From an optimization exercise on the open Yosys and OpenROAD flow, aimed at small area and a short achievable clock period; shortcuts taken in it are not production practice.
RTL that was checked went through simulation tests only; none was proved equivalent to the original.
The series may have gaps, and a smaller design here may also do less where the tests do not look.
Only the layout flow was run in runs 2 to 6; the RTL was not checked for function there.

**Run 1: layout detail**

Window x 119 to 159, y 119 to 159 um. Cells in gray, sequential cells in the stronger gray; small squares are vias.
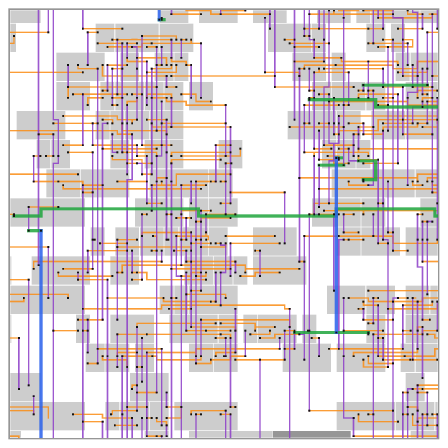
**Run 1: wiring by layer**

Scale: 1.5 px per um. Only two layers are drawn.
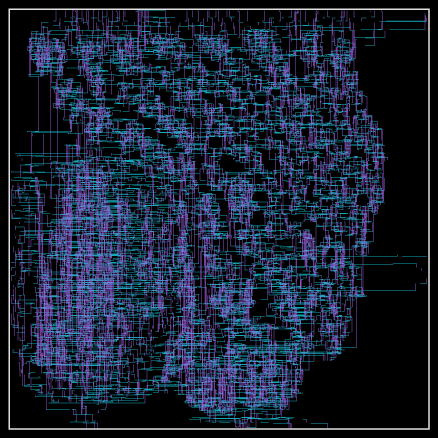
**Run 1: cell outlines without signal wires**

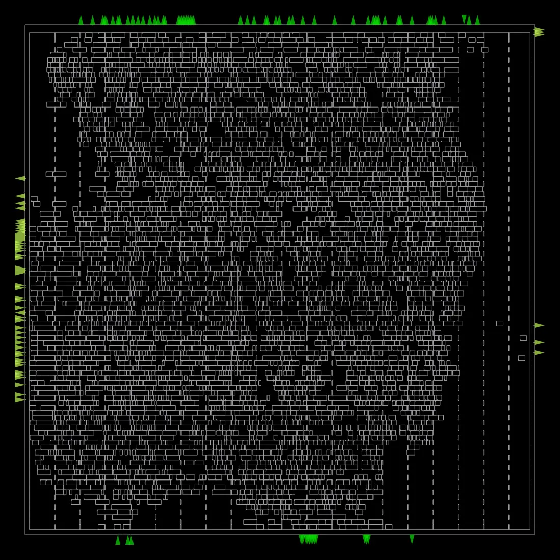
**Run 1: clock network drawn from the DEF**

Scale: 1.5 px per um.
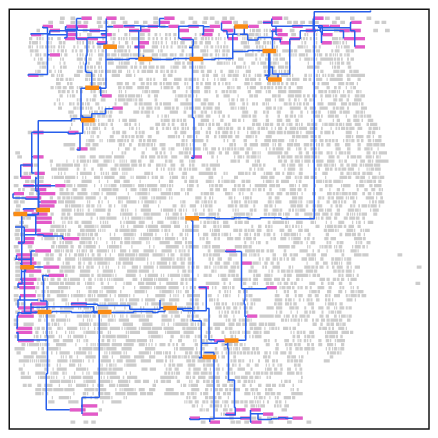
$ cat design/flow/constraint.sdc
create_clock -name core_clock -period 33.0 [get_ports {clk}]
set_input_delay 6.6000 -clock core_clock [delete_from_list [all_inputs] [get_ports {clk}]]
set_output_delay 6.6000 -clock core_clock [all_outputs]
set_load 0.01 [all_outputs]
$ cat design/flow/config.mk
export PLATFORM = sky130hd
export DESIGN_NAME = Subtractor
export DESIGN_NICKNAME = Subtractor
export VERILOG_FILES = /design/flow/design.v
export SDC_FILE = /design/flow/constraint.sdc
export NUM_CORES = 4
export LEC_CHECK = 0
export CAP_MARGIN = 20
export CORE_MARGIN = 2
export CORE_UTILIZATION = 40
export SLEW_MARGIN = 20
$ cat design/flow/design.v
`timescale 1ns / 1ps
module Subtractor(
    input clk,
    input rst,               
    input in_valid,
    input [1:0] sel,         
    input [15:0] a,
    input [15:0] b,
    output out_valid,
    output [3:0] LED,
    output [26:0] binary_out,
    output [55:0] seg
);
reg [26:0] binary;
wire [3:0] ones, tens, hundreds, thousand1, thousand10, thousand100, million, million10;
wire [6:0] _ones, _tens, _hundreds, _thousand1, _thousand10, _thousand100, _million, _million10;
wire [55:0] disarray;
reg [15:0] A,B;
reg [3:0] led;
reg [1:0] Sel;
reg v1;
reg [55:0] seg_r;
reg [3:0] led_r;
reg [26:0] binary_r;
reg v2;
wire [15:0] addition_sum;
wire [15:0] subtraction_sum;
wire [26:0] addition_total;
wire [26:0] subtraction_total;
wire [15:0] shift_total;
assign addition_total = {11'd0, addition_sum};
assign subtraction_total = {11'd0, subtraction_sum};
always @ (posedge clk) begin
if (rst) v1 <= 1'b0;
else v1 <= in_valid;
if (in_valid) begin Sel <= sel; A <= a; B <= b; end
end
always @ (*) begin
case (Sel)
2'b00: begin
binary = addition_total;
led [3:0] = 4'b0001;
end
2'b01: begin
binary = subtraction_total;
led [3:0] = 4'b0010;
end
2'b10: begin
binary = A*B;
led [3:0] = 4'b0100;
end
2'b11: begin
binary = shift_total;
led [3:0] = 4'b1000;
end
default: begin binary = A+B; led [3:0] = 4'b0001; end
endcase
end
Adder_16 add1(.a(A),.b(B),.cin(1'b0),.sum(addition_sum),.cout());
Adder_16 sub1(.a(A),.b(~B+1),.cin(1'b0),.sum(subtraction_sum),.cout());
Right_Shift RS1(A,shift_total);
BCD x1(binary, ones, tens, hundreds, thousand1, thousand10, thousand100, million, million10);
conversion c1(ones, _ones); conversion c6(tens, _tens); conversion c2(hundreds, _hundreds); conversion c3(thousand1, _thousand1); conversion c4(thousand10, _thousand10); conversion c5(thousand100, _thousand100);
conversion c7(million, _million); conversion c8(million10, _million10);
assign disarray = {_million10,_million,_thousand100,_thousand10,_thousand1,_hundreds,_tens,_ones};
always @ (posedge clk) begin
if (rst) v2 <= 1'b0;
else v2 <= v1;
seg_r <= disarray;
led_r <= led;
binary_r <= binary;
end
assign out_valid = v2;
assign LED = led_r;
assign binary_out = binary_r;
assign seg = seg_r;
endmodule
module BCD(
input [26:0] binary,
output reg [3:0] ones,
output reg [3:0] tens,
output reg [3:0] hundreds,
output reg [3:0] thousand1,
output reg [3:0] thousand10,
output reg [3:0] thousand100,
output reg [3:0] million,
output reg [3:0] million10
);
integer i;
always @ (binary) begin
ones = 4'b0000; tens = 4'b0000; hundreds = 4'b0000; thousand1 = 4'b0000; thousand10 = 4'b0000; thousand100 = 4'b0000; million = 4'b0000; million10 = 4'b0000;
for (i=26;i>=0;i=i-1) begin
if (million10 >= 4'b0101)
    million10 = million10 + 3;
if (million >= 4'b0101)
        million = million + 3;
if (thousand100 >= 4'b0101)
        thousand100 = thousand100 + 3;
if (thousand10 >= 4'b0101)
        thousand10 = thousand10 + 3;
if (thousand1 >= 4'b0101)
        thousand1 = thousand1 + 3;
if (hundreds >= 4'b0101)
        hundreds = hundreds + 3;
if (tens >= 4'b0101)
        tens = tens + 3;
if (ones >= 4'b0101)
        ones = ones + 3;
million10 = million10 << 1;
million10[0] = million[3];
million = million << 1;
million[0] = thousand100[3];
thousand100 = thousand100 << 1;
thousand100[0] = thousand10[3];
thousand10 = thousand10 << 1;
thousand10[0] = thousand1[3];
thousand1 = thousand1 << 1;
thousand1[0] = hundreds[3];
hundreds = hundreds << 1;
hundreds[0] = tens[3];
tens = tens << 1;
tens[0] = ones[3];
ones = ones << 1;
ones[0] = binary[i];
end
if (million10 == 4'b0000) begin million10 = 4'b1111;
    if (million == 4'b0000) begin million = 4'b1111;
        if (thousand100 == 4'b0000) begin thousand100 = 4'b1111;
            if (thousand10 == 4'b0000) begin thousand10 = 4'b1111;
                if (thousand1 == 4'b0000) begin thousand1 = 4'b1111;
                    if (hundreds == 4'b0000) begin hundreds = 4'b1111;
                        if (tens == 4'b0000) begin tens = 4'b1111;
                            if (ones == 4'b0000) begin ones = 4'b1111;
end
    end
        end
            end
                end
                    end
                        end
                            end
end
endmodule
module conversion(
    input [3:0]number,
    output reg [6:0]led
    );   
    always @(number[3:0]) begin
        case (number[3:0])
            4'b0000: led = ~(7'b0111111);
            4'b0001: led = ~(7'b0000110);
            4'b0010: led = ~(7'b1011011);
            4'b0011: led = ~(7'b1001111);
            4'b0100: led = ~(7'b1100110);
            4'b0101: led = ~(7'b1101101);
            4'b0110: led = ~(7'b1111101);
            4'b0111: led = ~(7'b0000111);
            4'b1000: led = ~(7'b1111111);
            4'b1001: led = ~(7'b1101111);
            4'b1111: led = ~(7'b0000000);
            default: led = ~(7'b0000000);
        endcase
    end   
endmodule
module Adder_16 (input  [15:0] a, b, input cin,
                 output [15:0] sum, output cout);
  wire [16:0] c;	     
  assign c[0] = cin;	 
  assign cout = c[16];	 
  Full_Adder adder [15:0] (a[15:0], b[15:0], c[15:0], c[16:1], sum[15:0]);
endmodule
module Full_Adder(input a, b, c, output cout, sum);
  wire w1, w2, w3;
  and (w1, a, b);
  xor (w2, a, b);
  and (w3, w2, c);
  xor (sum, w2, c);
  or  (cout, w1, w3);
endmodule
module Right_Shift(input [15:0] a, output [15:0] c);
reg [15:0] c_1;
always @ (a) begin
c_1 <= a;
c_1 [0] <= a [1];
c_1 [1] <= a [2];
c_1 [2] <= a [3];
c_1 [3] <= a [4];
c_1 [4] <= a [5];
c_1 [5] <= a [6];
c_1 [6] <= a [7];
c_1 [7] <= a [8];
c_1 [8] <= a [9];
c_1 [9] <= a [10];
c_1 [10] <= a [11];
c_1 [11] <= a [12];
c_1 [12] <= a [13];
c_1 [13] <= a [14];
c_1 [14] <= a [15];
c_1 [15] <= 1'b0; 
end
assign c = c_1;
endmodule
$ cat design/flow/run.sh
#!/bin/bash
# synth_recipe.tcl (not shown) runs the flow's synth.tcl, then flattens the netlist and writes it again
# the make line also repeats each setting of config.mk as NAME=value (left out here)
make -C /OpenROAD-flow-scripts/flow DESIGN_CONFIG=/design/flow/config.mk WORK_HOME=/design/flow/orfs CLKGATE_MAP_FILE= SYNTH_SCRIPT=/design/flow/synth_recipe.tcl finish
==> impl_metrics.env, run 1 <==
export IMPL_run_status="no timing/DRC/antenna violations"
export IMPL_detail_route_iter0_violations=1703
export IMPL_synth_async_reset_ratio_pct=0
export IMPL_hold_violations=0
export IMPL_yosys_warnings=5
export IMPL_cts_inserted_buffers=17
export IMPL_num_antenna_cells=0
export IMPL_highest_signal_layer="met4"
export IMPL_rr_startpoint="B[6]"
export IMPL_insertion_delay_ps=480
export IMPL_top_register="seg_r"
export IMPL_non_clock_buffer_count=331
export IMPL_placeableCoreArea_um2=74600
export IMPL_slew_limit_headroom_pct=36.5
export IMPL_layout_commonest_cell="sky130_fd_sc_hd__inv_1"
export IMPL_syn_instance_count=3856
export IMPL_r2r_cells=173
export IMPL_startpoint_type="register"
export IMPL_seqAreaFraction_pct=7.91
export IMPL_numPlacedInstances=4959
export IMPL_place_worst_setup_slack_ps=-661
export IMPL_multi_input_area_um2=25900
export IMPL_postSynth_topFlopCell="sky130_fd_sc_hd__dfxtp_1"
export IMPL_synth_area_leader_cell="sky130_fd_sc_hd__fa_1"
export IMPL_worst_slack_ps=1690
export IMPL_syn_avg_cell_area_um2=7.84
export IMPL_layout_common_cells="478 x sky130_fd_sc_hd__inv_1, 348 x sky130_fd_sc_hd__nand2_1, 324 x sky130_fd_sc_hd__nor2_1, 277 x sky130_fd_sc_hd__ha_1, 214 x sky130_fd_sc_hd__fa_1"
export IMPL_drc=0
export IMPL_fp_row_count=100
export IMPL_area_sequential_um2=2800
export IMPL_wire_length_per_cell_um=15.5
Notes on 'layout detail' above:
orange -> metal 1
blue -> metal 4
green -> metal 3
purple -> metal 2
most frequent = nor2_1 (11), inv_1 (9), a21oi_1 (9)
sequential cells in the window = 0
cells with their middle in the window = 107

Notes on 'wiring by layer' above:
cyan -> metal 1  # wire length 36.7 mm
purple -> metal 2  # wire length 36.2 mm

Notes on 'cell outlines without signal wires' above:
Util after Layout: 47.5%
sequential cell count: 123

Notes on 'clock network drawn from the DEF' above:
magenta -> flip-flops  # count 123
blue -> clock wires  # length 2,830 um
orange -> clock drivers  # count 17
routed clock nets = 18
Worst Skew: 17.5 ps

==> inputs of run 2 (changes only) <==
==> design/flow/design.v (replaced) <==
`timescale 1ns / 1ps
module Subtractor(
    input clk,
    input rst,               
    input in_valid,
    input [1:0] sel,         
    input [15:0] a,
    input [15:0] b,
    output out_valid,
    output [3:0] LED,
    output [26:0] binary_out,
    output [55:0] seg
);
function [3:0] add3(input [3:0] d);
    add3 = (d >= 4'd5) ? d + 4'd3 : d;
endfunction
function [6:0] seg7(input [3:0] d);
    case (d)
        4'd0: seg7 = ~7'b0111111;
        4'd1: seg7 = ~7'b0000110;
        4'd2: seg7 = ~7'b1011011;
        4'd3: seg7 = ~7'b1001111;
        4'd4: seg7 = ~7'b1100110;
        4'd5: seg7 = ~7'b1101101;
        4'd6: seg7 = ~7'b1111101;
        4'd7: seg7 = ~7'b0000111;
        4'd8: seg7 = ~7'b1111111;
        4'd9: seg7 = ~7'b1101111;
        default: seg7 = ~7'b0000000;
    endcase
endfunction
reg [15:0] A, B;
reg [1:0] S0;
reg v0;
always @(posedge clk) begin
    v0 <= in_valid & ~rst;
    A <= a; B <= b; S0 <= sel;
end
wire [15:0] addsub = A + (B ^ {16{S0[0]}}) + {15'd0, S0[0]};
wire [26:0] prod = A * B;
reg [26:0] res;
always @(*) begin
    case (S0)
        2'd2: res = prod;
        2'd3: res = {12'd0, A[15:1]};
        default: res = {11'd0, addsub};
    endcase
end
reg [26:0] R1;
reg [1:0] S1;
reg v1;
always @(posedge clk) begin
    v1 <= v0 & ~rst;
    R1 <= res; S1 <= S0;
end
localparam K = 13;                
reg [31:0] dd;
integer i, k;
always @(*) begin
    dd = 32'd0;
    for (i = 26; i >= K; i = i - 1) begin
        for (k = 0; k < 8; k = k + 1) dd[4*k +: 4] = add3(dd[4*k +: 4]);
        dd = {dd[30:0], R1[i]};
    end
end
reg [26:0] R2;
reg [19:0] D2;                    
reg [1:0] S2;
reg v2;
always @(posedge clk) begin
    v2 <= v1 & ~rst;
    R2 <= R1; S2 <= S1; D2 <= dd[19:0];
end
reg [31:0] de;
reg [3:0] dg;
reg blank;
reg [55:0] sg;
always @(*) begin
    de = {12'd0, D2};
    for (i = K - 1; i >= 0; i = i - 1) begin
        for (k = 0; k < 8; k = k + 1) de[4*k +: 4] = add3(de[4*k +: 4]);
        de = {de[30:0], R2[i]};
    end
    blank = 1'b1;
    for (k = 7; k >= 0; k = k - 1) begin
        dg = de[4*k +: 4];
        if (blank && dg == 4'd0) dg = 4'hF;
        else blank = 1'b0;
        sg[7*k +: 7] = seg7(dg);
    end
end
reg [55:0] seg_r;
reg [3:0] led_r;
reg [26:0] bin_r;
reg v3;
always @(posedge clk) begin
    v3 <= v2 & ~rst;
    seg_r <= sg;
    bin_r <= R2;
    led_r <= 4'b0001 << S2;
end
assign out_valid = v3;
assign LED = led_r;
assign binary_out = bin_r;
assign seg = seg_r;
endmodule
**Run 2: gate-type map**

Scale: 1.5 px per um.
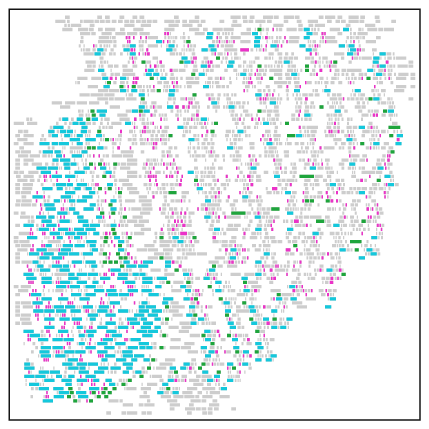
cyan -> fa/ha/maj cells  # cells 460, most used ha_1
green -> xor and xnor cells  # cells 130, most used xnor2_1
magenta -> nand cells  # cells 528, most used nand2_1, where widely spread
Final Instance Count excl. Fillers: 4,654
multi-input gate share of total cell area: 72.0%
most frequent standard cell in the layout excluding fill and tap cells: sky130_fd_sc_hd__inv_1

**Run 2: cell outlines without signal wires**

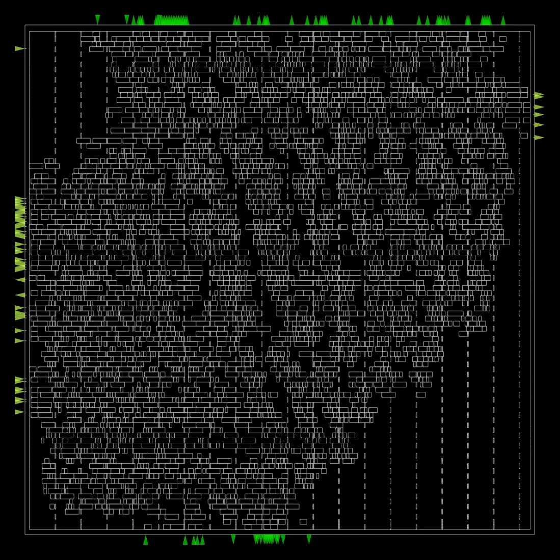
fill count: 7,111
tap cells: 950
sequential cell count: 200
FP Rows: 98

==> run 2 against run 1 <==
Still clean; flip-flop and latch count increased by 77; sequential share of layout area rose by 4.8 points; via count shrank 10%; clock skew up 15 ps; highest routed layer unchanged.
==> impl_metrics.env, run 2 <==
export IMPL_whs_endpoint="R2[7]"
export IMPL_min_from="R1[7]"
export IMPL_ys_seq_elements=200
export IMPL_worst_slack_ps=17540
export IMPL_detail_route_iter0_violations=1416
export IMPL_r2r_cells=68
export IMPL_synth_async_reset_ratio_pct=0
export IMPL_numPlacedInstances=4620
export IMPL_resize_count_post_cts=0
export IMPL_grt_overflow_total=0
export IMPL_postSynth_topFlopCell="sky130_fd_sc_hd__dfxtp_1"
export IMPL_syn_instance_count=3649
export IMPL_area_sequential_um2=4010
export IMPL_highest_signal_layer="met4"
export IMPL_post_synth_xor_area_fraction_pct=4.27
export IMPL_rr_startpoint="D2[12]"
export IMPL_synth_compound_area_share_pct=23.7
export IMPL_non_clock_buffer_count=135
export IMPL_post_cts_setup_buffers=0
export IMPL_slew_limit_headroom_pct=34.4
export IMPL_detailed_place_hpwl_mm=49.1
export IMPL_synth_top_cell_area_share_pct=13.9
export IMPL_run_status="no timing/DRC/antenna violations"
export IMPL_place_worst_setup_slack_ps=17660
export IMPL_fmax_ghz=0.0647
export IMPL_hold_violations=0
export IMPL_layout_clock_buffers=17
export IMPL_syn_avg_cell_area_um2=7.92
export IMPL_grt_antenna_before_repair=1
export IMPL_drc=0
export IMPL_yosys_warnings=1
export IMPL_fin_util_pct=44.2
export IMPL_wire_length_per_cell_um=13.8
export IMPL_timing_final_crit_period_ps=15460
export IMPL_cts_htree_levels=4
export IMPL_cell_area_after_layout_um2=31600
export IMPL_critical_path_required_ps=33390
export IMPL_cts_root_buf="sky130_fd_sc_hd__clkbuf_16"
export IMPL_top_register="seg_r"
export IMPL_startpoint_type="register"
export IMPL_routed_via_density=5.35
export IMPL_seqAreaFraction_pct=12.7
export IMPL_insertion_delay_ps=500
export IMPL_fin_worst_skew_ps=32.9
export IMPL_multi_input_area_um2=22700
export IMPL_synth_area_leader_cell="sky130_fd_sc_hd__dfxtp_1"
export IMPL_layout_common_cells="426 x sky130_fd_sc_hd__inv_1, 378 x sky130_fd_sc_hd__nand2_1, 273 x sky130_fd_sc_hd__ha_1, 228 x sky130_fd_sc_hd__nor2_1, 210 x sky130_fd_sc_hd__a21oi_1"
export IMPL_m1WireLength_mm=31.6
export IMPL_crit_family="compound AO/OA/AOI/OAI gates"
export IMPL_placeableCoreArea_um2=71500
export IMPL_cts_inserted_buffers=17
export IMPL_num_antenna_cells=1
export IMPL_synthTopCellsByCount="426 x sky130_fd_sc_hd__inv_1, 378 x sky130_fd_sc_hd__nand2_1, 273 x sky130_fd_sc_hd__ha_1"
**Run 2: wiring by layer**

Scale: 1.5 px per um. Only two layers are drawn.
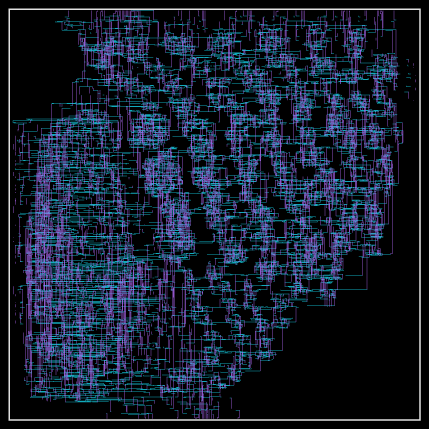
cyan -> metal 1  # wire length 31.6 mm
purple -> metal 2  # wire length 29.7 mm

==> run 3: a larger rewrite; changed files in full <==
removed: design/flow/run.sh
==> design/flow/design.v <==
`timescale 1ns / 1ps
module Subtractor(
    input clk,
    input rst,               
    input in_valid,
    input [1:0] sel,         
    input [15:0] a,
    input [15:0] b,
    output out_valid,
    output [3:0] LED,
    output [26:0] binary_out,
    output [55:0] seg
);
function [3:0] add3(input [3:0] x);
    reg ge5;
    begin
        ge5 = x[3] | (x[2] & (x[1] | x[0]));
        add3[3] = ge5;
        add3[2] = (x[3] & x[0]) | (x[2] & ~x[1] & ~x[0]);
        add3[1] = (x[3] & ~x[0]) | (x[1] & (~x[2] | x[0]));
        add3[0] = x[0] ^ ge5;
    end
endfunction
function [6:0] seg7(input [3:0] d, input blank);
    reg [6:0] s;
    begin
        case (d)
            4'd0: s = ~7'b0111111;
            4'd1: s = ~7'b0000110;
            4'd2: s = ~7'b1011011;
            4'd3: s = ~7'b1001111;
            4'd4: s = ~7'b1100110;
            4'd5: s = ~7'b1101101;
            4'd6: s = ~7'b1111101;
            4'd7: s = ~7'b0000111;
            4'd8: s = ~7'b1111111;
            default: s = ~7'b1101111;
        endcase
        seg7 = blank ? 7'b1111111 : s;
    end
endfunction
reg [15:0] A, B;
reg [1:0] S0;
reg v0;
always @(posedge clk) begin
    v0 <= in_valid & ~rst;
    S0 <= sel; A <= a; B <= b;
end
wire mul = (S0 == 2'd2);
wire shr = (S0 == 2'd3);
wire cin = (S0 == 2'd1);
wire [15:0] Bm = mul ? B : 16'd1;
wire [15:0] X = shr ? {1'b0, A[15:1]} : A;
wire [15:0] Yp = (B ^ {16{S0[0]}}) & {16{~S0[1]}};
wire y0 = Yp[0];
wire [16:0] Bx = {B, 1'b0};
wire y1 = Yp[1];
wire as = ~S0[1];
wire one0 = mul ? (Bx[1] ^ Bx[0]) : as;
wire half0 = shr;
wire two0 = mul & ((Bx[2] & ~Bx[1] & ~Bx[0]) | (~Bx[2] & Bx[1] & Bx[0]));
wire neg0 = mul & Bx[2];
wire nneg0 = ~neg0;
wire bp0_0 = ((one0 & A[0]) | (half0 & A[1])) ^ neg0;
wire bp0_1 = ((one0 & A[1]) | (two0 & A[0]) | (half0 & A[2])) ^ neg0;
wire bp0_2 = ((one0 & A[2]) | (two0 & A[1]) | (half0 & A[3])) ^ neg0;
wire bp0_3 = ((one0 & A[3]) | (two0 & A[2]) | (half0 & A[4])) ^ neg0;
wire bp0_4 = ((one0 & A[4]) | (two0 & A[3]) | (half0 & A[5])) ^ neg0;
wire bp0_5 = ((one0 & A[5]) | (two0 & A[4]) | (half0 & A[6])) ^ neg0;
wire bp0_6 = ((one0 & A[6]) | (two0 & A[5]) | (half0 & A[7])) ^ neg0;
wire bp0_7 = ((one0 & A[7]) | (two0 & A[6]) | (half0 & A[8])) ^ neg0;
wire bp0_8 = ((one0 & A[8]) | (two0 & A[7]) | (half0 & A[9])) ^ neg0;
wire bp0_9 = ((one0 & A[9]) | (two0 & A[8]) | (half0 & A[10])) ^ neg0;
wire bp0_10 = ((one0 & A[10]) | (two0 & A[9]) | (half0 & A[11])) ^ neg0;
wire bp0_11 = ((one0 & A[11]) | (two0 & A[10]) | (half0 & A[12])) ^ neg0;
wire bp0_12 = ((one0 & A[12]) | (two0 & A[11]) | (half0 & A[13])) ^ neg0;
wire bp0_13 = ((one0 & A[13]) | (two0 & A[12]) | (half0 & A[14])) ^ neg0;
wire bp0_14 = ((one0 & A[14]) | (two0 & A[13]) | (half0 & A[15])) ^ neg0;
wire bp0_15 = ((one0 & A[15]) | (two0 & A[14])) ^ neg0;
wire bp0_16 = ((two0 & A[15])) ^ neg0;
wire one1 = mul & (Bx[3] ^ Bx[2]);
wire two1 = mul & ((Bx[4] & ~Bx[3] & ~Bx[2]) | (~Bx[4] & Bx[3] & Bx[2]));
wire neg1 = mul & Bx[4];
wire nneg1 = ~neg1;
wire bp1_0 = (((one1 & A[0])) ^ neg1) | Yp[2];
wire bp1_1 = (((one1 & A[1]) | (two1 & A[0])) ^ neg1) | Yp[3];
wire bp1_2 = (((one1 & A[2]) | (two1 & A[1])) ^ neg1) | Yp[4];
wire bp1_3 = (((one1 & A[3]) | (two1 & A[2])) ^ neg1) | Yp[5];
wire bp1_4 = (((one1 & A[4]) | (two1 & A[3])) ^ neg1) | Yp[6];
wire bp1_5 = (((one1 & A[5]) | (two1 & A[4])) ^ neg1) | Yp[7];
wire bp1_6 = (((one1 & A[6]) | (two1 & A[5])) ^ neg1) | Yp[8];
wire bp1_7 = (((one1 & A[7]) | (two1 & A[6])) ^ neg1) | Yp[9];
wire bp1_8 = (((one1 & A[8]) | (two1 & A[7])) ^ neg1) | Yp[10];
wire bp1_9 = (((one1 & A[9]) | (two1 & A[8])) ^ neg1) | Yp[11];
wire bp1_10 = (((one1 & A[10]) | (two1 & A[9])) ^ neg1) | Yp[12];
wire bp1_11 = (((one1 & A[11]) | (two1 & A[10])) ^ neg1) | Yp[13];
wire bp1_12 = (((one1 & A[12]) | (two1 & A[11])) ^ neg1) | Yp[14];
wire bp1_13 = (((one1 & A[13]) | (two1 & A[12])) ^ neg1) | Yp[15];
wire bp1_14 = ((one1 & A[14]) | (two1 & A[13])) ^ neg1;
wire bp1_15 = ((one1 & A[15]) | (two1 & A[14])) ^ neg1;
wire bp1_16 = ((two1 & A[15])) ^ neg1;
wire one2 = mul & (Bx[5] ^ Bx[4]);
wire two2 = mul & ((Bx[6] & ~Bx[5] & ~Bx[4]) | (~Bx[6] & Bx[5] & Bx[4]));
wire neg2 = mul & Bx[6];
wire nneg2 = ~neg2;
wire bp2_0 = ((one2 & A[0])) ^ neg2;
wire bp2_1 = ((one2 & A[1]) | (two2 & A[0])) ^ neg2;
wire bp2_2 = ((one2 & A[2]) | (two2 & A[1])) ^ neg2;
wire bp2_3 = ((one2 & A[3]) | (two2 & A[2])) ^ neg2;
wire bp2_4 = ((one2 & A[4]) | (two2 & A[3])) ^ neg2;
wire bp2_5 = ((one2 & A[5]) | (two2 & A[4])) ^ neg2;
wire bp2_6 = ((one2 & A[6]) | (two2 & A[5])) ^ neg2;
wire bp2_7 = ((one2 & A[7]) | (two2 & A[6])) ^ neg2;
wire bp2_8 = ((one2 & A[8]) | (two2 & A[7])) ^ neg2;
wire bp2_9 = ((one2 & A[9]) | (two2 & A[8])) ^ neg2;
wire bp2_10 = ((one2 & A[10]) | (two2 & A[9])) ^ neg2;
wire bp2_11 = ((one2 & A[11]) | (two2 & A[10])) ^ neg2;
wire bp2_12 = ((one2 & A[12]) | (two2 & A[11])) ^ neg2;
wire bp2_13 = ((one2 & A[13]) | (two2 & A[12])) ^ neg2;
wire bp2_14 = ((one2 & A[14]) | (two2 & A[13])) ^ neg2;
wire bp2_15 = ((one2 & A[15]) | (two2 & A[14])) ^ neg2;
wire bp2_16 = ((two2 & A[15])) ^ neg2;
wire one3 = mul & (Bx[7] ^ Bx[6]);
wire two3 = mul & ((Bx[8] & ~Bx[7] & ~Bx[6]) | (~Bx[8] & Bx[7] & Bx[6]));
wire neg3 = mul & Bx[8];
wire nneg3 = ~neg3;
wire bp3_0 = ((one3 & A[0])) ^ neg3;
wire bp3_1 = ((one3 & A[1]) | (two3 & A[0])) ^ neg3;
wire bp3_2 = ((one3 & A[2]) | (two3 & A[1])) ^ neg3;
wire bp3_3 = ((one3 & A[3]) | (two3 & A[2])) ^ neg3;
wire bp3_4 = ((one3 & A[4]) | (two3 & A[3])) ^ neg3;
wire bp3_5 = ((one3 & A[5]) | (two3 & A[4])) ^ neg3;
wire bp3_6 = ((one3 & A[6]) | (two3 & A[5])) ^ neg3;
wire bp3_7 = ((one3 & A[7]) | (two3 & A[6])) ^ neg3;
wire bp3_8 = ((one3 & A[8]) | (two3 & A[7])) ^ neg3;
wire bp3_9 = ((one3 & A[9]) | (two3 & A[8])) ^ neg3;
wire bp3_10 = ((one3 & A[10]) | (two3 & A[9])) ^ neg3;
wire bp3_11 = ((one3 & A[11]) | (two3 & A[10])) ^ neg3;
wire bp3_12 = ((one3 & A[12]) | (two3 & A[11])) ^ neg3;
wire bp3_13 = ((one3 & A[13]) | (two3 & A[12])) ^ neg3;
wire bp3_14 = ((one3 & A[14]) | (two3 & A[13])) ^ neg3;
wire bp3_15 = ((one3 & A[15]) | (two3 & A[14])) ^ neg3;
wire bp3_16 = ((two3 & A[15])) ^ neg3;
wire one4 = mul & (Bx[9] ^ Bx[8]);
wire two4 = mul & ((Bx[10] & ~Bx[9] & ~Bx[8]) | (~Bx[10] & Bx[9] & Bx[8]));
wire neg4 = mul & Bx[10];
wire nneg4 = ~neg4;
wire bp4_0 = ((one4 & A[0])) ^ neg4;
wire bp4_1 = ((one4 & A[1]) | (two4 & A[0])) ^ neg4;
wire bp4_2 = ((one4 & A[2]) | (two4 & A[1])) ^ neg4;
wire bp4_3 = ((one4 & A[3]) | (two4 & A[2])) ^ neg4;
wire bp4_4 = ((one4 & A[4]) | (two4 & A[3])) ^ neg4;
wire bp4_5 = ((one4 & A[5]) | (two4 & A[4])) ^ neg4;
wire bp4_6 = ((one4 & A[6]) | (two4 & A[5])) ^ neg4;
wire bp4_7 = ((one4 & A[7]) | (two4 & A[6])) ^ neg4;
wire bp4_8 = ((one4 & A[8]) | (two4 & A[7])) ^ neg4;
wire bp4_9 = ((one4 & A[9]) | (two4 & A[8])) ^ neg4;
wire bp4_10 = ((one4 & A[10]) | (two4 & A[9])) ^ neg4;
wire bp4_11 = ((one4 & A[11]) | (two4 & A[10])) ^ neg4;
wire bp4_12 = ((one4 & A[12]) | (two4 & A[11])) ^ neg4;
wire bp4_13 = ((one4 & A[13]) | (two4 & A[12])) ^ neg4;
wire bp4_14 = ((one4 & A[14]) | (two4 & A[13])) ^ neg4;
wire bp4_15 = ((one4 & A[15]) | (two4 & A[14])) ^ neg4;
wire bp4_16 = ((two4 & A[15])) ^ neg4;
wire one5 = mul & (Bx[11] ^ Bx[10]);
wire two5 = mul & ((Bx[12] & ~Bx[11] & ~Bx[10]) | (~Bx[12] & Bx[11] & Bx[10]));
wire neg5 = mul & Bx[12];
wire nneg5 = ~neg5;
wire bp5_0 = ((one5 & A[0])) ^ neg5;
wire bp5_1 = ((one5 & A[1]) | (two5 & A[0])) ^ neg5;
wire bp5_2 = ((one5 & A[2]) | (two5 & A[1])) ^ neg5;
wire bp5_3 = ((one5 & A[3]) | (two5 & A[2])) ^ neg5;
wire bp5_4 = ((one5 & A[4]) | (two5 & A[3])) ^ neg5;
wire bp5_5 = ((one5 & A[5]) | (two5 & A[4])) ^ neg5;
wire bp5_6 = ((one5 & A[6]) | (two5 & A[5])) ^ neg5;
wire bp5_7 = ((one5 & A[7]) | (two5 & A[6])) ^ neg5;
wire bp5_8 = ((one5 & A[8]) | (two5 & A[7])) ^ neg5;
wire bp5_9 = ((one5 & A[9]) | (two5 & A[8])) ^ neg5;
wire bp5_10 = ((one5 & A[10]) | (two5 & A[9])) ^ neg5;
wire bp5_11 = ((one5 & A[11]) | (two5 & A[10])) ^ neg5;
wire bp5_12 = ((one5 & A[12]) | (two5 & A[11])) ^ neg5;
wire bp5_13 = ((one5 & A[13]) | (two5 & A[12])) ^ neg5;
wire bp5_14 = ((one5 & A[14]) | (two5 & A[13])) ^ neg5;
wire bp5_15 = ((one5 & A[15]) | (two5 & A[14])) ^ neg5;
wire bp5_16 = ((two5 & A[15])) ^ neg5;
wire one6 = mul & (Bx[13] ^ Bx[12]);
wire two6 = mul & ((Bx[14] & ~Bx[13] & ~Bx[12]) | (~Bx[14] & Bx[13] & Bx[12]));
wire neg6 = mul & Bx[14];
wire nneg6 = ~neg6;
wire bp6_0 = ((one6 & A[0])) ^ neg6;
wire bp6_1 = ((one6 & A[1]) | (two6 & A[0])) ^ neg6;
wire bp6_2 = ((one6 & A[2]) | (two6 & A[1])) ^ neg6;
wire bp6_3 = ((one6 & A[3]) | (two6 & A[2])) ^ neg6;
wire bp6_4 = ((one6 & A[4]) | (two6 & A[3])) ^ neg6;
wire bp6_5 = ((one6 & A[5]) | (two6 & A[4])) ^ neg6;
wire bp6_6 = ((one6 & A[6]) | (two6 & A[5])) ^ neg6;
wire bp6_7 = ((one6 & A[7]) | (two6 & A[6])) ^ neg6;
wire bp6_8 = ((one6 & A[8]) | (two6 & A[7])) ^ neg6;
wire bp6_9 = ((one6 & A[9]) | (two6 & A[8])) ^ neg6;
wire bp6_10 = ((one6 & A[10]) | (two6 & A[9])) ^ neg6;
wire bp6_11 = ((one6 & A[11]) | (two6 & A[10])) ^ neg6;
wire bp6_12 = ((one6 & A[12]) | (two6 & A[11])) ^ neg6;
wire bp6_13 = ((one6 & A[13]) | (two6 & A[12])) ^ neg6;
wire bp6_14 = ((one6 & A[14]) | (two6 & A[13])) ^ neg6;
wire one7 = mul & (Bx[15] ^ Bx[14]);
wire two7 = mul & ((Bx[16] & ~Bx[15] & ~Bx[14]) | (~Bx[16] & Bx[15] & Bx[14]));
wire neg7 = mul & Bx[16];
wire nneg7 = ~neg7;
wire bp7_0 = ((one7 & A[0])) ^ neg7;
wire bp7_1 = ((one7 & A[1]) | (two7 & A[0])) ^ neg7;
wire bp7_2 = ((one7 & A[2]) | (two7 & A[1])) ^ neg7;
wire bp7_3 = ((one7 & A[3]) | (two7 & A[2])) ^ neg7;
wire bp7_4 = ((one7 & A[4]) | (two7 & A[3])) ^ neg7;
wire bp7_5 = ((one7 & A[5]) | (two7 & A[4])) ^ neg7;
wire bp7_6 = ((one7 & A[6]) | (two7 & A[5])) ^ neg7;
wire bp7_7 = ((one7 & A[7]) | (two7 & A[6])) ^ neg7;
wire bp7_8 = ((one7 & A[8]) | (two7 & A[7])) ^ neg7;
wire bp7_9 = ((one7 & A[9]) | (two7 & A[8])) ^ neg7;
wire bp7_10 = ((one7 & A[10]) | (two7 & A[9])) ^ neg7;
wire bp7_11 = ((one7 & A[11]) | (two7 & A[10])) ^ neg7;
wire bp7_12 = ((one7 & A[12]) | (two7 & A[11])) ^ neg7;
wire b15 = mul & B[15];
wire b8_0 = b15 & A[0];
wire b8_1 = b15 & A[1];
wire b8_2 = b15 & A[2];
wire b8_3 = b15 & A[3];
wire b8_4 = b15 & A[4];
wire b8_5 = b15 & A[5];
wire b8_6 = b15 & A[6];
wire b8_7 = b15 & A[7];
wire b8_8 = b15 & A[8];
wire b8_9 = b15 & A[9];
wire b8_10 = b15 & A[10];
wire hs17_0;
wire hc17_0;
wire hs18_1;
wire hc18_1;
wire hs10_2;
wire hc10_2;
wire hs11_3;
wire hc11_3;
wire s12_0;
wire c12_0;
wire hs12_4;
wire hc12_4;
wire s13_1;
wire c13_1;
wire hs13_5;
wire hc13_5;
wire s14_2;
wire c14_2;
wire s14_3;
wire c14_3;
wire hs14_6;
wire hc14_6;
wire s15_4;
wire c15_4;
wire s15_5;
wire c15_5;
wire hs15_7;
wire hc15_7;
wire s16_6;
wire c16_6;
wire s16_7;
wire c16_7;
wire s16_8;
wire c16_8;
wire s17_9;
wire c17_9;
wire s17_10;
wire c17_10;
wire s17_11;
wire c17_11;
wire s18_12;
wire c18_12;
wire s18_13;
wire c18_13;
wire s18_14;
wire c18_14;
wire s19_15;
wire c19_15;
wire s19_16;
wire c19_16;
wire s19_17;
wire c19_17;
wire s20_18;
wire c20_18;
wire s20_19;
wire c20_19;
wire hs20_8;
wire hc20_8;
wire s21_20;
wire c21_20;
wire s21_21;
wire c21_21;
wire s22_22;
wire c22_22;
wire hs22_9;
wire hc22_9;
wire s23_23;
wire c23_23;
wire hs24_10;
wire hc24_10;
wire hs6_11;
wire hc6_11;
wire hs7_12;
wire hc7_12;
wire s8_24;
wire c8_24;
wire hs8_13;
wire hc8_13;
wire s9_25;
wire c9_25;
wire hs9_14;
wire hc9_14;
wire s10_26;
wire c10_26;
wire s10_27;
wire c10_27;
wire s11_28;
wire c11_28;
wire s11_29;
wire c11_29;
wire s12_30;
wire c12_30;
wire s12_31;
wire c12_31;
wire s13_32;
wire c13_32;
wire s13_33;
wire c13_33;
wire s14_34;
wire c14_34;
wire s14_35;
wire c14_35;
wire s15_36;
wire c15_36;
wire s15_37;
wire c15_37;
wire s16_38;
wire c16_38;
wire s16_39;
wire c16_39;
wire s17_40;
wire c17_40;
wire s17_41;
wire c17_41;
wire s18_42;
wire c18_42;
wire s18_43;
wire c18_43;
wire s19_44;
wire c19_44;
wire s19_45;
wire c19_45;
wire s20_46;
wire c20_46;
wire s20_47;
wire c20_47;
wire s21_48;
wire c21_48;
wire s21_49;
wire c21_49;
wire s22_50;
wire c22_50;
wire s22_51;
wire c22_51;
wire s23_52;
wire c23_52;
wire s23_53;
wire c23_53;
wire s24_54;
wire c24_54;
wire s24_55;
wire c24_55;
wire s25_56;
wire c25_56;
wire s25_57;
wire c25_57;
wire x26_146;
wire x26_147;
wire hs0_15;
wire hc0_15;
wire hs4_16;
wire hc4_16;
wire hs5_17;
wire hc5_17;
wire s6_58;
wire c6_58;
wire s7_59;
wire c7_59;
wire s8_60;
wire c8_60;
wire s9_61;
wire c9_61;
wire s10_62;
wire c10_62;
wire s11_63;
wire c11_63;
wire s12_64;
wire c12_64;
wire s13_65;
wire c13_65;
wire s14_66;
wire c14_66;
wire s15_67;
wire c15_67;
wire s16_68;
wire c16_68;
wire s17_69;
wire c17_69;
wire s18_70;
wire c18_70;
wire s19_71;
wire c19_71;
wire s20_72;
wire c20_72;
wire s21_73;
wire c21_73;
wire s22_74;
wire c22_74;
wire s23_75;
wire c23_75;
wire s24_76;
wire c24_76;
wire s25_77;
wire c25_77;
wire x26_194;
wire hs0_18;
wire hc0_18;
wire s1_78;
wire c1_78;
wire s2_79;
wire c2_79;
wire hs3_19;
wire hc3_19;
wire s4_80;
wire c4_80;
wire s5_81;
wire c5_81;
wire s6_82;
wire c6_82;
wire s7_83;
wire c7_83;
wire s8_84;
wire c8_84;
wire s9_85;
wire c9_85;
wire s10_86;
wire c10_86;
wire s11_87;
wire c11_87;
wire s12_88;
wire c12_88;
wire s13_89;
wire c13_89;
wire s14_90;
wire c14_90;
wire s15_91;
wire c15_91;
wire s16_92;
wire c16_92;
wire s17_93;
wire c17_93;
wire s18_94;
wire c18_94;
wire s19_95;
wire c19_95;
wire s20_96;
wire c20_96;
wire s21_97;
wire c21_97;
wire s22_98;
wire c22_98;
wire s23_99;
wire c23_99;
wire s24_100;
wire c24_100;
wire s25_101;
wire c25_101;
wire x26_247;
assign hs17_0 = 1'b1 ^ b8_1;
assign hc17_0 = 1'b1 & b8_1;
assign hs18_1 = 1'b1 ^ b8_2;
assign hc18_1 = 1'b1 & b8_2;
assign hs10_2 = neg5 ^ bp0_10;
assign hc10_2 = neg5 & bp0_10;
assign hs11_3 = bp0_11 ^ bp2_7;
assign hc11_3 = bp0_11 & bp2_7;
assign s12_0 = neg6 ^ bp0_12 ^ bp2_8;
assign c12_0 = (neg6 & bp0_12) | (neg6 & bp2_8) | (bp0_12 & bp2_8);
assign hs12_4 = bp3_6 ^ bp4_4;
assign hc12_4 = bp3_6 & bp4_4;
assign s13_1 = bp0_13 ^ bp2_9 ^ bp3_7;
assign c13_1 = (bp0_13 & bp2_9) | (bp0_13 & bp3_7) | (bp2_9 & bp3_7);
assign hs13_5 = bp4_5 ^ bp5_3;
assign hc13_5 = bp4_5 & bp5_3;
assign s14_2 = neg7 ^ bp0_14 ^ bp2_10;
assign c14_2 = (neg7 & bp0_14) | (neg7 & bp2_10) | (bp0_14 & bp2_10);
assign s14_3 = bp3_8 ^ bp4_6 ^ bp5_4;
assign c14_3 = (bp3_8 & bp4_6) | (bp3_8 & bp5_4) | (bp4_6 & bp5_4);
assign hs14_6 = bp6_2 ^ bp7_0;
assign hc14_6 = bp6_2 & bp7_0;
assign s15_4 = bp0_15 ^ bp2_11 ^ bp3_9;
assign c15_4 = (bp0_15 & bp2_11) | (bp0_15 & bp3_9) | (bp2_11 & bp3_9);
assign s15_5 = bp4_7 ^ bp5_5 ^ bp6_3;
assign c15_5 = (bp4_7 & bp5_5) | (bp4_7 & bp6_3) | (bp5_5 & bp6_3);
assign hs15_7 = bp7_1 ^ bp1_13;
assign hc15_7 = bp7_1 & bp1_13;
assign s16_6 = b8_0 ^ bp0_16 ^ bp2_12;
assign c16_6 = (b8_0 & bp0_16) | (b8_0 & bp2_12) | (bp0_16 & bp2_12);
assign s16_7 = bp3_10 ^ bp4_8 ^ bp5_6;
assign c16_7 = (bp3_10 & bp4_8) | (bp3_10 & bp5_6) | (bp4_8 & bp5_6);
assign s16_8 = bp6_4 ^ bp7_2 ^ bp1_14;
assign c16_8 = (bp6_4 & bp7_2) | (bp6_4 & bp1_14) | (bp7_2 & bp1_14);
assign s17_9 = nneg0 ^ hs17_0 ^ bp2_13;
assign c17_9 = (nneg0 & hs17_0) | (nneg0 & bp2_13) | (hs17_0 & bp2_13);
assign s17_10 = bp3_11 ^ bp4_9 ^ bp5_7;
assign c17_10 = (bp3_11 & bp4_9) | (bp3_11 & bp5_7) | (bp4_9 & bp5_7);
assign s17_11 = bp6_5 ^ bp7_3 ^ bp1_15;
assign c17_11 = (bp6_5 & bp7_3) | (bp6_5 & bp1_15) | (bp7_3 & bp1_15);
assign s18_12 = hc17_0 ^ hs18_1 ^ bp2_14;
assign c18_12 = (hc17_0 & hs18_1) | (hc17_0 & bp2_14) | (hs18_1 & bp2_14);
assign s18_13 = bp3_12 ^ bp4_10 ^ bp5_8;
assign c18_13 = (bp3_12 & bp4_10) | (bp3_12 & bp5_8) | (bp4_10 & bp5_8);
assign s18_14 = bp6_6 ^ bp7_4 ^ bp1_16;
assign c18_14 = (bp6_6 & bp7_4) | (bp6_6 & bp1_16) | (bp7_4 & bp1_16);
assign s19_15 = b8_3 ^ nneg1 ^ hc18_1;
assign c19_15 = (b8_3 & nneg1) | (b8_3 & hc18_1) | (nneg1 & hc18_1);
assign s19_16 = bp2_15 ^ bp3_13 ^ bp4_11;
assign c19_16 = (bp2_15 & bp3_13) | (bp2_15 & bp4_11) | (bp3_13 & bp4_11);
assign s19_17 = bp5_9 ^ bp6_7 ^ bp7_5;
assign c19_17 = (bp5_9 & bp6_7) | (bp5_9 & bp7_5) | (bp6_7 & bp7_5);
assign s20_18 = 1'b1 ^ b8_4 ^ bp2_16;
assign c20_18 = (1'b1 & b8_4) | (1'b1 & bp2_16) | (b8_4 & bp2_16);
assign s20_19 = bp3_14 ^ bp4_12 ^ bp5_10;
assign c20_19 = (bp3_14 & bp4_12) | (bp3_14 & bp5_10) | (bp4_12 & bp5_10);
assign hs20_8 = bp6_8 ^ bp7_6;
assign hc20_8 = bp6_8 & bp7_6;
assign s21_20 = b8_5 ^ nneg2 ^ bp3_15;
assign c21_20 = (b8_5 & nneg2) | (b8_5 & bp3_15) | (nneg2 & bp3_15);
assign s21_21 = bp4_13 ^ bp5_11 ^ bp6_9;
assign c21_21 = (bp4_13 & bp5_11) | (bp4_13 & bp6_9) | (bp5_11 & bp6_9);
assign s22_22 = 1'b1 ^ b8_6 ^ bp3_16;
assign c22_22 = (1'b1 & b8_6) | (1'b1 & bp3_16) | (b8_6 & bp3_16);
assign hs22_9 = bp4_14 ^ bp5_12;
assign hc22_9 = bp4_14 & bp5_12;
assign s23_23 = b8_7 ^ nneg3 ^ bp4_15;
assign c23_23 = (b8_7 & nneg3) | (b8_7 & bp4_15) | (nneg3 & bp4_15);
assign hs24_10 = 1'b1 ^ b8_8;
assign hc24_10 = 1'b1 & b8_8;
assign hs6_11 = neg3 ^ bp0_6;
assign hc6_11 = neg3 & bp0_6;
assign hs7_12 = bp0_7 ^ bp2_3;
assign hc7_12 = bp0_7 & bp2_3;
assign s8_24 = neg4 ^ bp0_8 ^ bp2_4;
assign c8_24 = (neg4 & bp0_8) | (neg4 & bp2_4) | (bp0_8 & bp2_4);
assign hs8_13 = bp3_2 ^ bp4_0;
assign hc8_13 = bp3_2 & bp4_0;
assign s9_25 = bp0_9 ^ bp2_5 ^ bp3_3;
assign c9_25 = (bp0_9 & bp2_5) | (bp0_9 & bp3_3) | (bp2_5 & bp3_3);
assign hs9_14 = bp4_1 ^ bp1_7;
assign hc9_14 = bp4_1 & bp1_7;
assign s10_26 = bp2_6 ^ bp3_4 ^ bp4_2;
assign c10_26 = (bp2_6 & bp3_4) | (bp2_6 & bp4_2) | (bp3_4 & bp4_2);
assign s10_27 = bp5_0 ^ bp1_8 ^ hs10_2;
assign c10_27 = (bp5_0 & bp1_8) | (bp5_0 & hs10_2) | (bp1_8 & hs10_2);
assign s11_28 = bp3_5 ^ bp4_3 ^ bp5_1;
assign c11_28 = (bp3_5 & bp4_3) | (bp3_5 & bp5_1) | (bp4_3 & bp5_1);
assign s11_29 = bp1_9 ^ hc10_2 ^ hs11_3;
assign c11_29 = (bp1_9 & hc10_2) | (bp1_9 & hs11_3) | (hc10_2 & hs11_3);
assign s12_30 = bp5_2 ^ bp6_0 ^ bp1_10;
assign c12_30 = (bp5_2 & bp6_0) | (bp5_2 & bp1_10) | (bp6_0 & bp1_10);
assign s12_31 = hc11_3 ^ hs12_4 ^ s12_0;
assign c12_31 = (hc11_3 & hs12_4) | (hc11_3 & s12_0) | (hs12_4 & s12_0);
assign s13_32 = bp6_1 ^ bp1_11 ^ hc12_4;
assign c13_32 = (bp6_1 & bp1_11) | (bp6_1 & hc12_4) | (bp1_11 & hc12_4);
assign s13_33 = hs13_5 ^ c12_0 ^ s13_1;
assign c13_33 = (hs13_5 & c12_0) | (hs13_5 & s13_1) | (c12_0 & s13_1);
assign s14_34 = bp1_12 ^ hc13_5 ^ hs14_6;
assign c14_34 = (bp1_12 & hc13_5) | (bp1_12 & hs14_6) | (hc13_5 & hs14_6);
assign s14_35 = c13_1 ^ s14_2 ^ s14_3;
assign c14_35 = (c13_1 & s14_2) | (c13_1 & s14_3) | (s14_2 & s14_3);
assign s15_36 = hc14_6 ^ c14_2 ^ c14_3;
assign c15_36 = (hc14_6 & c14_2) | (hc14_6 & c14_3) | (c14_2 & c14_3);
assign s15_37 = s15_4 ^ s15_5 ^ hs15_7;
assign c15_37 = (s15_4 & s15_5) | (s15_4 & hs15_7) | (s15_5 & hs15_7);
assign s16_38 = c15_4 ^ c15_5 ^ hc15_7;
assign c16_38 = (c15_4 & c15_5) | (c15_4 & hc15_7) | (c15_5 & hc15_7);
assign s16_39 = s16_6 ^ s16_7 ^ s16_8;
assign c16_39 = (s16_6 & s16_7) | (s16_6 & s16_8) | (s16_7 & s16_8);
assign s17_40 = c16_6 ^ c16_7 ^ s17_10;
assign c17_40 = (c16_6 & c16_7) | (c16_6 & s17_10) | (c16_7 & s17_10);
assign s17_41 = s17_9 ^ c16_8 ^ s17_11;
assign c17_41 = (s17_9 & c16_8) | (s17_9 & s17_11) | (c16_8 & s17_11);
assign s18_42 = c17_10 ^ c17_9 ^ s18_12;
assign c18_42 = (c17_10 & c17_9) | (c17_10 & s18_12) | (c17_9 & s18_12);
assign s18_43 = s18_13 ^ c17_11 ^ s18_14;
assign c18_43 = (s18_13 & c17_11) | (s18_13 & s18_14) | (c17_11 & s18_14);
assign s19_44 = s19_15 ^ c18_12 ^ c18_13;
assign c19_44 = (s19_15 & c18_12) | (s19_15 & c18_13) | (c18_12 & c18_13);
assign s19_45 = s19_16 ^ s19_17 ^ c18_14;
assign c19_45 = (s19_16 & s19_17) | (s19_16 & c18_14) | (s19_17 & c18_14);
assign s20_46 = c19_15 ^ hs20_8 ^ c19_16;
assign c20_46 = (c19_15 & hs20_8) | (c19_15 & c19_16) | (hs20_8 & c19_16);
assign s20_47 = c19_17 ^ s20_18 ^ s20_19;
assign c20_47 = (c19_17 & s20_18) | (c19_17 & s20_19) | (s20_18 & s20_19);
assign s21_48 = bp7_7 ^ hc20_8 ^ c20_18;
assign c21_48 = (bp7_7 & hc20_8) | (bp7_7 & c20_18) | (hc20_8 & c20_18);
assign s21_49 = c20_19 ^ s21_20 ^ s21_21;
assign c21_49 = (c20_19 & s21_20) | (c20_19 & s21_21) | (s21_20 & s21_21);
assign s22_50 = bp6_10 ^ bp7_8 ^ hs22_9;
assign c22_50 = (bp6_10 & bp7_8) | (bp6_10 & hs22_9) | (bp7_8 & hs22_9);
assign s22_51 = c21_20 ^ c21_21 ^ s22_22;
assign c22_51 = (c21_20 & c21_21) | (c21_20 & s22_22) | (c21_21 & s22_22);
assign s23_52 = bp5_13 ^ bp6_11 ^ bp7_9;
assign c23_52 = (bp5_13 & bp6_11) | (bp5_13 & bp7_9) | (bp6_11 & bp7_9);
assign s23_53 = hc22_9 ^ c22_22 ^ s23_23;
assign c23_53 = (hc22_9 & c22_22) | (hc22_9 & s23_23) | (c22_22 & s23_23);
assign s24_54 = hs24_10 ^ bp4_16 ^ bp5_14;
assign c24_54 = (hs24_10 & bp4_16) | (hs24_10 & bp5_14) | (bp4_16 & bp5_14);
assign s24_55 = bp6_12 ^ bp7_10 ^ c23_23;
assign c24_55 = (bp6_12 & bp7_10) | (bp6_12 & c23_23) | (bp7_10 & c23_23);
assign s25_56 = b8_9 ^ nneg4 ^ hc24_10;
assign c25_56 = (b8_9 & nneg4) | (b8_9 & hc24_10) | (nneg4 & hc24_10);
assign s25_57 = bp5_15 ^ bp6_13 ^ bp7_11;
assign c25_57 = (bp5_15 & bp6_13) | (bp5_15 & bp7_11) | (bp6_13 & bp7_11);
assign x26_146 = 1'b1 ^ b8_10 ^ bp5_16;
assign x26_147 = bp6_14 ^ bp7_12;
assign hs0_15 = cin ^ y0;
assign hc0_15 = cin & y0;
assign hs4_16 = neg2 ^ bp0_4;
assign hc4_16 = neg2 & bp0_4;
assign hs5_17 = bp0_5 ^ bp2_1;
assign hc5_17 = bp0_5 & bp2_1;
assign s6_58 = bp2_2 ^ bp3_0 ^ bp1_4;
assign c6_58 = (bp2_2 & bp3_0) | (bp2_2 & bp1_4) | (bp3_0 & bp1_4);
assign s7_59 = bp3_1 ^ bp1_5 ^ hc6_11;
assign c7_59 = (bp3_1 & bp1_5) | (bp3_1 & hc6_11) | (bp1_5 & hc6_11);
assign s8_60 = bp1_6 ^ hc7_12 ^ hs8_13;
assign c8_60 = (bp1_6 & hc7_12) | (bp1_6 & hs8_13) | (hc7_12 & hs8_13);
assign s9_61 = hc8_13 ^ c8_24 ^ s9_25;
assign c9_61 = (hc8_13 & c8_24) | (hc8_13 & s9_25) | (c8_24 & s9_25);
assign s10_62 = c9_25 ^ hc9_14 ^ s10_26;
assign c10_62 = (c9_25 & hc9_14) | (c9_25 & s10_26) | (hc9_14 & s10_26);
assign s11_63 = c10_26 ^ s11_28 ^ c10_27;
assign c11_63 = (c10_26 & s11_28) | (c10_26 & c10_27) | (s11_28 & c10_27);
assign s12_64 = c11_28 ^ s12_30 ^ c11_29;
assign c12_64 = (c11_28 & s12_30) | (c11_28 & c11_29) | (s12_30 & c11_29);
assign s13_65 = c12_30 ^ s13_32 ^ c12_31;
assign c13_65 = (c12_30 & s13_32) | (c12_30 & c12_31) | (s13_32 & c12_31);
assign s14_66 = c13_32 ^ s14_34 ^ c13_33;
assign c14_66 = (c13_32 & s14_34) | (c13_32 & c13_33) | (s14_34 & c13_33);
assign s15_67 = c14_34 ^ s15_36 ^ c14_35;
assign c15_67 = (c14_34 & s15_36) | (c14_34 & c14_35) | (s15_36 & c14_35);
assign s16_68 = c15_36 ^ s16_38 ^ c15_37;
assign c16_68 = (c15_36 & s16_38) | (c15_36 & c15_37) | (s16_38 & c15_37);
assign s17_69 = c16_38 ^ s17_40 ^ c16_39;
assign c17_69 = (c16_38 & s17_40) | (c16_38 & c16_39) | (s17_40 & c16_39);
assign s18_70 = c17_40 ^ s18_42 ^ c17_41;
assign c18_70 = (c17_40 & s18_42) | (c17_40 & c17_41) | (s18_42 & c17_41);
assign s19_71 = s19_44 ^ c18_42 ^ c18_43;
assign c19_71 = (s19_44 & c18_42) | (s19_44 & c18_43) | (c18_42 & c18_43);
assign s20_72 = c19_44 ^ s20_46 ^ s20_47;
assign c20_72 = (c19_44 & s20_46) | (c19_44 & s20_47) | (s20_46 & s20_47);
assign s21_73 = c20_46 ^ s21_48 ^ c20_47;
assign c21_73 = (c20_46 & s21_48) | (c20_46 & c20_47) | (s21_48 & c20_47);
assign s22_74 = s22_50 ^ c21_48 ^ c21_49;
assign c22_74 = (s22_50 & c21_48) | (s22_50 & c21_49) | (c21_48 & c21_49);
assign s23_75 = s23_52 ^ c22_50 ^ c22_51;
assign c23_75 = (s23_52 & c22_50) | (s23_52 & c22_51) | (c22_50 & c22_51);
assign s24_76 = c23_52 ^ s24_54 ^ s24_55;
assign c24_76 = (c23_52 & s24_54) | (c23_52 & s24_55) | (s24_54 & s24_55);
assign s25_77 = s25_56 ^ c24_54 ^ s25_57;
assign c25_77 = (s25_56 & c24_54) | (s25_56 & s25_57) | (c24_54 & s25_57);
assign x26_194 = c25_56 ^ x26_147 ^ c25_57;
assign hs0_18 = neg0 ^ hs0_15;
assign hc0_18 = neg0 & hs0_15;
assign s1_78 = y1 ^ hc0_15 ^ bp0_1;
assign c1_78 = (y1 & hc0_15) | (y1 & bp0_1) | (hc0_15 & bp0_1);
assign s2_79 = neg1 ^ bp0_2 ^ bp1_0;
assign c2_79 = (neg1 & bp0_2) | (neg1 & bp1_0) | (bp0_2 & bp1_0);
assign hs3_19 = bp0_3 ^ bp1_1;
assign hc3_19 = bp0_3 & bp1_1;
assign s4_80 = bp2_0 ^ bp1_2 ^ hs4_16;
assign c4_80 = (bp2_0 & bp1_2) | (bp2_0 & hs4_16) | (bp1_2 & hs4_16);
assign s5_81 = bp1_3 ^ hc4_16 ^ hs5_17;
assign c5_81 = (bp1_3 & hc4_16) | (bp1_3 & hs5_17) | (hc4_16 & hs5_17);
assign s6_82 = hc5_17 ^ hs6_11 ^ s6_58;
assign c6_82 = (hc5_17 & hs6_11) | (hc5_17 & s6_58) | (hs6_11 & s6_58);
assign s7_83 = hs7_12 ^ c6_58 ^ s7_59;
assign c7_83 = (hs7_12 & c6_58) | (hs7_12 & s7_59) | (c6_58 & s7_59);
assign s8_84 = s8_24 ^ c7_59 ^ s8_60;
assign c8_84 = (s8_24 & c7_59) | (s8_24 & s8_60) | (c7_59 & s8_60);
assign s9_85 = hs9_14 ^ c8_60 ^ s9_61;
assign c9_85 = (hs9_14 & c8_60) | (hs9_14 & s9_61) | (c8_60 & s9_61);
assign s10_86 = s10_27 ^ c9_61 ^ s10_62;
assign c10_86 = (s10_27 & c9_61) | (s10_27 & s10_62) | (c9_61 & s10_62);
assign s11_87 = s11_29 ^ c10_62 ^ s11_63;
assign c11_87 = (s11_29 & c10_62) | (s11_29 & s11_63) | (c10_62 & s11_63);
assign s12_88 = s12_31 ^ c11_63 ^ s12_64;
assign c12_88 = (s12_31 & c11_63) | (s12_31 & s12_64) | (c11_63 & s12_64);
assign s13_89 = s13_33 ^ c12_64 ^ s13_65;
assign c13_89 = (s13_33 & c12_64) | (s13_33 & s13_65) | (c12_64 & s13_65);
assign s14_90 = s14_35 ^ c13_65 ^ s14_66;
assign c14_90 = (s14_35 & c13_65) | (s14_35 & s14_66) | (c13_65 & s14_66);
assign s15_91 = s15_37 ^ c14_66 ^ s15_67;
assign c15_91 = (s15_37 & c14_66) | (s15_37 & s15_67) | (c14_66 & s15_67);
assign s16_92 = s16_39 ^ c15_67 ^ s16_68;
assign c16_92 = (s16_39 & c15_67) | (s16_39 & s16_68) | (c15_67 & s16_68);
assign s17_93 = s17_41 ^ c16_68 ^ s17_69;
assign c17_93 = (s17_41 & c16_68) | (s17_41 & s17_69) | (c16_68 & s17_69);
assign s18_94 = s18_43 ^ c17_69 ^ s18_70;
assign c18_94 = (s18_43 & c17_69) | (s18_43 & s18_70) | (c17_69 & s18_70);
assign s19_95 = s19_45 ^ c18_70 ^ s19_71;
assign c19_95 = (s19_45 & c18_70) | (s19_45 & s19_71) | (c18_70 & s19_71);
assign s20_96 = c19_45 ^ s20_72 ^ c19_71;
assign c20_96 = (c19_45 & s20_72) | (c19_45 & c19_71) | (s20_72 & c19_71);
assign s21_97 = s21_49 ^ c20_72 ^ s21_73;
assign c21_97 = (s21_49 & c20_72) | (s21_49 & s21_73) | (c20_72 & s21_73);
assign s22_98 = s22_51 ^ c21_73 ^ s22_74;
assign c22_98 = (s22_51 & c21_73) | (s22_51 & s22_74) | (c21_73 & s22_74);
assign s23_99 = s23_53 ^ c22_74 ^ s23_75;
assign c23_99 = (s23_53 & c22_74) | (s23_53 & s23_75) | (c22_74 & s23_75);
assign s24_100 = c23_53 ^ c23_75 ^ s24_76;
assign c24_100 = (c23_53 & c23_75) | (c23_53 & s24_76) | (c23_75 & s24_76);
assign s25_101 = c24_55 ^ s25_77 ^ c24_76;
assign c25_101 = (c24_55 & s25_77) | (c24_55 & c24_76) | (s25_77 & c24_76);
assign x26_247 = x26_146 ^ x26_194 ^ c25_77;
wire [26:0] ta = {x26_247, s25_101, s24_100, s23_99, s22_98, s21_97, s20_96, s19_95, s18_94, s17_93, s16_92, s15_91, s14_90, s13_89, s12_88, s11_87, s10_86, s9_85, s8_84, s7_83, s6_82, s5_81, s4_80, hs3_19, s2_79, s1_78, bp0_0};
wire [26:0] tb = {c25_101, c24_100, c23_99, c22_98, c21_97, c20_96, c19_95, c18_94, c17_93, c16_92, c15_91, c14_90, c13_89, c12_88, c11_87, c10_86, c9_85, c8_84, c7_83, c6_82, c5_81, c4_80, hc3_19, c2_79, c1_78, hc0_18, hs0_18};
wire [26:0] tsum = ta + tb;
reg [26:0] R1;
reg [1:0] S1;
reg v1;
always @(posedge clk) begin
    v1 <= v0 & ~rst;
    R1 <= {tsum[26:16] & {11{mul}}, tsum[15:0]};    
    S1 <= S0;
end
wire [26:0] Rm = R1;
reg [31:0] dd;
integer i, k;
always @(*) begin
    dd = 32'd0;
    for (i = 26; i >= 11; i = i - 1) begin
        for (k = 0; k < 8; k = k + 1) dd[4*k +: 4] = add3(dd[4*k +: 4]);
        dd = {dd[30:0], Rm[i]};
    end
end
reg [26:0] R2;
reg [18:0] D2;                    
reg [1:0] S2;
reg v2;
always @(posedge clk) begin
    v2 <= v1 & ~rst;
    R2 <= Rm; S2 <= S1; D2 <= dd[18:0];
end
reg [31:0] de;
reg blank;
reg [55:0] sg;
always @(*) begin
    de = {13'd0, D2};
    for (i = 10; i >= 0; i = i - 1) begin
        for (k = 0; k < 8; k = k + 1) de[4*k +: 4] = add3(de[4*k +: 4]);
        de = {de[30:0], R2[i]};
    end
    blank = 1'b1;
    for (k = 7; k >= 0; k = k - 1) begin
        blank = blank & (de[4*k +: 4] == 4'd0);
        sg[7*k +: 7] = seg7(de[4*k +: 4], blank);
    end
end
reg [55:0] seg_r;
reg [3:0] led_r;
reg [26:0] bin_r;
reg v3;
always @(posedge clk) begin
    v3 <= v2 & ~rst;
    seg_r <= sg;
    bin_r <= R2;
    led_r <= {S2 == 2'd3, S2 == 2'd2, S2 == 2'd1, S2 == 2'd0};
end
assign out_valid = v3;
assign LED = led_r;
assign binary_out = bin_r;
assign seg = seg_r;
endmodule
==> design/flow/flow/run.sh <==
#!/bin/bash
# Layout flow: the standard ORFS flow (standard.sh) with three changes:
#  - synthesis skips the generic ABC pass inside Yosys's synth (SYNTH_ARGS=-noabc), so
#    extract_fa sees the adder cells' XOR/majority logic as written;
#  - the technology-mapping ABC script (flow/abc_area.script) maps for a delay target
#    and then sizes cells for it, instead of sizing every path for minimum delay;
#  - port buffers use the small buffer given in flow/port_buffer.txt.
set -euo pipefail
W=$(pwd)
mkdir -p "$W/scripts_x"
for f in "$FLOW_HOME"/scripts/*; do ln -sfn "$f" "$W/scripts_x/"; done
rm -f "$W/scripts_x/abc_area.script"
cp "$W/flow/abc_area.script" "$W/scripts_x/abc_area.script"
PB=$(cat "$W/flow/port_buffer.txt")
bash standard.sh SCRIPTS_DIR="$W/scripts_x" SYNTH_ARGS=-noabc "BUFFER_PORTS_ARGS=-buffer_cell $PB" finish > "$W/make_finish.log" 2>&1
==> design/flow/flow/abc_area.script <==
strash
dch -f
map -D 5000
topo
stime -c
buffer -c
upsize -c -D 5000
dnsize -c -D 5000
==> design/flow/flow/port_buffer.txt <==
sky130_fd_sc_hd__buf_2
==> design/flow/standard.sh <==
#!/bin/bash
# synth_recipe.tcl (not shown) runs the flow's synth.tcl, then flattens the netlist and writes it again
# the make line also repeats each setting of config.mk as NAME=value (left out here)
make -C /OpenROAD-flow-scripts/flow DESIGN_CONFIG=/design/flow/config.mk WORK_HOME=/design/flow/orfs CLKGATE_MAP_FILE= SYNTH_SCRIPT=/design/flow/synth_recipe.tcl "${@:-finish}"
==> design/flow/config.mk <==
export PLATFORM = sky130hd
export DESIGN_NAME = Subtractor
export DESIGN_NICKNAME = Subtractor
export VERILOG_FILES = /design/flow/design.v
export SDC_FILE = /design/flow/constraint.sdc
export NUM_CORES = 4
export LEC_CHECK = 0
export ABC_AREA = 1
export CAP_MARGIN = 20
export CORE_MARGIN = 2
export CORE_UTILIZATION = 60
export CTS_CLUSTER_DIAMETER = 100
export CTS_CLUSTER_SIZE = 30
export SLEW_MARGIN = 20
**Run 3: cell outlines without signal wires**

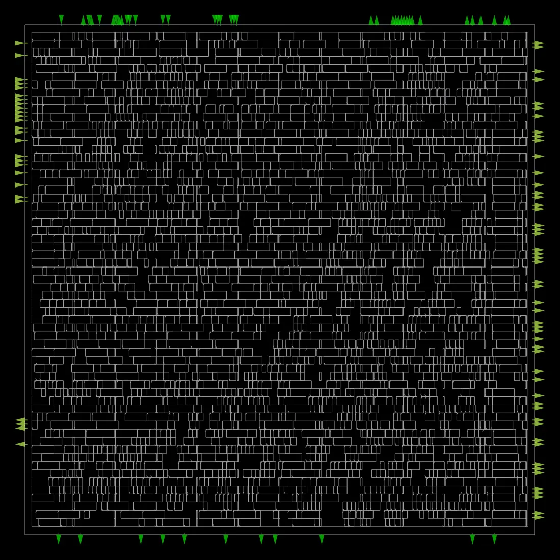
Final Instance Count excl. Fillers: 2,639
proportion of cell area occupied by registers: 22.3%
Util after Layout: 65.3%

**Run 3: gate-type map**

Scale: 3 px per um.
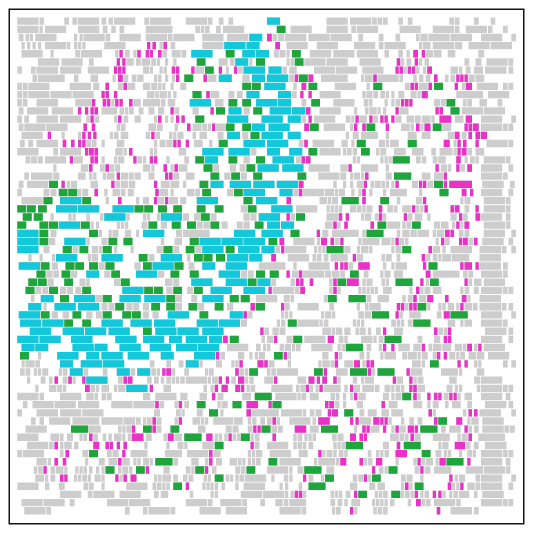
cyan -> fa/ha/maj cells  # cells 146, most used fa_1
green -> xor and xnor cells  # cells 211, most used xor2_1, where widely spread
magenta -> nand cells  # cells 406, most used nand2_1, where widely spread
multi-input gate share of total cell area: 62.3%
most frequent standard cell in the layout excluding fill and tap cells: sky130_fd_sc_hd__nand2_1

==> run 3 against run 2 <==
Core utilization is 21 points higher; first-iteration DRC count is 40% lower; worst hold slack worse by 1.9 ps; global-route usage is 7.3 points higher; flip-flop and latch count is 1 higher; sequential share of layout area is 9.6 points higher; clock skew is 6.0 ps lower; count of clock-buffer cells in the layout is 6 lower; critical path depth is 67 lower; maximum frequency is 110% higher.
==> impl_metrics.env, run 3 <==
export IMPL_run_status="no timing/DRC/antenna violations"
export IMPL_grt_antenna_before_repair=0
export IMPL_placeableCoreArea_um2=27600
export IMPL_filler_cell_count=2476
export IMPL_non_clock_buffer_count=137
export IMPL_synth_top_cell_area_share_pct=24.0
export IMPL_fin_worst_skew_ps=26.9
export IMPL_syn_avg_cell_area_um2=7.73
export IMPL_synth_area_leader_cell="sky130_fd_sc_hd__dfxtp_1"
export IMPL_min_from="R1[6]"
export IMPL_place_worst_setup_slack_ps=25740
export IMPL_detail_route_iter0_violations=854
export IMPL_tapCellCount=378
export IMPL_hold_violations=0
export IMPL_cts_htree_levels=1
export IMPL_synth_async_reset_ratio_pct=0
export IMPL_fmax_ghz=0.133
export IMPL_resize_count_post_cts=0
export IMPL_highest_signal_layer="met4"
export IMPL_whs_endpoint="R2[6]"
export IMPL_m1WireLength_mm=15.4
export IMPL_fp_row_count=61
export IMPL_syn_instance_count=2164
export IMPL_slew_limit_headroom_pct=28.1
**Run 3: clock network drawn from the DEF**

Scale: 2 px per um.
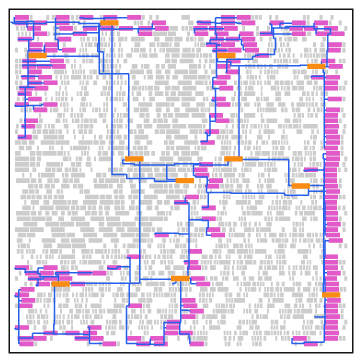
magenta -> flip-flops  # count 201
orange -> clock drivers  # count 11
blue -> clock wires  # length 2,120 um
flops lie = widely spread
routed clock nets = 12

==> inputs of run 4 (changes only) <==
--- a/design/flow/design.v
+++ b/design/flow/design.v
@@ -735,10 +735,10 @@
 reg v1;
 always @(posedge clk) begin
     v1 <= v0 & ~rst;
-    R1 <= {tsum[26:16] & {11{mul}}, tsum[15:0]};    
+    R1 <= tsum;
     S1 <= S0;
 end
-wire [26:0] Rm = R1;
+wire [26:0] Rm = {R1[26:16] & {11{S1 == 2'd2}}, R1[15:0]};    
 reg [31:0] dd;
 integer i, k;
 always @(*) begin
**Run 4: layout detail**

Window x 66 to 106, y 66 to 106 um. Cells in gray, sequential cells in the stronger gray; small squares are vias.
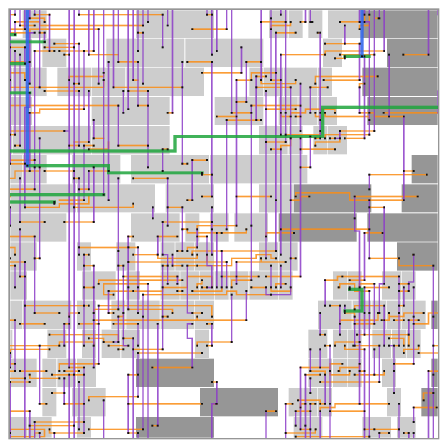
purple -> metal 2
green -> metal 3
blue -> metal 4
orange -> metal 1
sequential cells in the window = 11
most frequent = nand2_1 (20), a21oi_1 (12)
cells with their middle in the window = 116
netlist names of flops here include = R1 (6), D2 (3), R2 (2)

**Run 4: gate-type map**

Scale: 3 px per um.
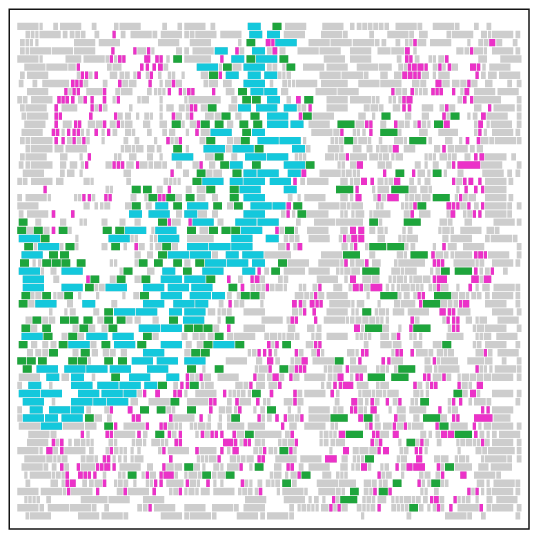
magenta -> nand cells  # cells 477, most used nand2_1, where widely spread
green -> xor and xnor cells  # cells 207, most used xor2_1
cyan -> fa/ha/maj cells  # cells 146, most used fa_1
Final Instance Count excl. Fillers: 2,704
multi-input gate share of total cell area: 63.0%

==> run 4 against run 3 <==
Still clean; worst hold slack improved by 2.8 ps; final area grew 2.3%; core utilization increased by 0.75 points; first-iteration DRC count is 0.47% higher; global-route usage up 1.4 points; flip-flop and latch count is the same; cell count up 2.5%; via count rose by 3.8%; critical path depth unchanged; routed wire length rose by 9.1%; maximum frequency fell by 0.16%; largest cell class unchanged.
==> impl_metrics.env, run 4 <==
export IMPL_layout_clock_buffers=13
export IMPL_place_worst_setup_slack_ps=25630
export IMPL_run_status="no timing/DRC/antenna violations"
export IMPL_muxShareOfSynthArea_pct=0
export IMPL_slew_limit_headroom_pct=26.3
export IMPL_first_pass_iters=5
export IMPL_fmax_ghz=0.132
export IMPL_grt_pass1_wl_mm=65.9
export IMPL_fin_worst_skew_ps=27.0
export IMPL_seqAreaFraction_pct=21.8
export IMPL_r2r_cells=25
export IMPL_highest_signal_layer="met4"
export IMPL_cts_root_buf="sky130_fd_sc_hd__clkbuf_16"
export IMPL_detailroute_wirelength_met3_mm=2.65
export IMPL_hold_violations=0
export IMPL_syn_instance_count=2225
export IMPL_synth_async_reset_ratio_pct=0
export IMPL_clk_share_pct=1.89
export IMPL_synth_fa_ha_area_share_pct=15.1
export IMPL_layout_commonest_cell="sky130_fd_sc_hd__nand2_1"
export IMPL_detail_route_iter0_violations=858
export IMPL_synth_area_leader_cell="sky130_fd_sc_hd__dfxtp_1"
export IMPL_syn_avg_cell_area_um2=7.68
export IMPL_num_antenna_cells=0
export IMPL_m1WireLength_mm=16.0
export IMPL_synth_top_cell_area_share_pct=23.6
export IMPL_resize_count_post_cts=0
export IMPL_worst_setup_path_type="reg -> out"
export IMPL_synth_top_family_by_area="compound AO/OA/AOI/OAI gates"
export IMPL_critical_path_required_ps=26400
export IMPL_placeableCoreArea_um2=27900
export IMPL_finalSetupViolCount=0
export IMPL_cts_htree_levels=1
export IMPL_cts_sinks=201
export IMPL_non_clock_buffer_count=140
export IMPL_largest_class="multi-input combinational cells"
export IMPL_grt_antenna_before_repair=0
export IMPL_synthMostInstantiatedCell="sky130_fd_sc_hd__nand2_1"
export IMPL_top_register="seg_r"
export IMPL_min_from="R1[9]"
export IMPL_whs_endpoint="R2[9]"
export IMPL_cell_area_after_layout_um2=18500
export IMPL_rrSetupSlack_ps=25870
**Run 4: cell outlines without signal wires**

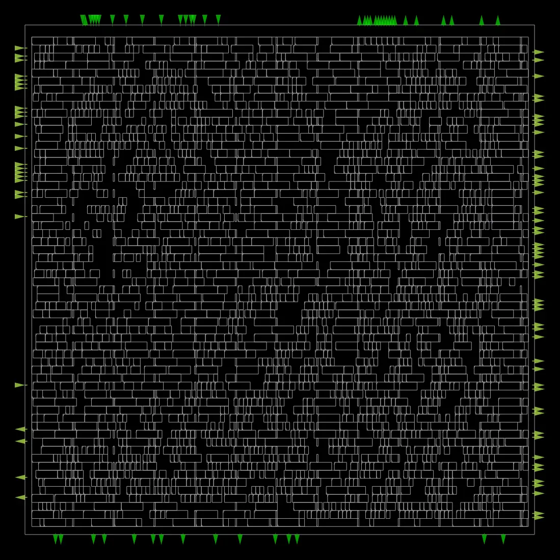
FP Rows: 61
Util after Layout: 66.1%
tap cells: 378
fill count: 2,434

--- run 5: outline of the changes from run 4 ---
design/flow/design.v: 788 -> 1174 lines; modules unchanged: 0
  Subtractor: edited, 787 -> 1173 lines
==> design/flow/flow/abc_area.script (replaced) <==
strash
dch -f
map -D 6500
topo
stime -c
buffer -c
upsize -c -D 6500
dnsize -c -D 6500
--- a/design/flow/config.mk
+++ b/design/flow/config.mk
@@ -10,5 +10,3 @@
 export CORE_MARGIN = 2
 export CORE_UTILIZATION = 60
-export CTS_CLUSTER_DIAMETER = 100
-export CTS_CLUSTER_SIZE = 30
 export SLEW_MARGIN = 20
**Run 5: cell outlines without signal wires**

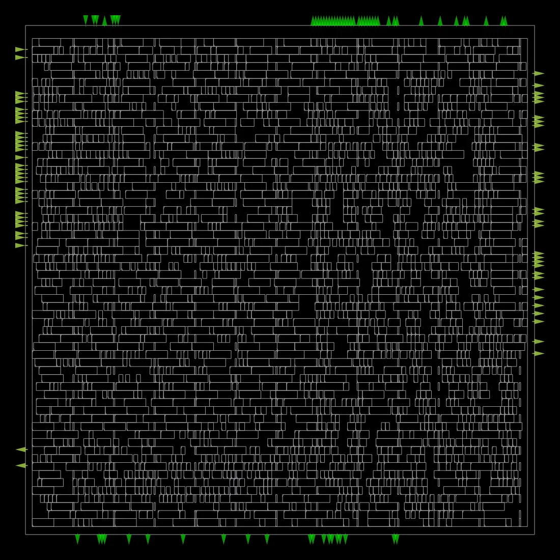
fill count: 2,423
sequential cell count: 218
CORE AREA: 27,900 um^2
proportion of cell area occupied by registers: 23.1%
Util after Layout: 67.5%

**Run 5: layout detail**

Window x 67 to 107, y 67 to 107 um. Cells in gray, sequential cells in the stronger gray; small squares are vias.
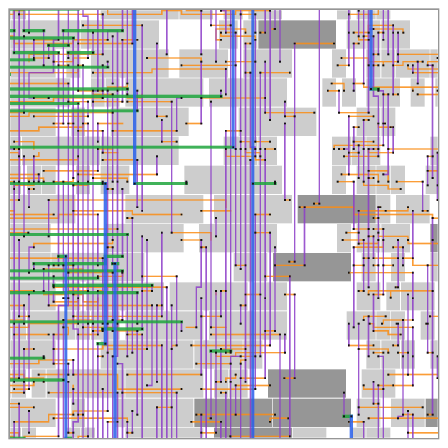
orange -> metal 1
blue -> metal 4
green -> metal 3
purple -> metal 2
sequential cells in the window = 6
netlist names of flops here include = R1 (3), R2 (2)
cells with their middle in the window = 114
most frequent = fa_1 (31), nor2_1 (23), nand2_1 (13)

==> run 5 against run 4 <==
Sequential share of layout area is 1.3 points higher; cell count fell by 0.70%; routed wire length shrank 4.5%; area after synthesis rose by 0.40%; first-iteration DRC count down 19%; non-clock buffer count is 16 lower; synthesized cell count shrank 2.0%; core utilization is 1.4 points higher; critical path type is now in -> reg.
==> impl_metrics.env, run 5 <==
export IMPL_layout_commonest_cell="sky130_fd_sc_hd__nor2_1"
export IMPL_r2r_cells=53
export IMPL_synth_async_reset_ratio_pct=0
export IMPL_finalSetupViolCount=0
export IMPL_synthMostInstantiatedCell="sky130_fd_sc_hd__nor2_1"
export IMPL_layout_clock_buffers=33
export IMPL_synth_area_leader_cell="sky130_fd_sc_hd__dfxtp_1"
export IMPL_top_register="seg_r"
export IMPL_cell_area_after_layout_um2=18900
export IMPL_fmax_ghz=0.118
export IMPL_grt_antenna_before_repair=0
export IMPL_first_pass_iters=5
export IMPL_synth_fa_ha_area_share_pct=24.9
export IMPL_hold_violations=0
export IMPL_whs_endpoint="bin_r[17]"
export IMPL_critical_path_required_ps=33430
export IMPL_num_antenna_cells=0
export IMPL_syn_avg_cell_area_um2=7.86
export IMPL_tapCellCount=378
export IMPL_fp_row_count=61
export IMPL_fin_worst_skew_ps=28.8
export IMPL_synth_top_family_by_area="adder cells"
export IMPL_slew_limit_headroom_pct=45.2
export IMPL_post_layout_nonfiller_instances=2685
export IMPL_cts_root_buf="sky130_fd_sc_hd__clkbuf_16"
export IMPL_multi_input_area_share_pct=60.2
export IMPL_non_clock_buffer_count=124
export IMPL_run_status="no timing/DRC/antenna violations"
export IMPL_min_from="R2[17]"
export IMPL_rrSetupSlack_ps=25300
export IMPL_m1WireLength_mm=15.9
export IMPL_largest_class="multi-input combinational cells"
export IMPL_worst_setup_path_type="in -> reg"
export IMPL_cts_htree_levels=1
export IMPL_clk_share_pct=4.07
export IMPL_syn_instance_count=2181
export IMPL_grt_pass1_wl_mm=62.8
export IMPL_highest_signal_layer="met4"
**Run 5: gate-type map**

Scale: 3 px per um.
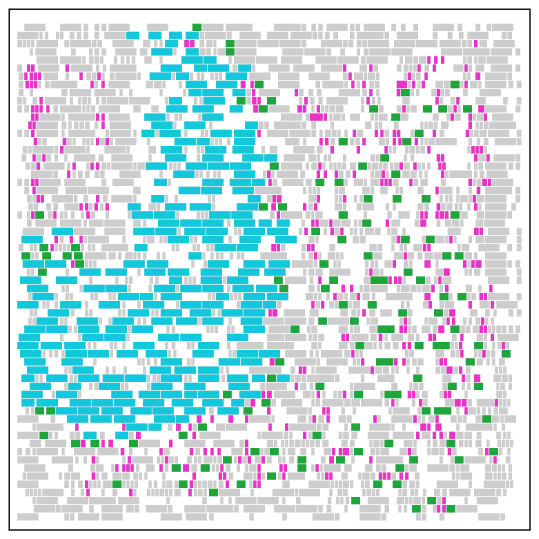
green -> xor and xnor cells  # cells 123, most used xor2_1, where widely spread
cyan -> fa/ha/maj cells  # cells 229, most used fa_1
magenta -> nand cells  # cells 360, most used nand2_1, where widely spread

==> inputs of run 6 (changes only) <==
==> design/flow/run.sh (new file) <==
#!/bin/bash
# synth_recipe.tcl (not shown) runs the flow's synth.tcl, then flattens the netlist and writes it again
# the make line also repeats each setting of config.mk as NAME=value (left out here)
make -C /OpenROAD-flow-scripts/flow DESIGN_CONFIG=/design/flow/config.mk WORK_HOME=/design/flow/orfs CLKGATE_MAP_FILE= SYNTH_SCRIPT=/design/flow/synth_recipe.tcl finish
removed: design/flow/flow/run.sh
removed: design/flow/flow/abc_area.script
removed: design/flow/flow/port_buffer.txt
removed: design/flow/standard.sh
**Run 6: layout detail**

Window x 73 to 113, y 73 to 113 um. Cells in gray, sequential cells in the stronger gray; small squares are vias.
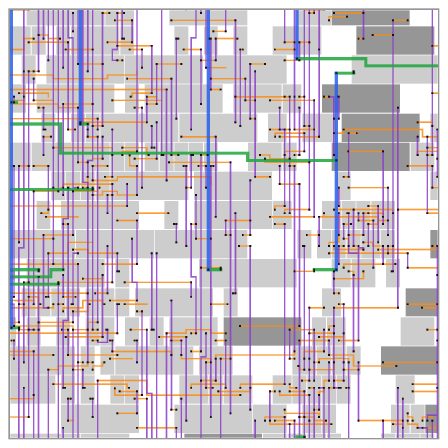
orange -> metal 1
green -> metal 3
blue -> metal 4
purple -> metal 2
most frequent = inv_1 (43), nand2_1 (26), fa_1 (24)
netlist names of flops here include = R1 (3), D2 (2), R2 (2)
cells with their middle in the window = 132
sequential cells in the window = 7

**Run 6: gate-type map**

Scale: 2 px per um.
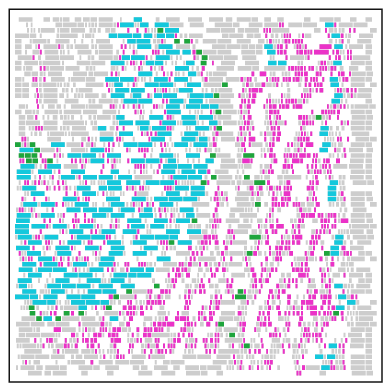
cyan -> fa/ha/maj cells  # cells 261, most used fa_1, where widely spread
magenta -> nand cells  # cells 1,082, most used nand2_1, where widely spread
green -> xor and xnor cells  # cells 48, most used xor2_1, where widely spread
multi-input gate share of total cell area: 57.0%
Final Instance Count excl. Fillers: 3,402

==> run 6 against run 5 <==
Via count increased by 21%; area after synthesis increased by 15%; cell count increased by 27%; global-route usage decreased by 0.14 points; core utilization increased by 0.75 points; non-clock buffer count increased by 3; highest routed layer unchanged; worst hold slack got worse by 6.7 ps; critical path depth decreased by 5; setup slack improved by 500 ps.
==> impl_metrics.env, run 6 <==
export IMPL_cts_htree_levels=1
export IMPL_tightest_slew_ps=902
export IMPL_synth_top_cell_area_share_pct=22.1
export IMPL_sequential_cell_count=218
export IMPL_insertion_delay_ps=530
export IMPL_synth_fa_ha_area_share_pct=23.6
export IMPL_critical_path_required_ps=26400
export IMPL_highest_signal_layer="met4"
export IMPL_first_pass_iters=5
export IMPL_synthMostInstantiatedCell="sky130_fd_sc_hd__nand2_1"
export IMPL_wire_length_per_cell_um=12.3
export IMPL_run_status="no timing/DRC/antenna violations"
export IMPL_top_register="seg_r"
export IMPL_grt_antenna_before_repair=0
export IMPL_rrSetupSlack_ps=26570
export IMPL_syn_instance_count=2856
export IMPL_worst_setup_path_type="reg -> out"
export IMPL_largest_class="multi-input combinational cells"
export IMPL_clk_share_pct=3.80
export IMPL_fmax_ghz=0.125
export IMPL_layout_clock_buffers=32
export IMPL_dieArea_um2=34500
export IMPL_synth_top_family_by_area="simple AND/OR/NAND/NOR gates"
export IMPL_startpoint_type="register"
export IMPL_synth_compound_area_share_pct=11.4
export IMPL_cts_root_buf="sky130_fd_sc_hd__clkbuf_16"
export IMPL_routed_antenna_nets=0
export IMPL_min_from="R2[16]"
export IMPL_synth_async_reset_ratio_pct=0
export IMPL_post_cts_setup_buffers=0
export IMPL_finalSetupViolCount=0
export IMPL_seqAreaFraction_pct=19.7
export IMPL_gr_usage_met3_pct=2.62
export IMPL_hold_violations=0
export IMPL_num_antenna_cells=0
export IMPL_resize_count_post_cts=0
export IMPL_instance_area_after_placement_um2=21400
export IMPL_m1WireLength_mm=17.0
export IMPL_cell_area_after_layout_um2=22200
export IMPL_non_clock_buffer_count=127
export IMPL_setup_worst_path_start="bin_r[6]"
export IMPL_r2r_cells=25
export IMPL_layout_commonest_cell="sky130_fd_sc_hd__nand2_1"
export IMPL_fin_worst_skew_ps=23.5
export IMPL_syn_avg_cell_area_um2=6.93
export IMPL_buffer_and_inverter_count_on_the_worst_path=1
export IMPL_routed_via_count=17200
export IMPL_whs_endpoint="bin_r[16]"
export IMPL_detail_route_iter0_violations=714
export IMPL_finalSetupTns_ps=0
export IMPL_slew_limit_headroom_pct=39.8
**Run 6: cell outlines without signal wires**

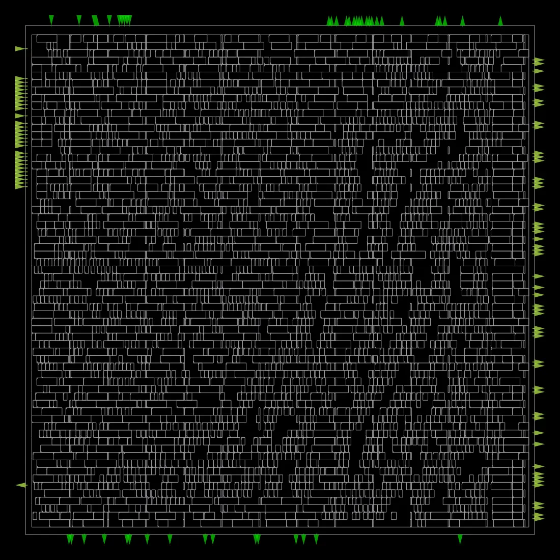
FP Rows: 66
CORE AREA: 32,500 um^2
tap cells: 442
Util after Layout: 68.3%
fill count: 2,875

## Run 7: large edit since run 6, in outline
design/flow/design.v: 1174 -> 1176 lines; modules unchanged: 0
  Subtractor: edited, 1173 -> 1175 lines
==> design/flow/flow/run.sh (new file) <==
#!/bin/bash
# Layout flow: the standard ORFS flow (standard.sh) with three changes:
#  - synthesis skips the generic ABC pass inside Yosys's synth (SYNTH_ARGS=-noabc), so
#    extract_fa sees the adder cells' XOR/majority logic as written;
#  - the technology-mapping ABC script (flow/abc_area.script) maps for a delay target
#    and then sizes cells for it, instead of sizing every path for minimum delay;
#  - port buffers use the small buffer given in flow/port_buffer.txt.
set -euo pipefail
W=$(pwd)
mkdir -p "$W/scripts_x"
for f in "$FLOW_HOME"/scripts/*; do ln -sfn "$f" "$W/scripts_x/"; done
rm -f "$W/scripts_x/abc_area.script"
cp "$W/flow/abc_area.script" "$W/scripts_x/abc_area.script"
PB=$(cat "$W/flow/port_buffer.txt")
bash standard.sh SCRIPTS_DIR="$W/scripts_x" SYNTH_ARGS=-noabc "BUFFER_PORTS_ARGS=-buffer_cell $PB" finish > "$W/make_finish.log" 2>&1
==> design/flow/flow/abc_area.script (new file) <==
strash
dch -f
map -D 6500
topo
stime -c
buffer -c
upsize -c -D 6500
dnsize -c -D 6500
==> design/flow/flow/port_buffer.txt (new file) <==
sky130_fd_sc_hd__buf_2
==> design/flow/standard.sh (new file) <==
#!/bin/bash
# synth_recipe.tcl (not shown) runs the flow's synth.tcl, then flattens the netlist and writes it again
# the make line also repeats each setting of config.mk as NAME=value (left out here)
make -C /OpenROAD-flow-scripts/flow DESIGN_CONFIG=/design/flow/config.mk WORK_HOME=/design/flow/orfs CLKGATE_MAP_FILE= SYNTH_SCRIPT=/design/flow/synth_recipe.tcl "${@:-finish}"
removed: design/flow/run.sh
**Run 7: layout detail**

Window x 65 to 105, y 65 to 105 um. Cells in gray, sequential cells in the stronger gray; small squares are vias.
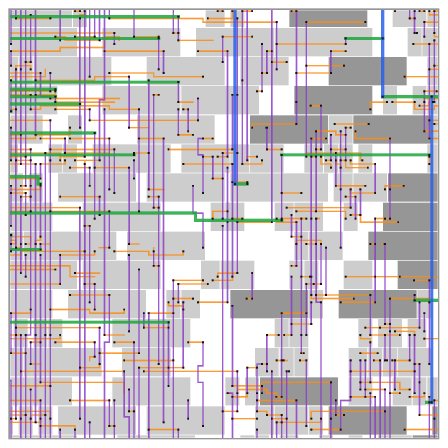
purple -> metal 2
blue -> metal 4
orange -> metal 1
green -> metal 3
cells with their middle in the window = 116
sequential cells in the window = 13
netlist names of flops here include = D2 (6), R1 (3), R2 (3)
most frequent = fa_1 (27), nor2_1 (21), dfxtp_1 (13)

**Run 7: wiring by layer**

Scale: 2 px per um. Only two layers are drawn.
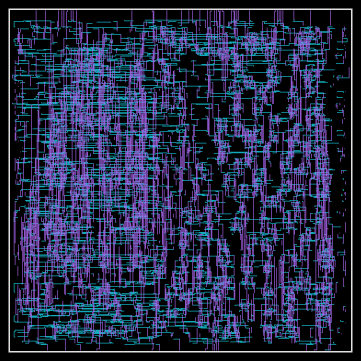
purple -> metal 2  # wire length 18,300 um
cyan -> metal 1  # wire length 14,700 um
wire length per cell: 14.0 um
total number of vias: 14,000
Final Routed Wirelength: 36.2 mm

==> run 7 against run 6 <==
Still clean on timing, DRC and antenna; routed wire length down 13%; non-clock buffer count down 1; global-route usage up 0.16 points; count of clock-buffer cells in the layout down 5; critical path type is now reg -> reg; highest routed layer unchanged.
==> impl_metrics.env, run 7 <==
export IMPL_fp_row_count=60
export IMPL_cts_root_buf="sky130_fd_sc_hd__clkbuf_16"
export IMPL_cts_htree_levels=1
export IMPL_layout_commonest_cell="sky130_fd_sc_hd__nor2_1"
export IMPL_post_layout_nonfiller_instances=2582
export IMPL_non_clock_buffer_count=126
export IMPL_setup_worst_path_start="D2[8]"
export IMPL_insertion_delay_ps=530
export IMPL_filler_cell_count=2264
export IMPL_post_cts_setup_buffers=0
export IMPL_m1WireLength_mm=14.7
export IMPL_tapCellCount=372
export IMPL_gr_usage_met2_pct=46.4
export IMPL_seqAreaFraction_pct=21.9
export IMPL_largest_class="multi-input combinational cells"
export IMPL_syn_avg_cell_area_um2=7.96
export IMPL_highest_signal_layer="met4"
export IMPL_multi_input_area_share_pct=60.8
export IMPL_grt_overflow_total=0
export IMPL_whs_endpoint="bin_r[18]"
export IMPL_dieArea_um2=29100
export IMPL_hold_violations=0
export IMPL_num_antenna_cells=0
export IMPL_grt_antenna_before_repair=0
export IMPL_synth_compound_area_share_pct=17.7
export IMPL_resize_count_post_cts=0
export IMPL_synth_async_reset_ratio_pct=0
export IMPL_run_status="no timing/DRC/antenna violations"
export IMPL_first_pass_iters=5
export IMPL_top_register="seg_r"
export IMPL_tightest_slew_ps=856
export IMPL_fmax_ghz=0.128
export IMPL_min_from="R2[18]"
export IMPL_synthMostInstantiatedCell="sky130_fd_sc_hd__nor2_1"
export IMPL_placeableCoreArea_um2=27100
export IMPL_sequential_cell_count=201
export IMPL_buffer_and_inverter_count_on_the_worst_path=8
export IMPL_synth_top_family_by_area="adder cells"
export IMPL_detailroute_wirelength_met3_mm=2.38
export IMPL_finalSetupViolCount=0
export IMPL_synth_top_cell_area_share_pct=24.2
export IMPL_routed_antenna_nets=0
export IMPL_critical_path_required_ps=33430
export IMPL_detail_route_iter0_violations=915
export IMPL_finalSetupTns_ps=0
export IMPL_synth_fa_ha_area_share_pct=25.7
export IMPL_fin_util_pct=67.7
export IMPL_slew_limit_headroom_pct=42.8
export IMPL_worst_slack_ps=25190
**Run 7: clock network drawn from the DEF**

Scale: 2 px per um.
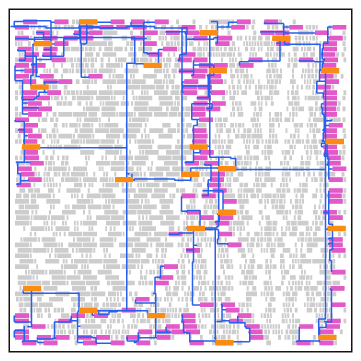
blue -> clock wires  # length 2,510 um
orange -> clock drivers  # count 22
magenta -> flip-flops  # count 201
flops lie = widely spread

==> inputs of run 8 (changes only) <==
--- a/design/flow/config.mk
+++ b/design/flow/config.mk
@@ -9,4 +9,5 @@
 export CAP_MARGIN = 20
 export CORE_MARGIN = 2
 export CORE_UTILIZATION = 60
+export CTS_BUF_LIST = sky130_fd_sc_hd__clkbuf_4 sky130_fd_sc_hd__clkbuf_8
 export SLEW_MARGIN = 20
**Run 8: gate-type map**

Scale: 3 px per um.
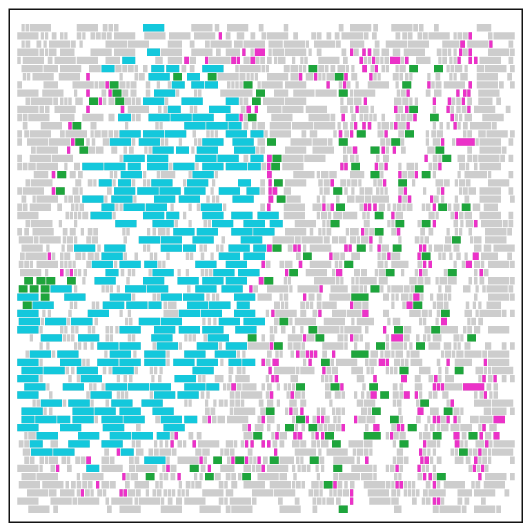
green -> xor and xnor cells  # cells 120, most used xor2_1, where widely spread
cyan -> fa/ha/maj cells  # cells 229, most used fa_1
magenta -> nand cells  # cells 266, most used nand2_1
most frequent standard cell in the layout excluding fill and tap cells: sky130_fd_sc_hd__nor2_1
Final Instance Count excl. Fillers: 2,606
multi-input gate share of total cell area: 60.9%

**Run 8: wiring by layer**

Scale: 2 px per um. Only two layers are drawn.
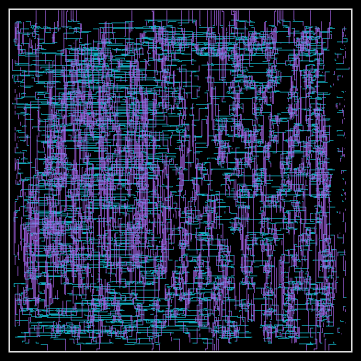
purple -> metal 2  # wire length 18,400 um
cyan -> metal 1  # wire length 14,900 um

==> run 8 against run 7 <==
Critical endpoint unchanged; maximum frequency grew 0.15%; sequential share of layout area hardly changed; still clean; via count increased by 0.52%; worst hold slack improved by 1.5 ps; synthesized cell count did not move; cell count up 0.93%; final area fell by 0.21%; critical path type unchanged.
==> impl_metrics.env, run 8 <==
export IMPL_grt_antenna_before_repair=0
export IMPL_finalSetupTns_ps=0
export IMPL_hold_violations=0
export IMPL_synth_top_family_by_area="adder cells"
export IMPL_detailroute_wirelength_met3_mm=2.34
export IMPL_resize_count_post_cts=0
export IMPL_cp_data_arrival_time_ps=8230
export IMPL_route_final_wire_length_mm=36.6
export IMPL_cts_root_buf="sky130_fd_sc_hd__clkbuf_8"
export IMPL_largest_class="multi-input combinational cells"
export IMPL_synth_async_reset_ratio_pct=0
export IMPL_run_status="no timing/DRC/antenna violations"
export IMPL_slew_limit_headroom_pct=42.2
export IMPL_fmax_ghz=0.128
export IMPL_synth_top_cell_area_share_pct=24.2
export IMPL_setup_worst_path_start="D2[8]"
export IMPL_cts_htree_levels=2
export IMPL_detail_route_iter0_violations=848
export IMPL_num_antenna_cells=0
export IMPL_worst_slack_ps=25200
export IMPL_grt_overflow_total=0
export IMPL_critical_path_required_ps=33440
export IMPL_filler_cell_count=2287
export IMPL_rr_startpoint="D2[8]"
export IMPL_whs_endpoint="R2[9]"
export IMPL_buffer_and_inverter_count_on_the_worst_path=8
export IMPL_non_clock_buffer_count=126
export IMPL_fin_util_pct=67.5
export IMPL_highest_signal_layer="met4"
export IMPL_tapCellCount=372
export IMPL_synth_fa_ha_area_share_pct=25.7
export IMPL_finalSetupViolCount=0
export IMPL_first_pass_iters=6
export IMPL_post_cts_setup_buffers=0
export IMPL_dieArea_um2=29100
export IMPL_syn_avg_cell_area_um2=7.96
export IMPL_seqAreaFraction_pct=22.0
export IMPL_top_register="seg_r"
export IMPL_insertion_delay_ps=550
export IMPL_min_from="R1[9]"
export IMPL_gr_usage_met2_pct=46.9
export IMPL_grt_busiest_layer="met2"
export IMPL_synth_compound_area_share_pct=17.7
export IMPL_wire_length_per_cell_um=14.0
export IMPL_placeableCoreArea_um2=27100
export IMPL_sequential_cell_count=201
export IMPL_fp_row_count=60
**Run 8: clock network drawn from the DEF**

Scale: 2 px per um.
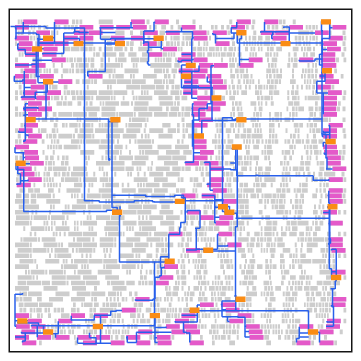
orange -> clock drivers  # count 35
magenta -> flip-flops  # count 201
blue -> clock wires  # length 2,800 um
flops lie = widely spread
routed clock nets = 36

==> inputs of run 9 (changes only) <==
==> design/flow/flow/abc_area.script (replaced) <==
strash
dch -f
map -D 5500
topo
stime -c
buffer -c
upsize -c -D 5500
dnsize -c -D 5500
--- a/design/flow/config.mk
+++ b/design/flow/config.mk
@@ -9,5 +9,4 @@
 export CAP_MARGIN = 20
 export CORE_MARGIN = 2
 export CORE_UTILIZATION = 60
-export CTS_BUF_LIST = sky130_fd_sc_hd__clkbuf_4 sky130_fd_sc_hd__clkbuf_8
 export SLEW_MARGIN = 20
**Run 9: wiring by layer**

Scale: 2 px per um. Only two layers are drawn.
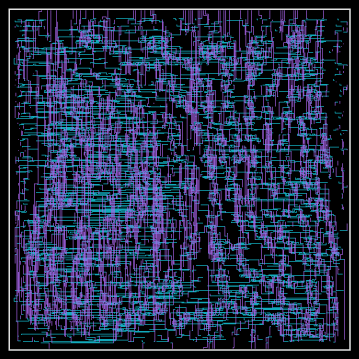
cyan -> metal 1  # wire length 16,200 um
purple -> metal 2  # wire length 17,700 um

**Run 9: layout detail**

Window x 65 to 105, y 65 to 105 um. Cells in gray, sequential cells in the stronger gray; small squares are vias.
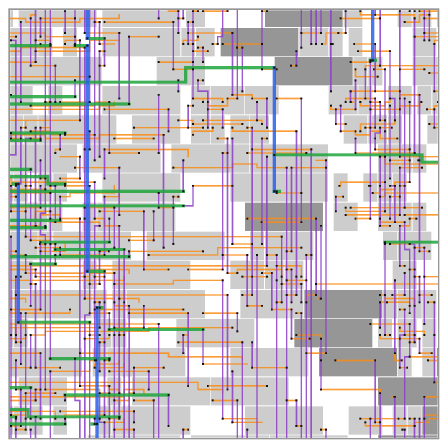
green -> metal 3
purple -> metal 2
orange -> metal 1
blue -> metal 4
netlist names of flops here include = D2 (3), R1 (3), R2 (2)
cells with their middle in the window = 116
sequential cells in the window = 8
most frequent = nor2_1 (25), fa_1 (24), inv_1 (14)

==> run 9 against run 8 <==
Still clean; area after synthesis down 0.97%; via count fell by 0.49%; worst hold slack better by 3.1 ps.
==> impl_metrics.env, run 9 <==
export IMPL_syn_avg_cell_area_um2=7.95
export IMPL_critical_path_required_ps=26400
export IMPL_grt_antenna_before_repair=0
export IMPL_top_register="seg_r"
export IMPL_cts_htree_levels=1
export IMPL_rr_startpoint="S0[1]"
export IMPL_grt_overflow_total=0
export IMPL_resize_count_post_cts=0
export IMPL_non_clock_buffer_count=126
export IMPL_run_status="no timing/DRC/antenna violations"
export IMPL_cts_root_buf="sky130_fd_sc_hd__clkbuf_16"
export IMPL_hold_violations=0
export IMPL_whs_endpoint="R2[10]"
export IMPL_synth_async_reset_ratio_pct=0
export IMPL_layout_commonest_cell="sky130_fd_sc_hd__nor2_1"
export IMPL_num_antenna_cells=0
export IMPL_largest_class="multi-input combinational cells"
export IMPL_dieArea_um2=28800
export IMPL_synth_top_cell_area_share_pct=24.4
export IMPL_worst_slack_ps=25410
export IMPL_first_pass_iters=5
export IMPL_post_cts_setup_buffers=0
**Run 9: cell outlines without signal wires**

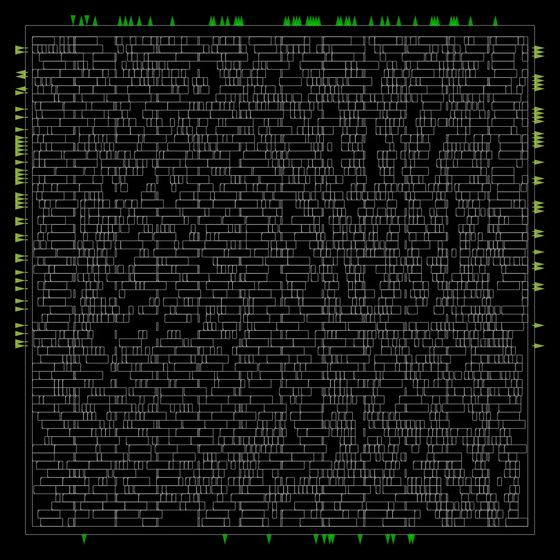
CORE AREA: 27,000 um^2
tap cells: 341
Util after Layout: 67.6%
Final Instance Count excl. Fillers: 2,536

==> inputs of run 10 (changes only) <==
==> design/flow/flow/abc_area.script (replaced) <==
strash
dch -f
map -D 5000
topo
stime -c
buffer -c
upsize -c -D 5000
dnsize -c -D 5000
**Run 10: wiring by layer**

Scale: 2 px per um. Only two layers are drawn.
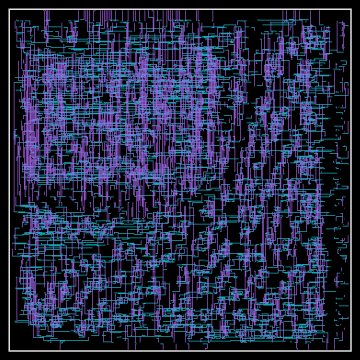
purple -> metal 2  # wire length 18,100 um
cyan -> metal 1  # wire length 14,700 um

**Run 10: clock network drawn from the DEF**

Scale: 2 px per um.
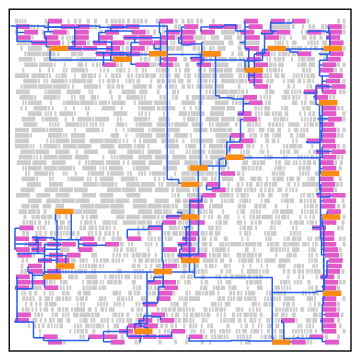
blue -> clock wires  # length 2,350 um
orange -> clock drivers  # count 22
magenta -> flip-flops  # count 201
flops lie = widely spread
routed clock nets = 23
clock insertion delay at the later pin of the skew report: 500 ps
Worst Skew: 10.5 ps

==> run 10 against run 9 <==
Synthesized cell count about the same; area after synthesis grew 0.57%; final area grew 0.32%; flip-flop and latch count is the same; highest routed layer unchanged; global-route usage is 0.82 points lower; clock skew down 1.0 ps; sequential share of layout area fell by 0.070 points; via count fell by 0.97%.
==> impl_metrics.env, run 10 <==
export IMPL_num_antenna_cells=0
export IMPL_grt_antenna_before_repair=0
export IMPL_dieArea_um2=29000
export IMPL_synth_async_reset_ratio_pct=0
export IMPL_synthesized_cell_area_um2=16600
export IMPL_hold_violations=0
export IMPL_syn_avg_cell_area_um2=8.00
export IMPL_layout_commonest_cell="sky130_fd_sc_hd__nor2_1"
export IMPL_critical_path_required_ps=26400
export IMPL_syn_instance_count=2070
export IMPL_cts_root_buf="sky130_fd_sc_hd__clkbuf_16"
export IMPL_unrepaired_setup_endpoints_after_global_routing="false"
export IMPL_resize_count_post_cts=0
export IMPL_synth_top_cell_area_share_pct=24.3
export IMPL_timing_final_crit_period_ps=7550
export IMPL_rrSetupSlack_ps=25650
export IMPL_tapCellCount=341
export IMPL_placeableCoreArea_um2=27000
export IMPL_largest_class="multi-input combinational cells"
export IMPL_cts_htree_levels=1
export IMPL_whs_endpoint="R2[5]"
export IMPL_m1WireLength_mm=14.7
export IMPL_worst_slack_ps=25450
export IMPL_rr_startpoint="S0[0]"
export IMPL_non_clock_buffer_count=126
export IMPL_top_register="seg_r"
export IMPL_finalSetupTns_ps=0
export IMPL_grt_overflow_total=0
export IMPL_run_status="no timing/DRC/antenna violations"
**Run 10: gate-type map**

Scale: 3 px per um.
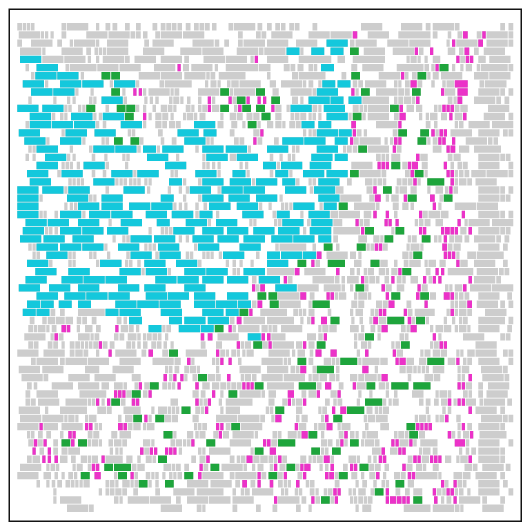
cyan -> fa/ha/maj cells  # cells 229, most used fa_1
green -> xor and xnor cells  # cells 117, most used xor2_1
magenta -> nand cells  # cells 320, most used nand2_1, where widely spread
multi-input gate share of total cell area: 61.7%
Final Instance Count excl. Fillers: 2,533

==> inputs of run 11 (changes only) <==
--- a/design/flow/config.mk
+++ b/design/flow/config.mk
@@ -9,4 +9,6 @@
 export CAP_MARGIN = 20
 export CORE_MARGIN = 2
 export CORE_UTILIZATION = 60
+export CTS_CLUSTER_DIAMETER = 80
+export CTS_CLUSTER_SIZE = 40
 export SLEW_MARGIN = 20
**Run 11: wiring by layer**

Scale: 2 px per um. Only two layers are drawn.
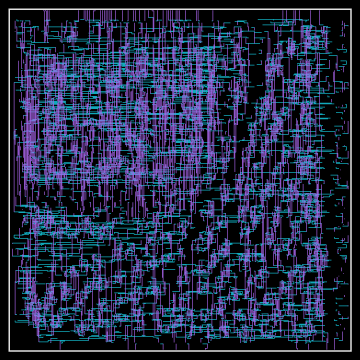
cyan -> metal 1  # wire length 14,800 um
purple -> metal 2  # wire length 17,700 um

**Run 11: layout detail**

Window x 65 to 105, y 65 to 105 um. Cells in gray, sequential cells in the stronger gray; small squares are vias.
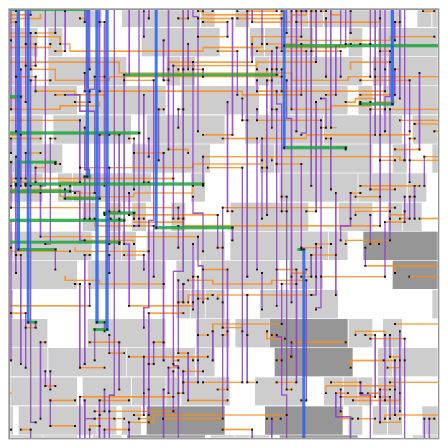
orange -> metal 1
green -> metal 3
blue -> metal 4
purple -> metal 2
sequential cells in the window = 6
cells with their middle in the window = 108
netlist names of flops here include = R1 (3), D2 (2)
most frequent = fa_1 (32), nor2_1 (30), ha_1 (8)

==> run 11 against run 10 <==
Worst hold slack better by 9.1 ps; routed wire length down 1.6%; sequential share of layout area up 0.49 points.
==> impl_metrics.env, run 11 <==
export IMPL_num_antenna_cells=0
export IMPL_routabilityCongestion=0.885
export IMPL_grt_antenna_before_repair=0
export IMPL_layout_commonest_cell="sky130_fd_sc_hd__nor2_1"
export IMPL_numPlacedInstances=2494
export IMPL_top_register="seg_r"
export IMPL_resize_count_post_cts=0
export IMPL_gr_usage_met2_pct=45.4
export IMPL_die_height_um=170
export IMPL_run_status="no timing/DRC/antenna violations"
export IMPL_placeableCoreArea_um2=27000
export IMPL_cell_area_after_layout_um2=17900
export IMPL_share_of_final_layout_cell_area_taken_by_non_clock_buffers_pct=3.55
export IMPL_syn_avg_cell_area_um2=8.00
export IMPL_cts_root_buf="sky130_fd_sc_hd__clkbuf_16"
export IMPL_detailed_place_hpwl_mm=27.7
export IMPL_layout_common_cells="352 x sky130_fd_sc_hd__nor2_1, 283 x sky130_fd_sc_hd__inv_1, 265 x sky130_fd_sc_hd__nand2_1, 201 x sky130_fd_sc_hd__dfxtp_1, 187 x sky130_fd_sc_hd__fa_1"
export IMPL_synthesized_cell_area_um2=16600
export IMPL_non_clock_buffer_count=126
export IMPL_grt_busiest_layer="met2"
export IMPL_synth_top_cell_area_share_pct=24.3
export IMPL_tapCellCount=341
export IMPL_synth_async_reset_ratio_pct=0
export IMPL_clk_pin_slew_worst_paths_ps=100
export IMPL_finalSetupTns_ps=0
export IMPL_critical_path_cell_count=1
export IMPL_seqAreaFraction_pct=22.5
export IMPL_grt_overflow_total=0
export IMPL_syn_instance_count=2070
export IMPL_rr_startpoint="S0[0]"
export IMPL_largest_class="multi-input combinational cells"
export IMPL_unrepaired_setup_endpoints_after_global_routing="false"
export IMPL_insertion_delay_ps=490
export IMPL_filler_cell_count=2345
export IMPL_synth_lib_cells_used_distinct=54
export IMPL_fin_worst_skew_ps=35.5
export IMPL_m1WireLength_mm=14.8
export IMPL_dieArea_um2=29000
export IMPL_rrSetupSlack_ps=25700
export IMPL_fin_nets=2433
export IMPL_gr_usage_met3_pct=2.88
export IMPL_synthMostInstantiatedCell="sky130_fd_sc_hd__nor2_1"
export IMPL_critical_path_required_ps=26400
export IMPL_hold_violations=0
export IMPL_timing_final_crit_period_ps=7550
export IMPL_largest_reg_flops=56
export IMPL_wire_length_per_cell_um=14.0
export IMPL_whs_endpoint="bin_r[17]"
export IMPL_cp_max_fo=1
export IMPL_worst_slack_ps=25450
export IMPL_cts_htree_levels=1
**Run 11: gate-type map**

Scale: 3 px per um.
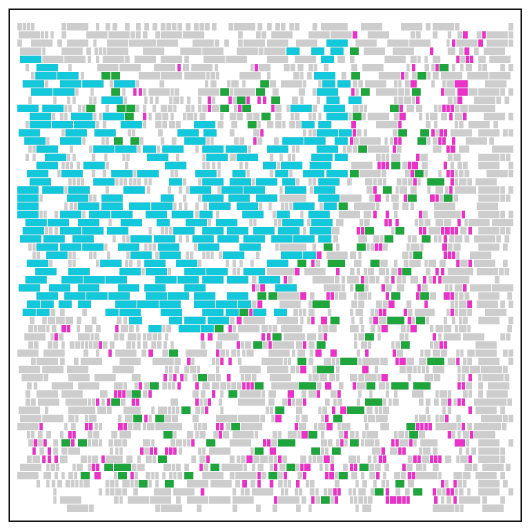
green -> xor and xnor cells  # cells 117, most used xor2_1
cyan -> fa/ha/maj cells  # cells 229, most used fa_1
magenta -> nand cells  # cells 320, most used nand2_1, where widely spread
multi-input gate share of total cell area: 63.1%
Final Instance Count excl. Fillers: 2,513

==> inputs of run 12 (changes only) <==
--- a/design/flow/config.mk
+++ b/design/flow/config.mk
@@ -9,6 +9,6 @@
 export CAP_MARGIN = 20
 export CORE_MARGIN = 2
 export CORE_UTILIZATION = 60
-export CTS_CLUSTER_DIAMETER = 80
-export CTS_CLUSTER_SIZE = 40
+export CTS_CLUSTER_DIAMETER = 110
+export CTS_CLUSTER_SIZE = 36
 export SLEW_MARGIN = 20
**Run 12: gate-type map**

Scale: 3 px per um.
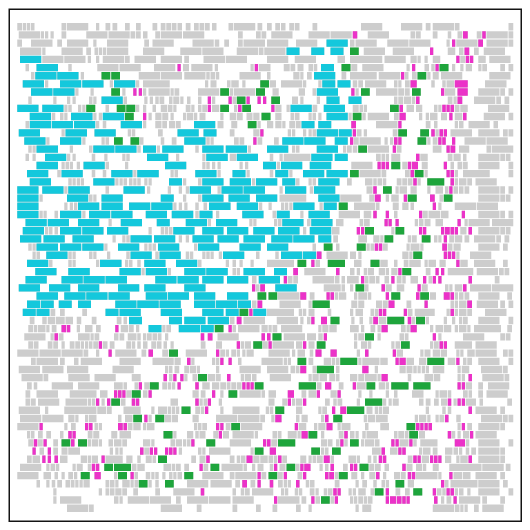
green -> xor and xnor cells  # cells 117, most used xor2_1
magenta -> nand cells  # cells 320, most used nand2_1, where widely spread
cyan -> fa/ha/maj cells  # cells 229, most used fa_1
Final Instance Count excl. Fillers: 2,510
multi-input gate share of total cell area: 63.2%

**Run 12: clock network drawn from the DEF**

Scale: 2 px per um.
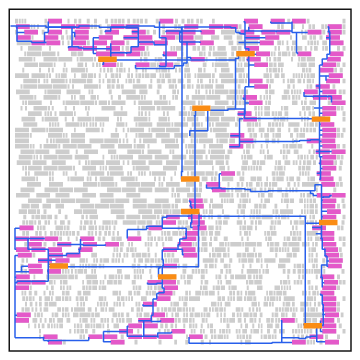
blue -> clock wires  # length 2,090 um
magenta -> flip-flops  # count 201
orange -> clock drivers  # count 10
flops lie = widely spread
Worst Skew: 14.3 ps
clock insertion delay at the later pin of the skew report: 480 ps

==> run 12 against run 11 <==
Still clean on timing, DRC and antenna; area after synthesis is the same; critical path depth is the same; worst hold slack gained 4.4 ps; register-to-register slack is essentially flat; setup slack lost 5.9 ps; final area shrank 0.20%; die area is the same; sequential share of layout area is essentially flat; flip-flop and latch count is the same; via count grew 0.23%; routed wire length grew 0.14%; critical path type unchanged; critical endpoint unchanged; highest routed layer unchanged.
==> impl_metrics.env, run 12 <==
export IMPL_detailed_place_hpwl_mm=27.7
export IMPL_cts_htree_levels=1
export IMPL_grt_overflow_total=0
export IMPL_run_status="no timing/DRC/antenna violations"
export IMPL_largest_reg_flops=56
export IMPL_finalSetupTns_ps=0
export IMPL_synth_lib_cells_used_distinct=54
export IMPL_cell_area_after_layout_um2=17800
export IMPL_synthMostInstantiatedCell="sky130_fd_sc_hd__nor2_1"
export IMPL_share_of_final_layout_cell_area_taken_by_non_clock_buffers_pct=3.56
export IMPL_synth_top_cell_area_share_pct=24.3
export IMPL_syn_avg_cell_area_um2=8.00
export IMPL_num_antenna_cells=0
export IMPL_non_clock_buffer_count=126
export IMPL_critical_path_cell_count=1
export IMPL_hold_violations=0
export IMPL_seqAreaFraction_pct=22.5
export IMPL_gr_usage_met2_pct=45.4
export IMPL_rr_startpoint="S0[0]"
export IMPL_clk_pin_slew_worst_paths_ps=120
export IMPL_synth_async_reset_ratio_pct=0
export IMPL_die_height_um=170
export IMPL_routabilityCongestion=0.885
export IMPL_cts_root_buf="sky130_fd_sc_hd__clkbuf_16"
export IMPL_unrepaired_setup_endpoints_after_global_routing="false"
export IMPL_syn_instance_count=2070
export IMPL_top_register="seg_r"
export IMPL_worst_slack_ps=25450
export IMPL_whs_endpoint="bin_r[17]"
export IMPL_m1WireLength_mm=14.7
export IMPL_layout_commonest_cell="sky130_fd_sc_hd__nor2_1"
export IMPL_cp_max_fo=1
export IMPL_gr_usage_met3_pct=2.91
export IMPL_filler_cell_count=2360
export IMPL_wire_length_per_cell_um=14.0
export IMPL_timing_final_crit_period_ps=7550
export IMPL_synth_enable_flop_cells=0
export IMPL_dieArea_um2=29000
export IMPL_grt_busiest_layer="met2"
export IMPL_cp_data_arrival_time_ps=950
export IMPL_rrSetupSlack_ps=25700
export IMPL_tapCellCount=341
export IMPL_largest_class="multi-input combinational cells"
export IMPL_numPlacedInstances=2494
export IMPL_post_cts_setup_buffers=0
**Run 12: wiring by layer**

Scale: 2 px per um. Only two layers are drawn.
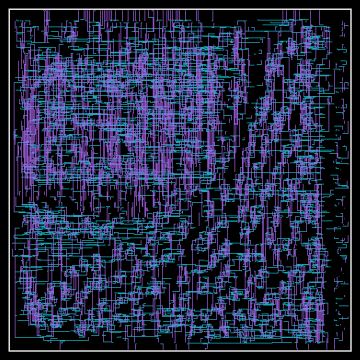
purple -> metal 2  # wire length 17,900 um
cyan -> metal 1  # wire length 14,700 um
Final Routed Wirelength: 35.1 mm
overall fraction of global-route tracks in use: 24.6%

==> inputs of run 13 (changes only) <==
--- a/design/flow/config.mk
+++ b/design/flow/config.mk
@@ -9,6 +9,6 @@
 export CAP_MARGIN = 20
 export CORE_MARGIN = 2
 export CORE_UTILIZATION = 60
-export CTS_CLUSTER_DIAMETER = 110
-export CTS_CLUSTER_SIZE = 36
+export CTS_CLUSTER_DIAMETER = 100
+export CTS_CLUSTER_SIZE = 30
 export SLEW_MARGIN = 20
**Run 13: gate-type map**

Scale: 3 px per um.
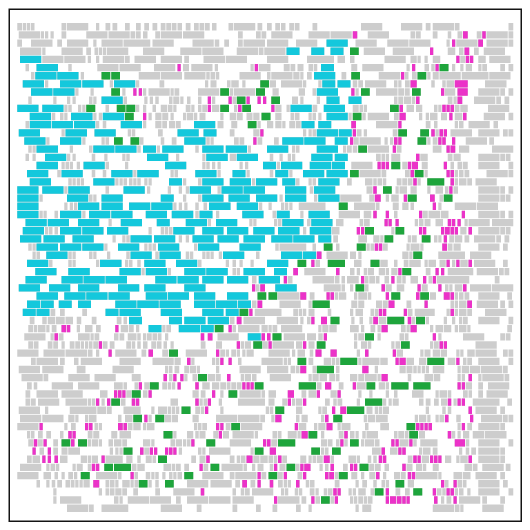
green -> xor and xnor cells  # cells 117, most used xor2_1
cyan -> fa/ha/maj cells  # cells 229, most used fa_1
magenta -> nand cells  # cells 320, most used nand2_1, where widely spread

**Run 13: cell outlines without signal wires**

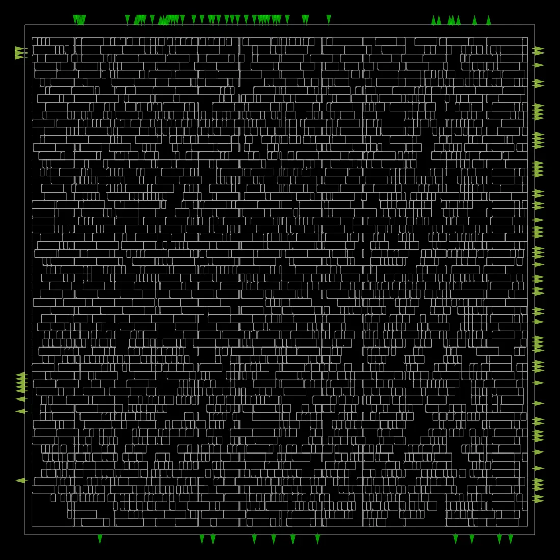
fill count: 2,356
sequential cell count: 201
CORE AREA: 27,000 um^2
Util after Layout: 65.9%
Final Instance Count excl. Fillers: 2,509

==> run 13 against run 12 <==
Routed wire length fell by 0.14%; largest cell class unchanged; count of clock-buffer cells in the layout fell by 1; worst hold slack got worse by 16 ps; non-clock buffer count did not move; critical endpoint unchanged.
==> impl_metrics.env, run 13 <==
export IMPL_run_status="no timing/DRC/antenna violations"
export IMPL_synth_compound_area_share_pct=17.7
export IMPL_grt_util_all_layers_pct=24.5
export IMPL_synth_enable_flop_cells=0
export IMPL_tapCellCount=341
export IMPL_unrepaired_setup_endpoints_after_global_routing="false"
export IMPL_grt_busiest_layer="met2"
export IMPL_finalSetupViolCount=0
export IMPL_synthMostInstantiatedCell="sky130_fd_sc_hd__nor2_1"
export IMPL_cts_root_buf="sky130_fd_sc_hd__clkbuf_16"
export IMPL_m1WireLength_mm=14.9
export IMPL_layout_commonest_cell="sky130_fd_sc_hd__nor2_1"
export IMPL_timing_final_crit_period_ps=7530
export IMPL_whs_endpoint="bin_r[15]"
export IMPL_clk_pin_slew_worst_paths_ps=100
export IMPL_share_of_final_layout_cell_area_taken_by_non_clock_buffers_pct=3.57
export IMPL_multi_input_area_share_pct=63.3
export IMPL_largest_class="multi-input combinational cells"
export IMPL_rr_startpoint="S0[0]"
export IMPL_finalSetupTns_ps=0
export IMPL_critical_path_cell_count=1
export IMPL_wire_length_per_cell_um=14.0
export IMPL_num_antenna_cells=0
export IMPL_top_register="seg_r"
export IMPL_route_final_wire_length_mm=35.1
export IMPL_syn_instance_count=2070
export IMPL_numPlacedInstances=2494
export IMPL_synthTopCellsByCount="352 x sky130_fd_sc_hd__nor2_1, 283 x sky130_fd_sc_hd__inv_1, 265 x sky130_fd_sc_hd__nand2_1"
export IMPL_final_max_slew_viol_count=0
export IMPL_hold_violations=0
export IMPL_insertion_delay_ps=470
export IMPL_dieArea_um2=29000
export IMPL_largest_reg_flops=56
export IMPL_synth_async_reset_ratio_pct=0
export IMPL_gr_usage_met2_pct=45.2
export IMPL_cts_htree_levels=1
export IMPL_n_all_inverters=293
export IMPL_setup_worst_path_start="seg_r[2]"
export IMPL_syn_avg_cell_area_um2=8.00
export IMPL_cell_area_after_layout_um2=17800
export IMPL_cp_max_fo=1
export IMPL_routabilityCongestion=0.885
export IMPL_hold_path_class="reg -> reg"
export IMPL_post_cts_setup_buffers=0
export IMPL_worst_slack_ps=25470
export IMPL_gr_usage_met3_pct=3.09
export IMPL_fin_worst_skew_ps=16.0
export IMPL_synth_lib_cells_used_distinct=54
export IMPL_detailed_place_hpwl_mm=27.7
export IMPL_grt_overflow_total=0
export IMPL_ys_seq_elements=201
export IMPL_die_height_um=170
export IMPL_boundaryPins=125
**Run 13: clock network drawn from the DEF**

Scale: 2 px per um.
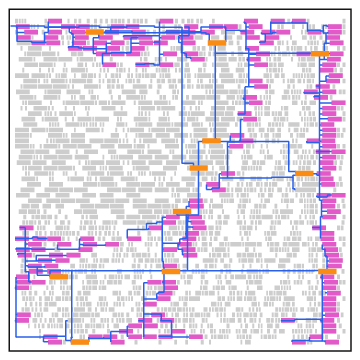
magenta -> flip-flops  # count 201
orange -> clock drivers  # count 11
blue -> clock wires  # length 2,020 um
flops lie = widely spread

==> inputs of run 14 (changes only) <==
--- a/design/flow/config.mk
+++ b/design/flow/config.mk
@@ -8,7 +8,7 @@
 export ABC_AREA = 1
 export CAP_MARGIN = 20
 export CORE_MARGIN = 2
-export CORE_UTILIZATION = 60
+export CORE_UTILIZATION = 70
 export CTS_CLUSTER_DIAMETER = 100
 export CTS_CLUSTER_SIZE = 30
 export SLEW_MARGIN = 20
**Run 14: gate-type map**

Scale: 3 px per um.
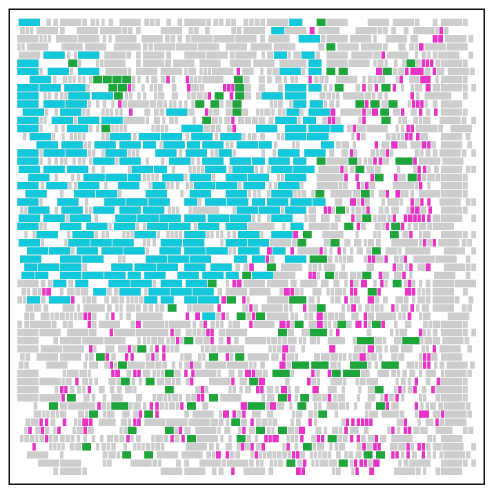
magenta -> nand cells  # cells 320, most used nand2_1, where widely spread
cyan -> fa/ha/maj cells  # cells 229, most used fa_1
green -> xor and xnor cells  # cells 117, most used xor2_1

**Run 14: clock network drawn from the DEF**

Scale: 2 px per um.
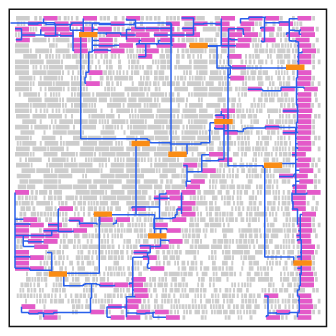
magenta -> flip-flops  # count 201
blue -> clock wires  # length 2,020 um
orange -> clock drivers  # count 11
routed clock nets = 12

==> run 14 against run 13 <==
Via count increased by 2.1%; sequential share of layout area increased by 0.056 points; critical endpoint is now binary_out[20]; routed wire length increased by 0.31%; highest routed layer unchanged.
==> impl_metrics.env, run 14 <==
export IMPL_route_final_wire_length_mm=35.2
export IMPL_fin_util_pct=76.1
export IMPL_cts_root_buf="sky130_fd_sc_hd__clkbuf_16"
export IMPL_cp_max_fo=1
export IMPL_whs_endpoint="bin_r[19]"
export IMPL_boundaryPins=125
export IMPL_share_of_final_layout_cell_area_taken_by_non_clock_buffers_pct=3.58
export IMPL_timing_final_crit_period_ps=7540
export IMPL_syn_instance_count=2070
export IMPL_synthTopCellsByCount="352 x sky130_fd_sc_hd__nor2_1, 283 x sky130_fd_sc_hd__inv_1, 265 x sky130_fd_sc_hd__nand2_1"
export IMPL_clk_pin_slew_worst_paths_ps=110
export IMPL_synth_compound_area_share_pct=17.7
export IMPL_hold_violations=0
export IMPL_run_status="no timing/DRC/antenna violations"
export IMPL_synthMostInstantiatedCell="sky130_fd_sc_hd__nor2_1"
export IMPL_cell_area_after_layout_um2=17800
export IMPL_unrepaired_setup_endpoints_after_global_routing="false"
export IMPL_layout_commonest_cell="sky130_fd_sc_hd__nor2_1"
export IMPL_largest_class="multi-input combinational cells"
export IMPL_die_height_um=158
export IMPL_grt_util_all_layers_pct=28.6
export IMPL_post_cts_setup_buffers=0
export IMPL_n_all_inverters=293
export IMPL_placeableCoreArea_um2=23300
export IMPL_insertion_delay_ps=490
export IMPL_gr_usage_met3_pct=3.26
export IMPL_multi_input_area_share_pct=63.5
export IMPL_worst_slack_ps=25460
export IMPL_synth_enable_flop_cells=0
export IMPL_syn_avg_cell_area_um2=8.00
export IMPL_synth_async_reset_ratio_pct=0
export IMPL_largest_reg_flops=56
export IMPL_setup_worst_path_start="bin_r[20]"
export IMPL_grt_busiest_layer="met2"
export IMPL_post_layout_nonfiller_instances=2487
export IMPL_ys_seq_elements=201
export IMPL_sequential_cell_count=201
export IMPL_tapCellCount=319
export IMPL_routabilityCongestion=0.892
**Run 14: layout detail**

Window x 59 to 99, y 59 to 99 um. Cells in gray, sequential cells in the stronger gray; small squares are vias.
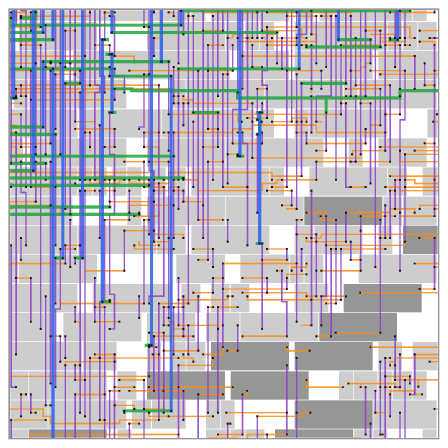
blue -> metal 4
purple -> metal 2
orange -> metal 1
green -> metal 3
cells with their middle in the window = 108
sequential cells in the window = 8
most frequent = fa_1 (35), nor2_1 (25)
netlist names of flops here include = R1 (4), D2 (3)

==> what the ideal ports hide <==
The flow's constraints put no driver on any port. The routed layouts listed below were extracted and timed again, unchanged, in two steps.
Step 1: set_driving_cell puts a clkbuf_16 on clk and a buf_2 on each other input, an assumption about the parent block.
Step 2 moves the port delays by t, midway between the first and last clock arrival at a register: inputs arrive t later, outputs are due t later. That takes back most of the time a late clock gives input paths.
Three values: ideal, step 1, step 2; two values: the first two.
run | shift t [ns] | setup slack, ns | worst setup path after step 2 | pins driven straight from the clock port
run 1 | 0.534 | 1.692 / 1.692 / 1.692 | register to register | 1
run 2 | 0.550 | 17.544 / 17.544 / 17.544 | register to register | 1
run 3 | 0.528 | 25.464 / 25.412 / 25.617 | register to register | 1
run 4 | 0.526 | 25.452 / 25.401 / 25.866 | register to register | 1
run 5 | 0.575 | 24.513 / 24.541 / 23.967 | input to register | 1
run 6 | 0.577 | 25.010 / 24.955 / 24.834 | input to register | 1
run 7 | 0.573 | 25.190 / 25.190 / 25.190 | register to register | 1
run 8 | 0.584 | 25.202 / 25.202 / 25.202 | register to register | 1
run 9 | 0.564 | 25.412 / 25.359 / 25.475 | register to register | 1
run 10 | 0.548 | 25.450 / 25.399 / 25.653 | register to register | 1
run 11 | 0.522 | 25.453 / 25.402 / 25.696 | register to register | 1
run 12 | 0.528 | 25.447 / 25.395 / 25.700 | register to register | 1
run 13 | 0.516 | 25.471 / 25.419 / 25.660 | register to register | 1
run 14 | 0.519 | 25.455 / 25.406 / 25.801 | register to register | 1
After both steps setup and hold are still met in every run listed. For run 5, which loses most, drivers alone change the setup slack by +0.028 ns; drivers and shift together by -0.546 ns.
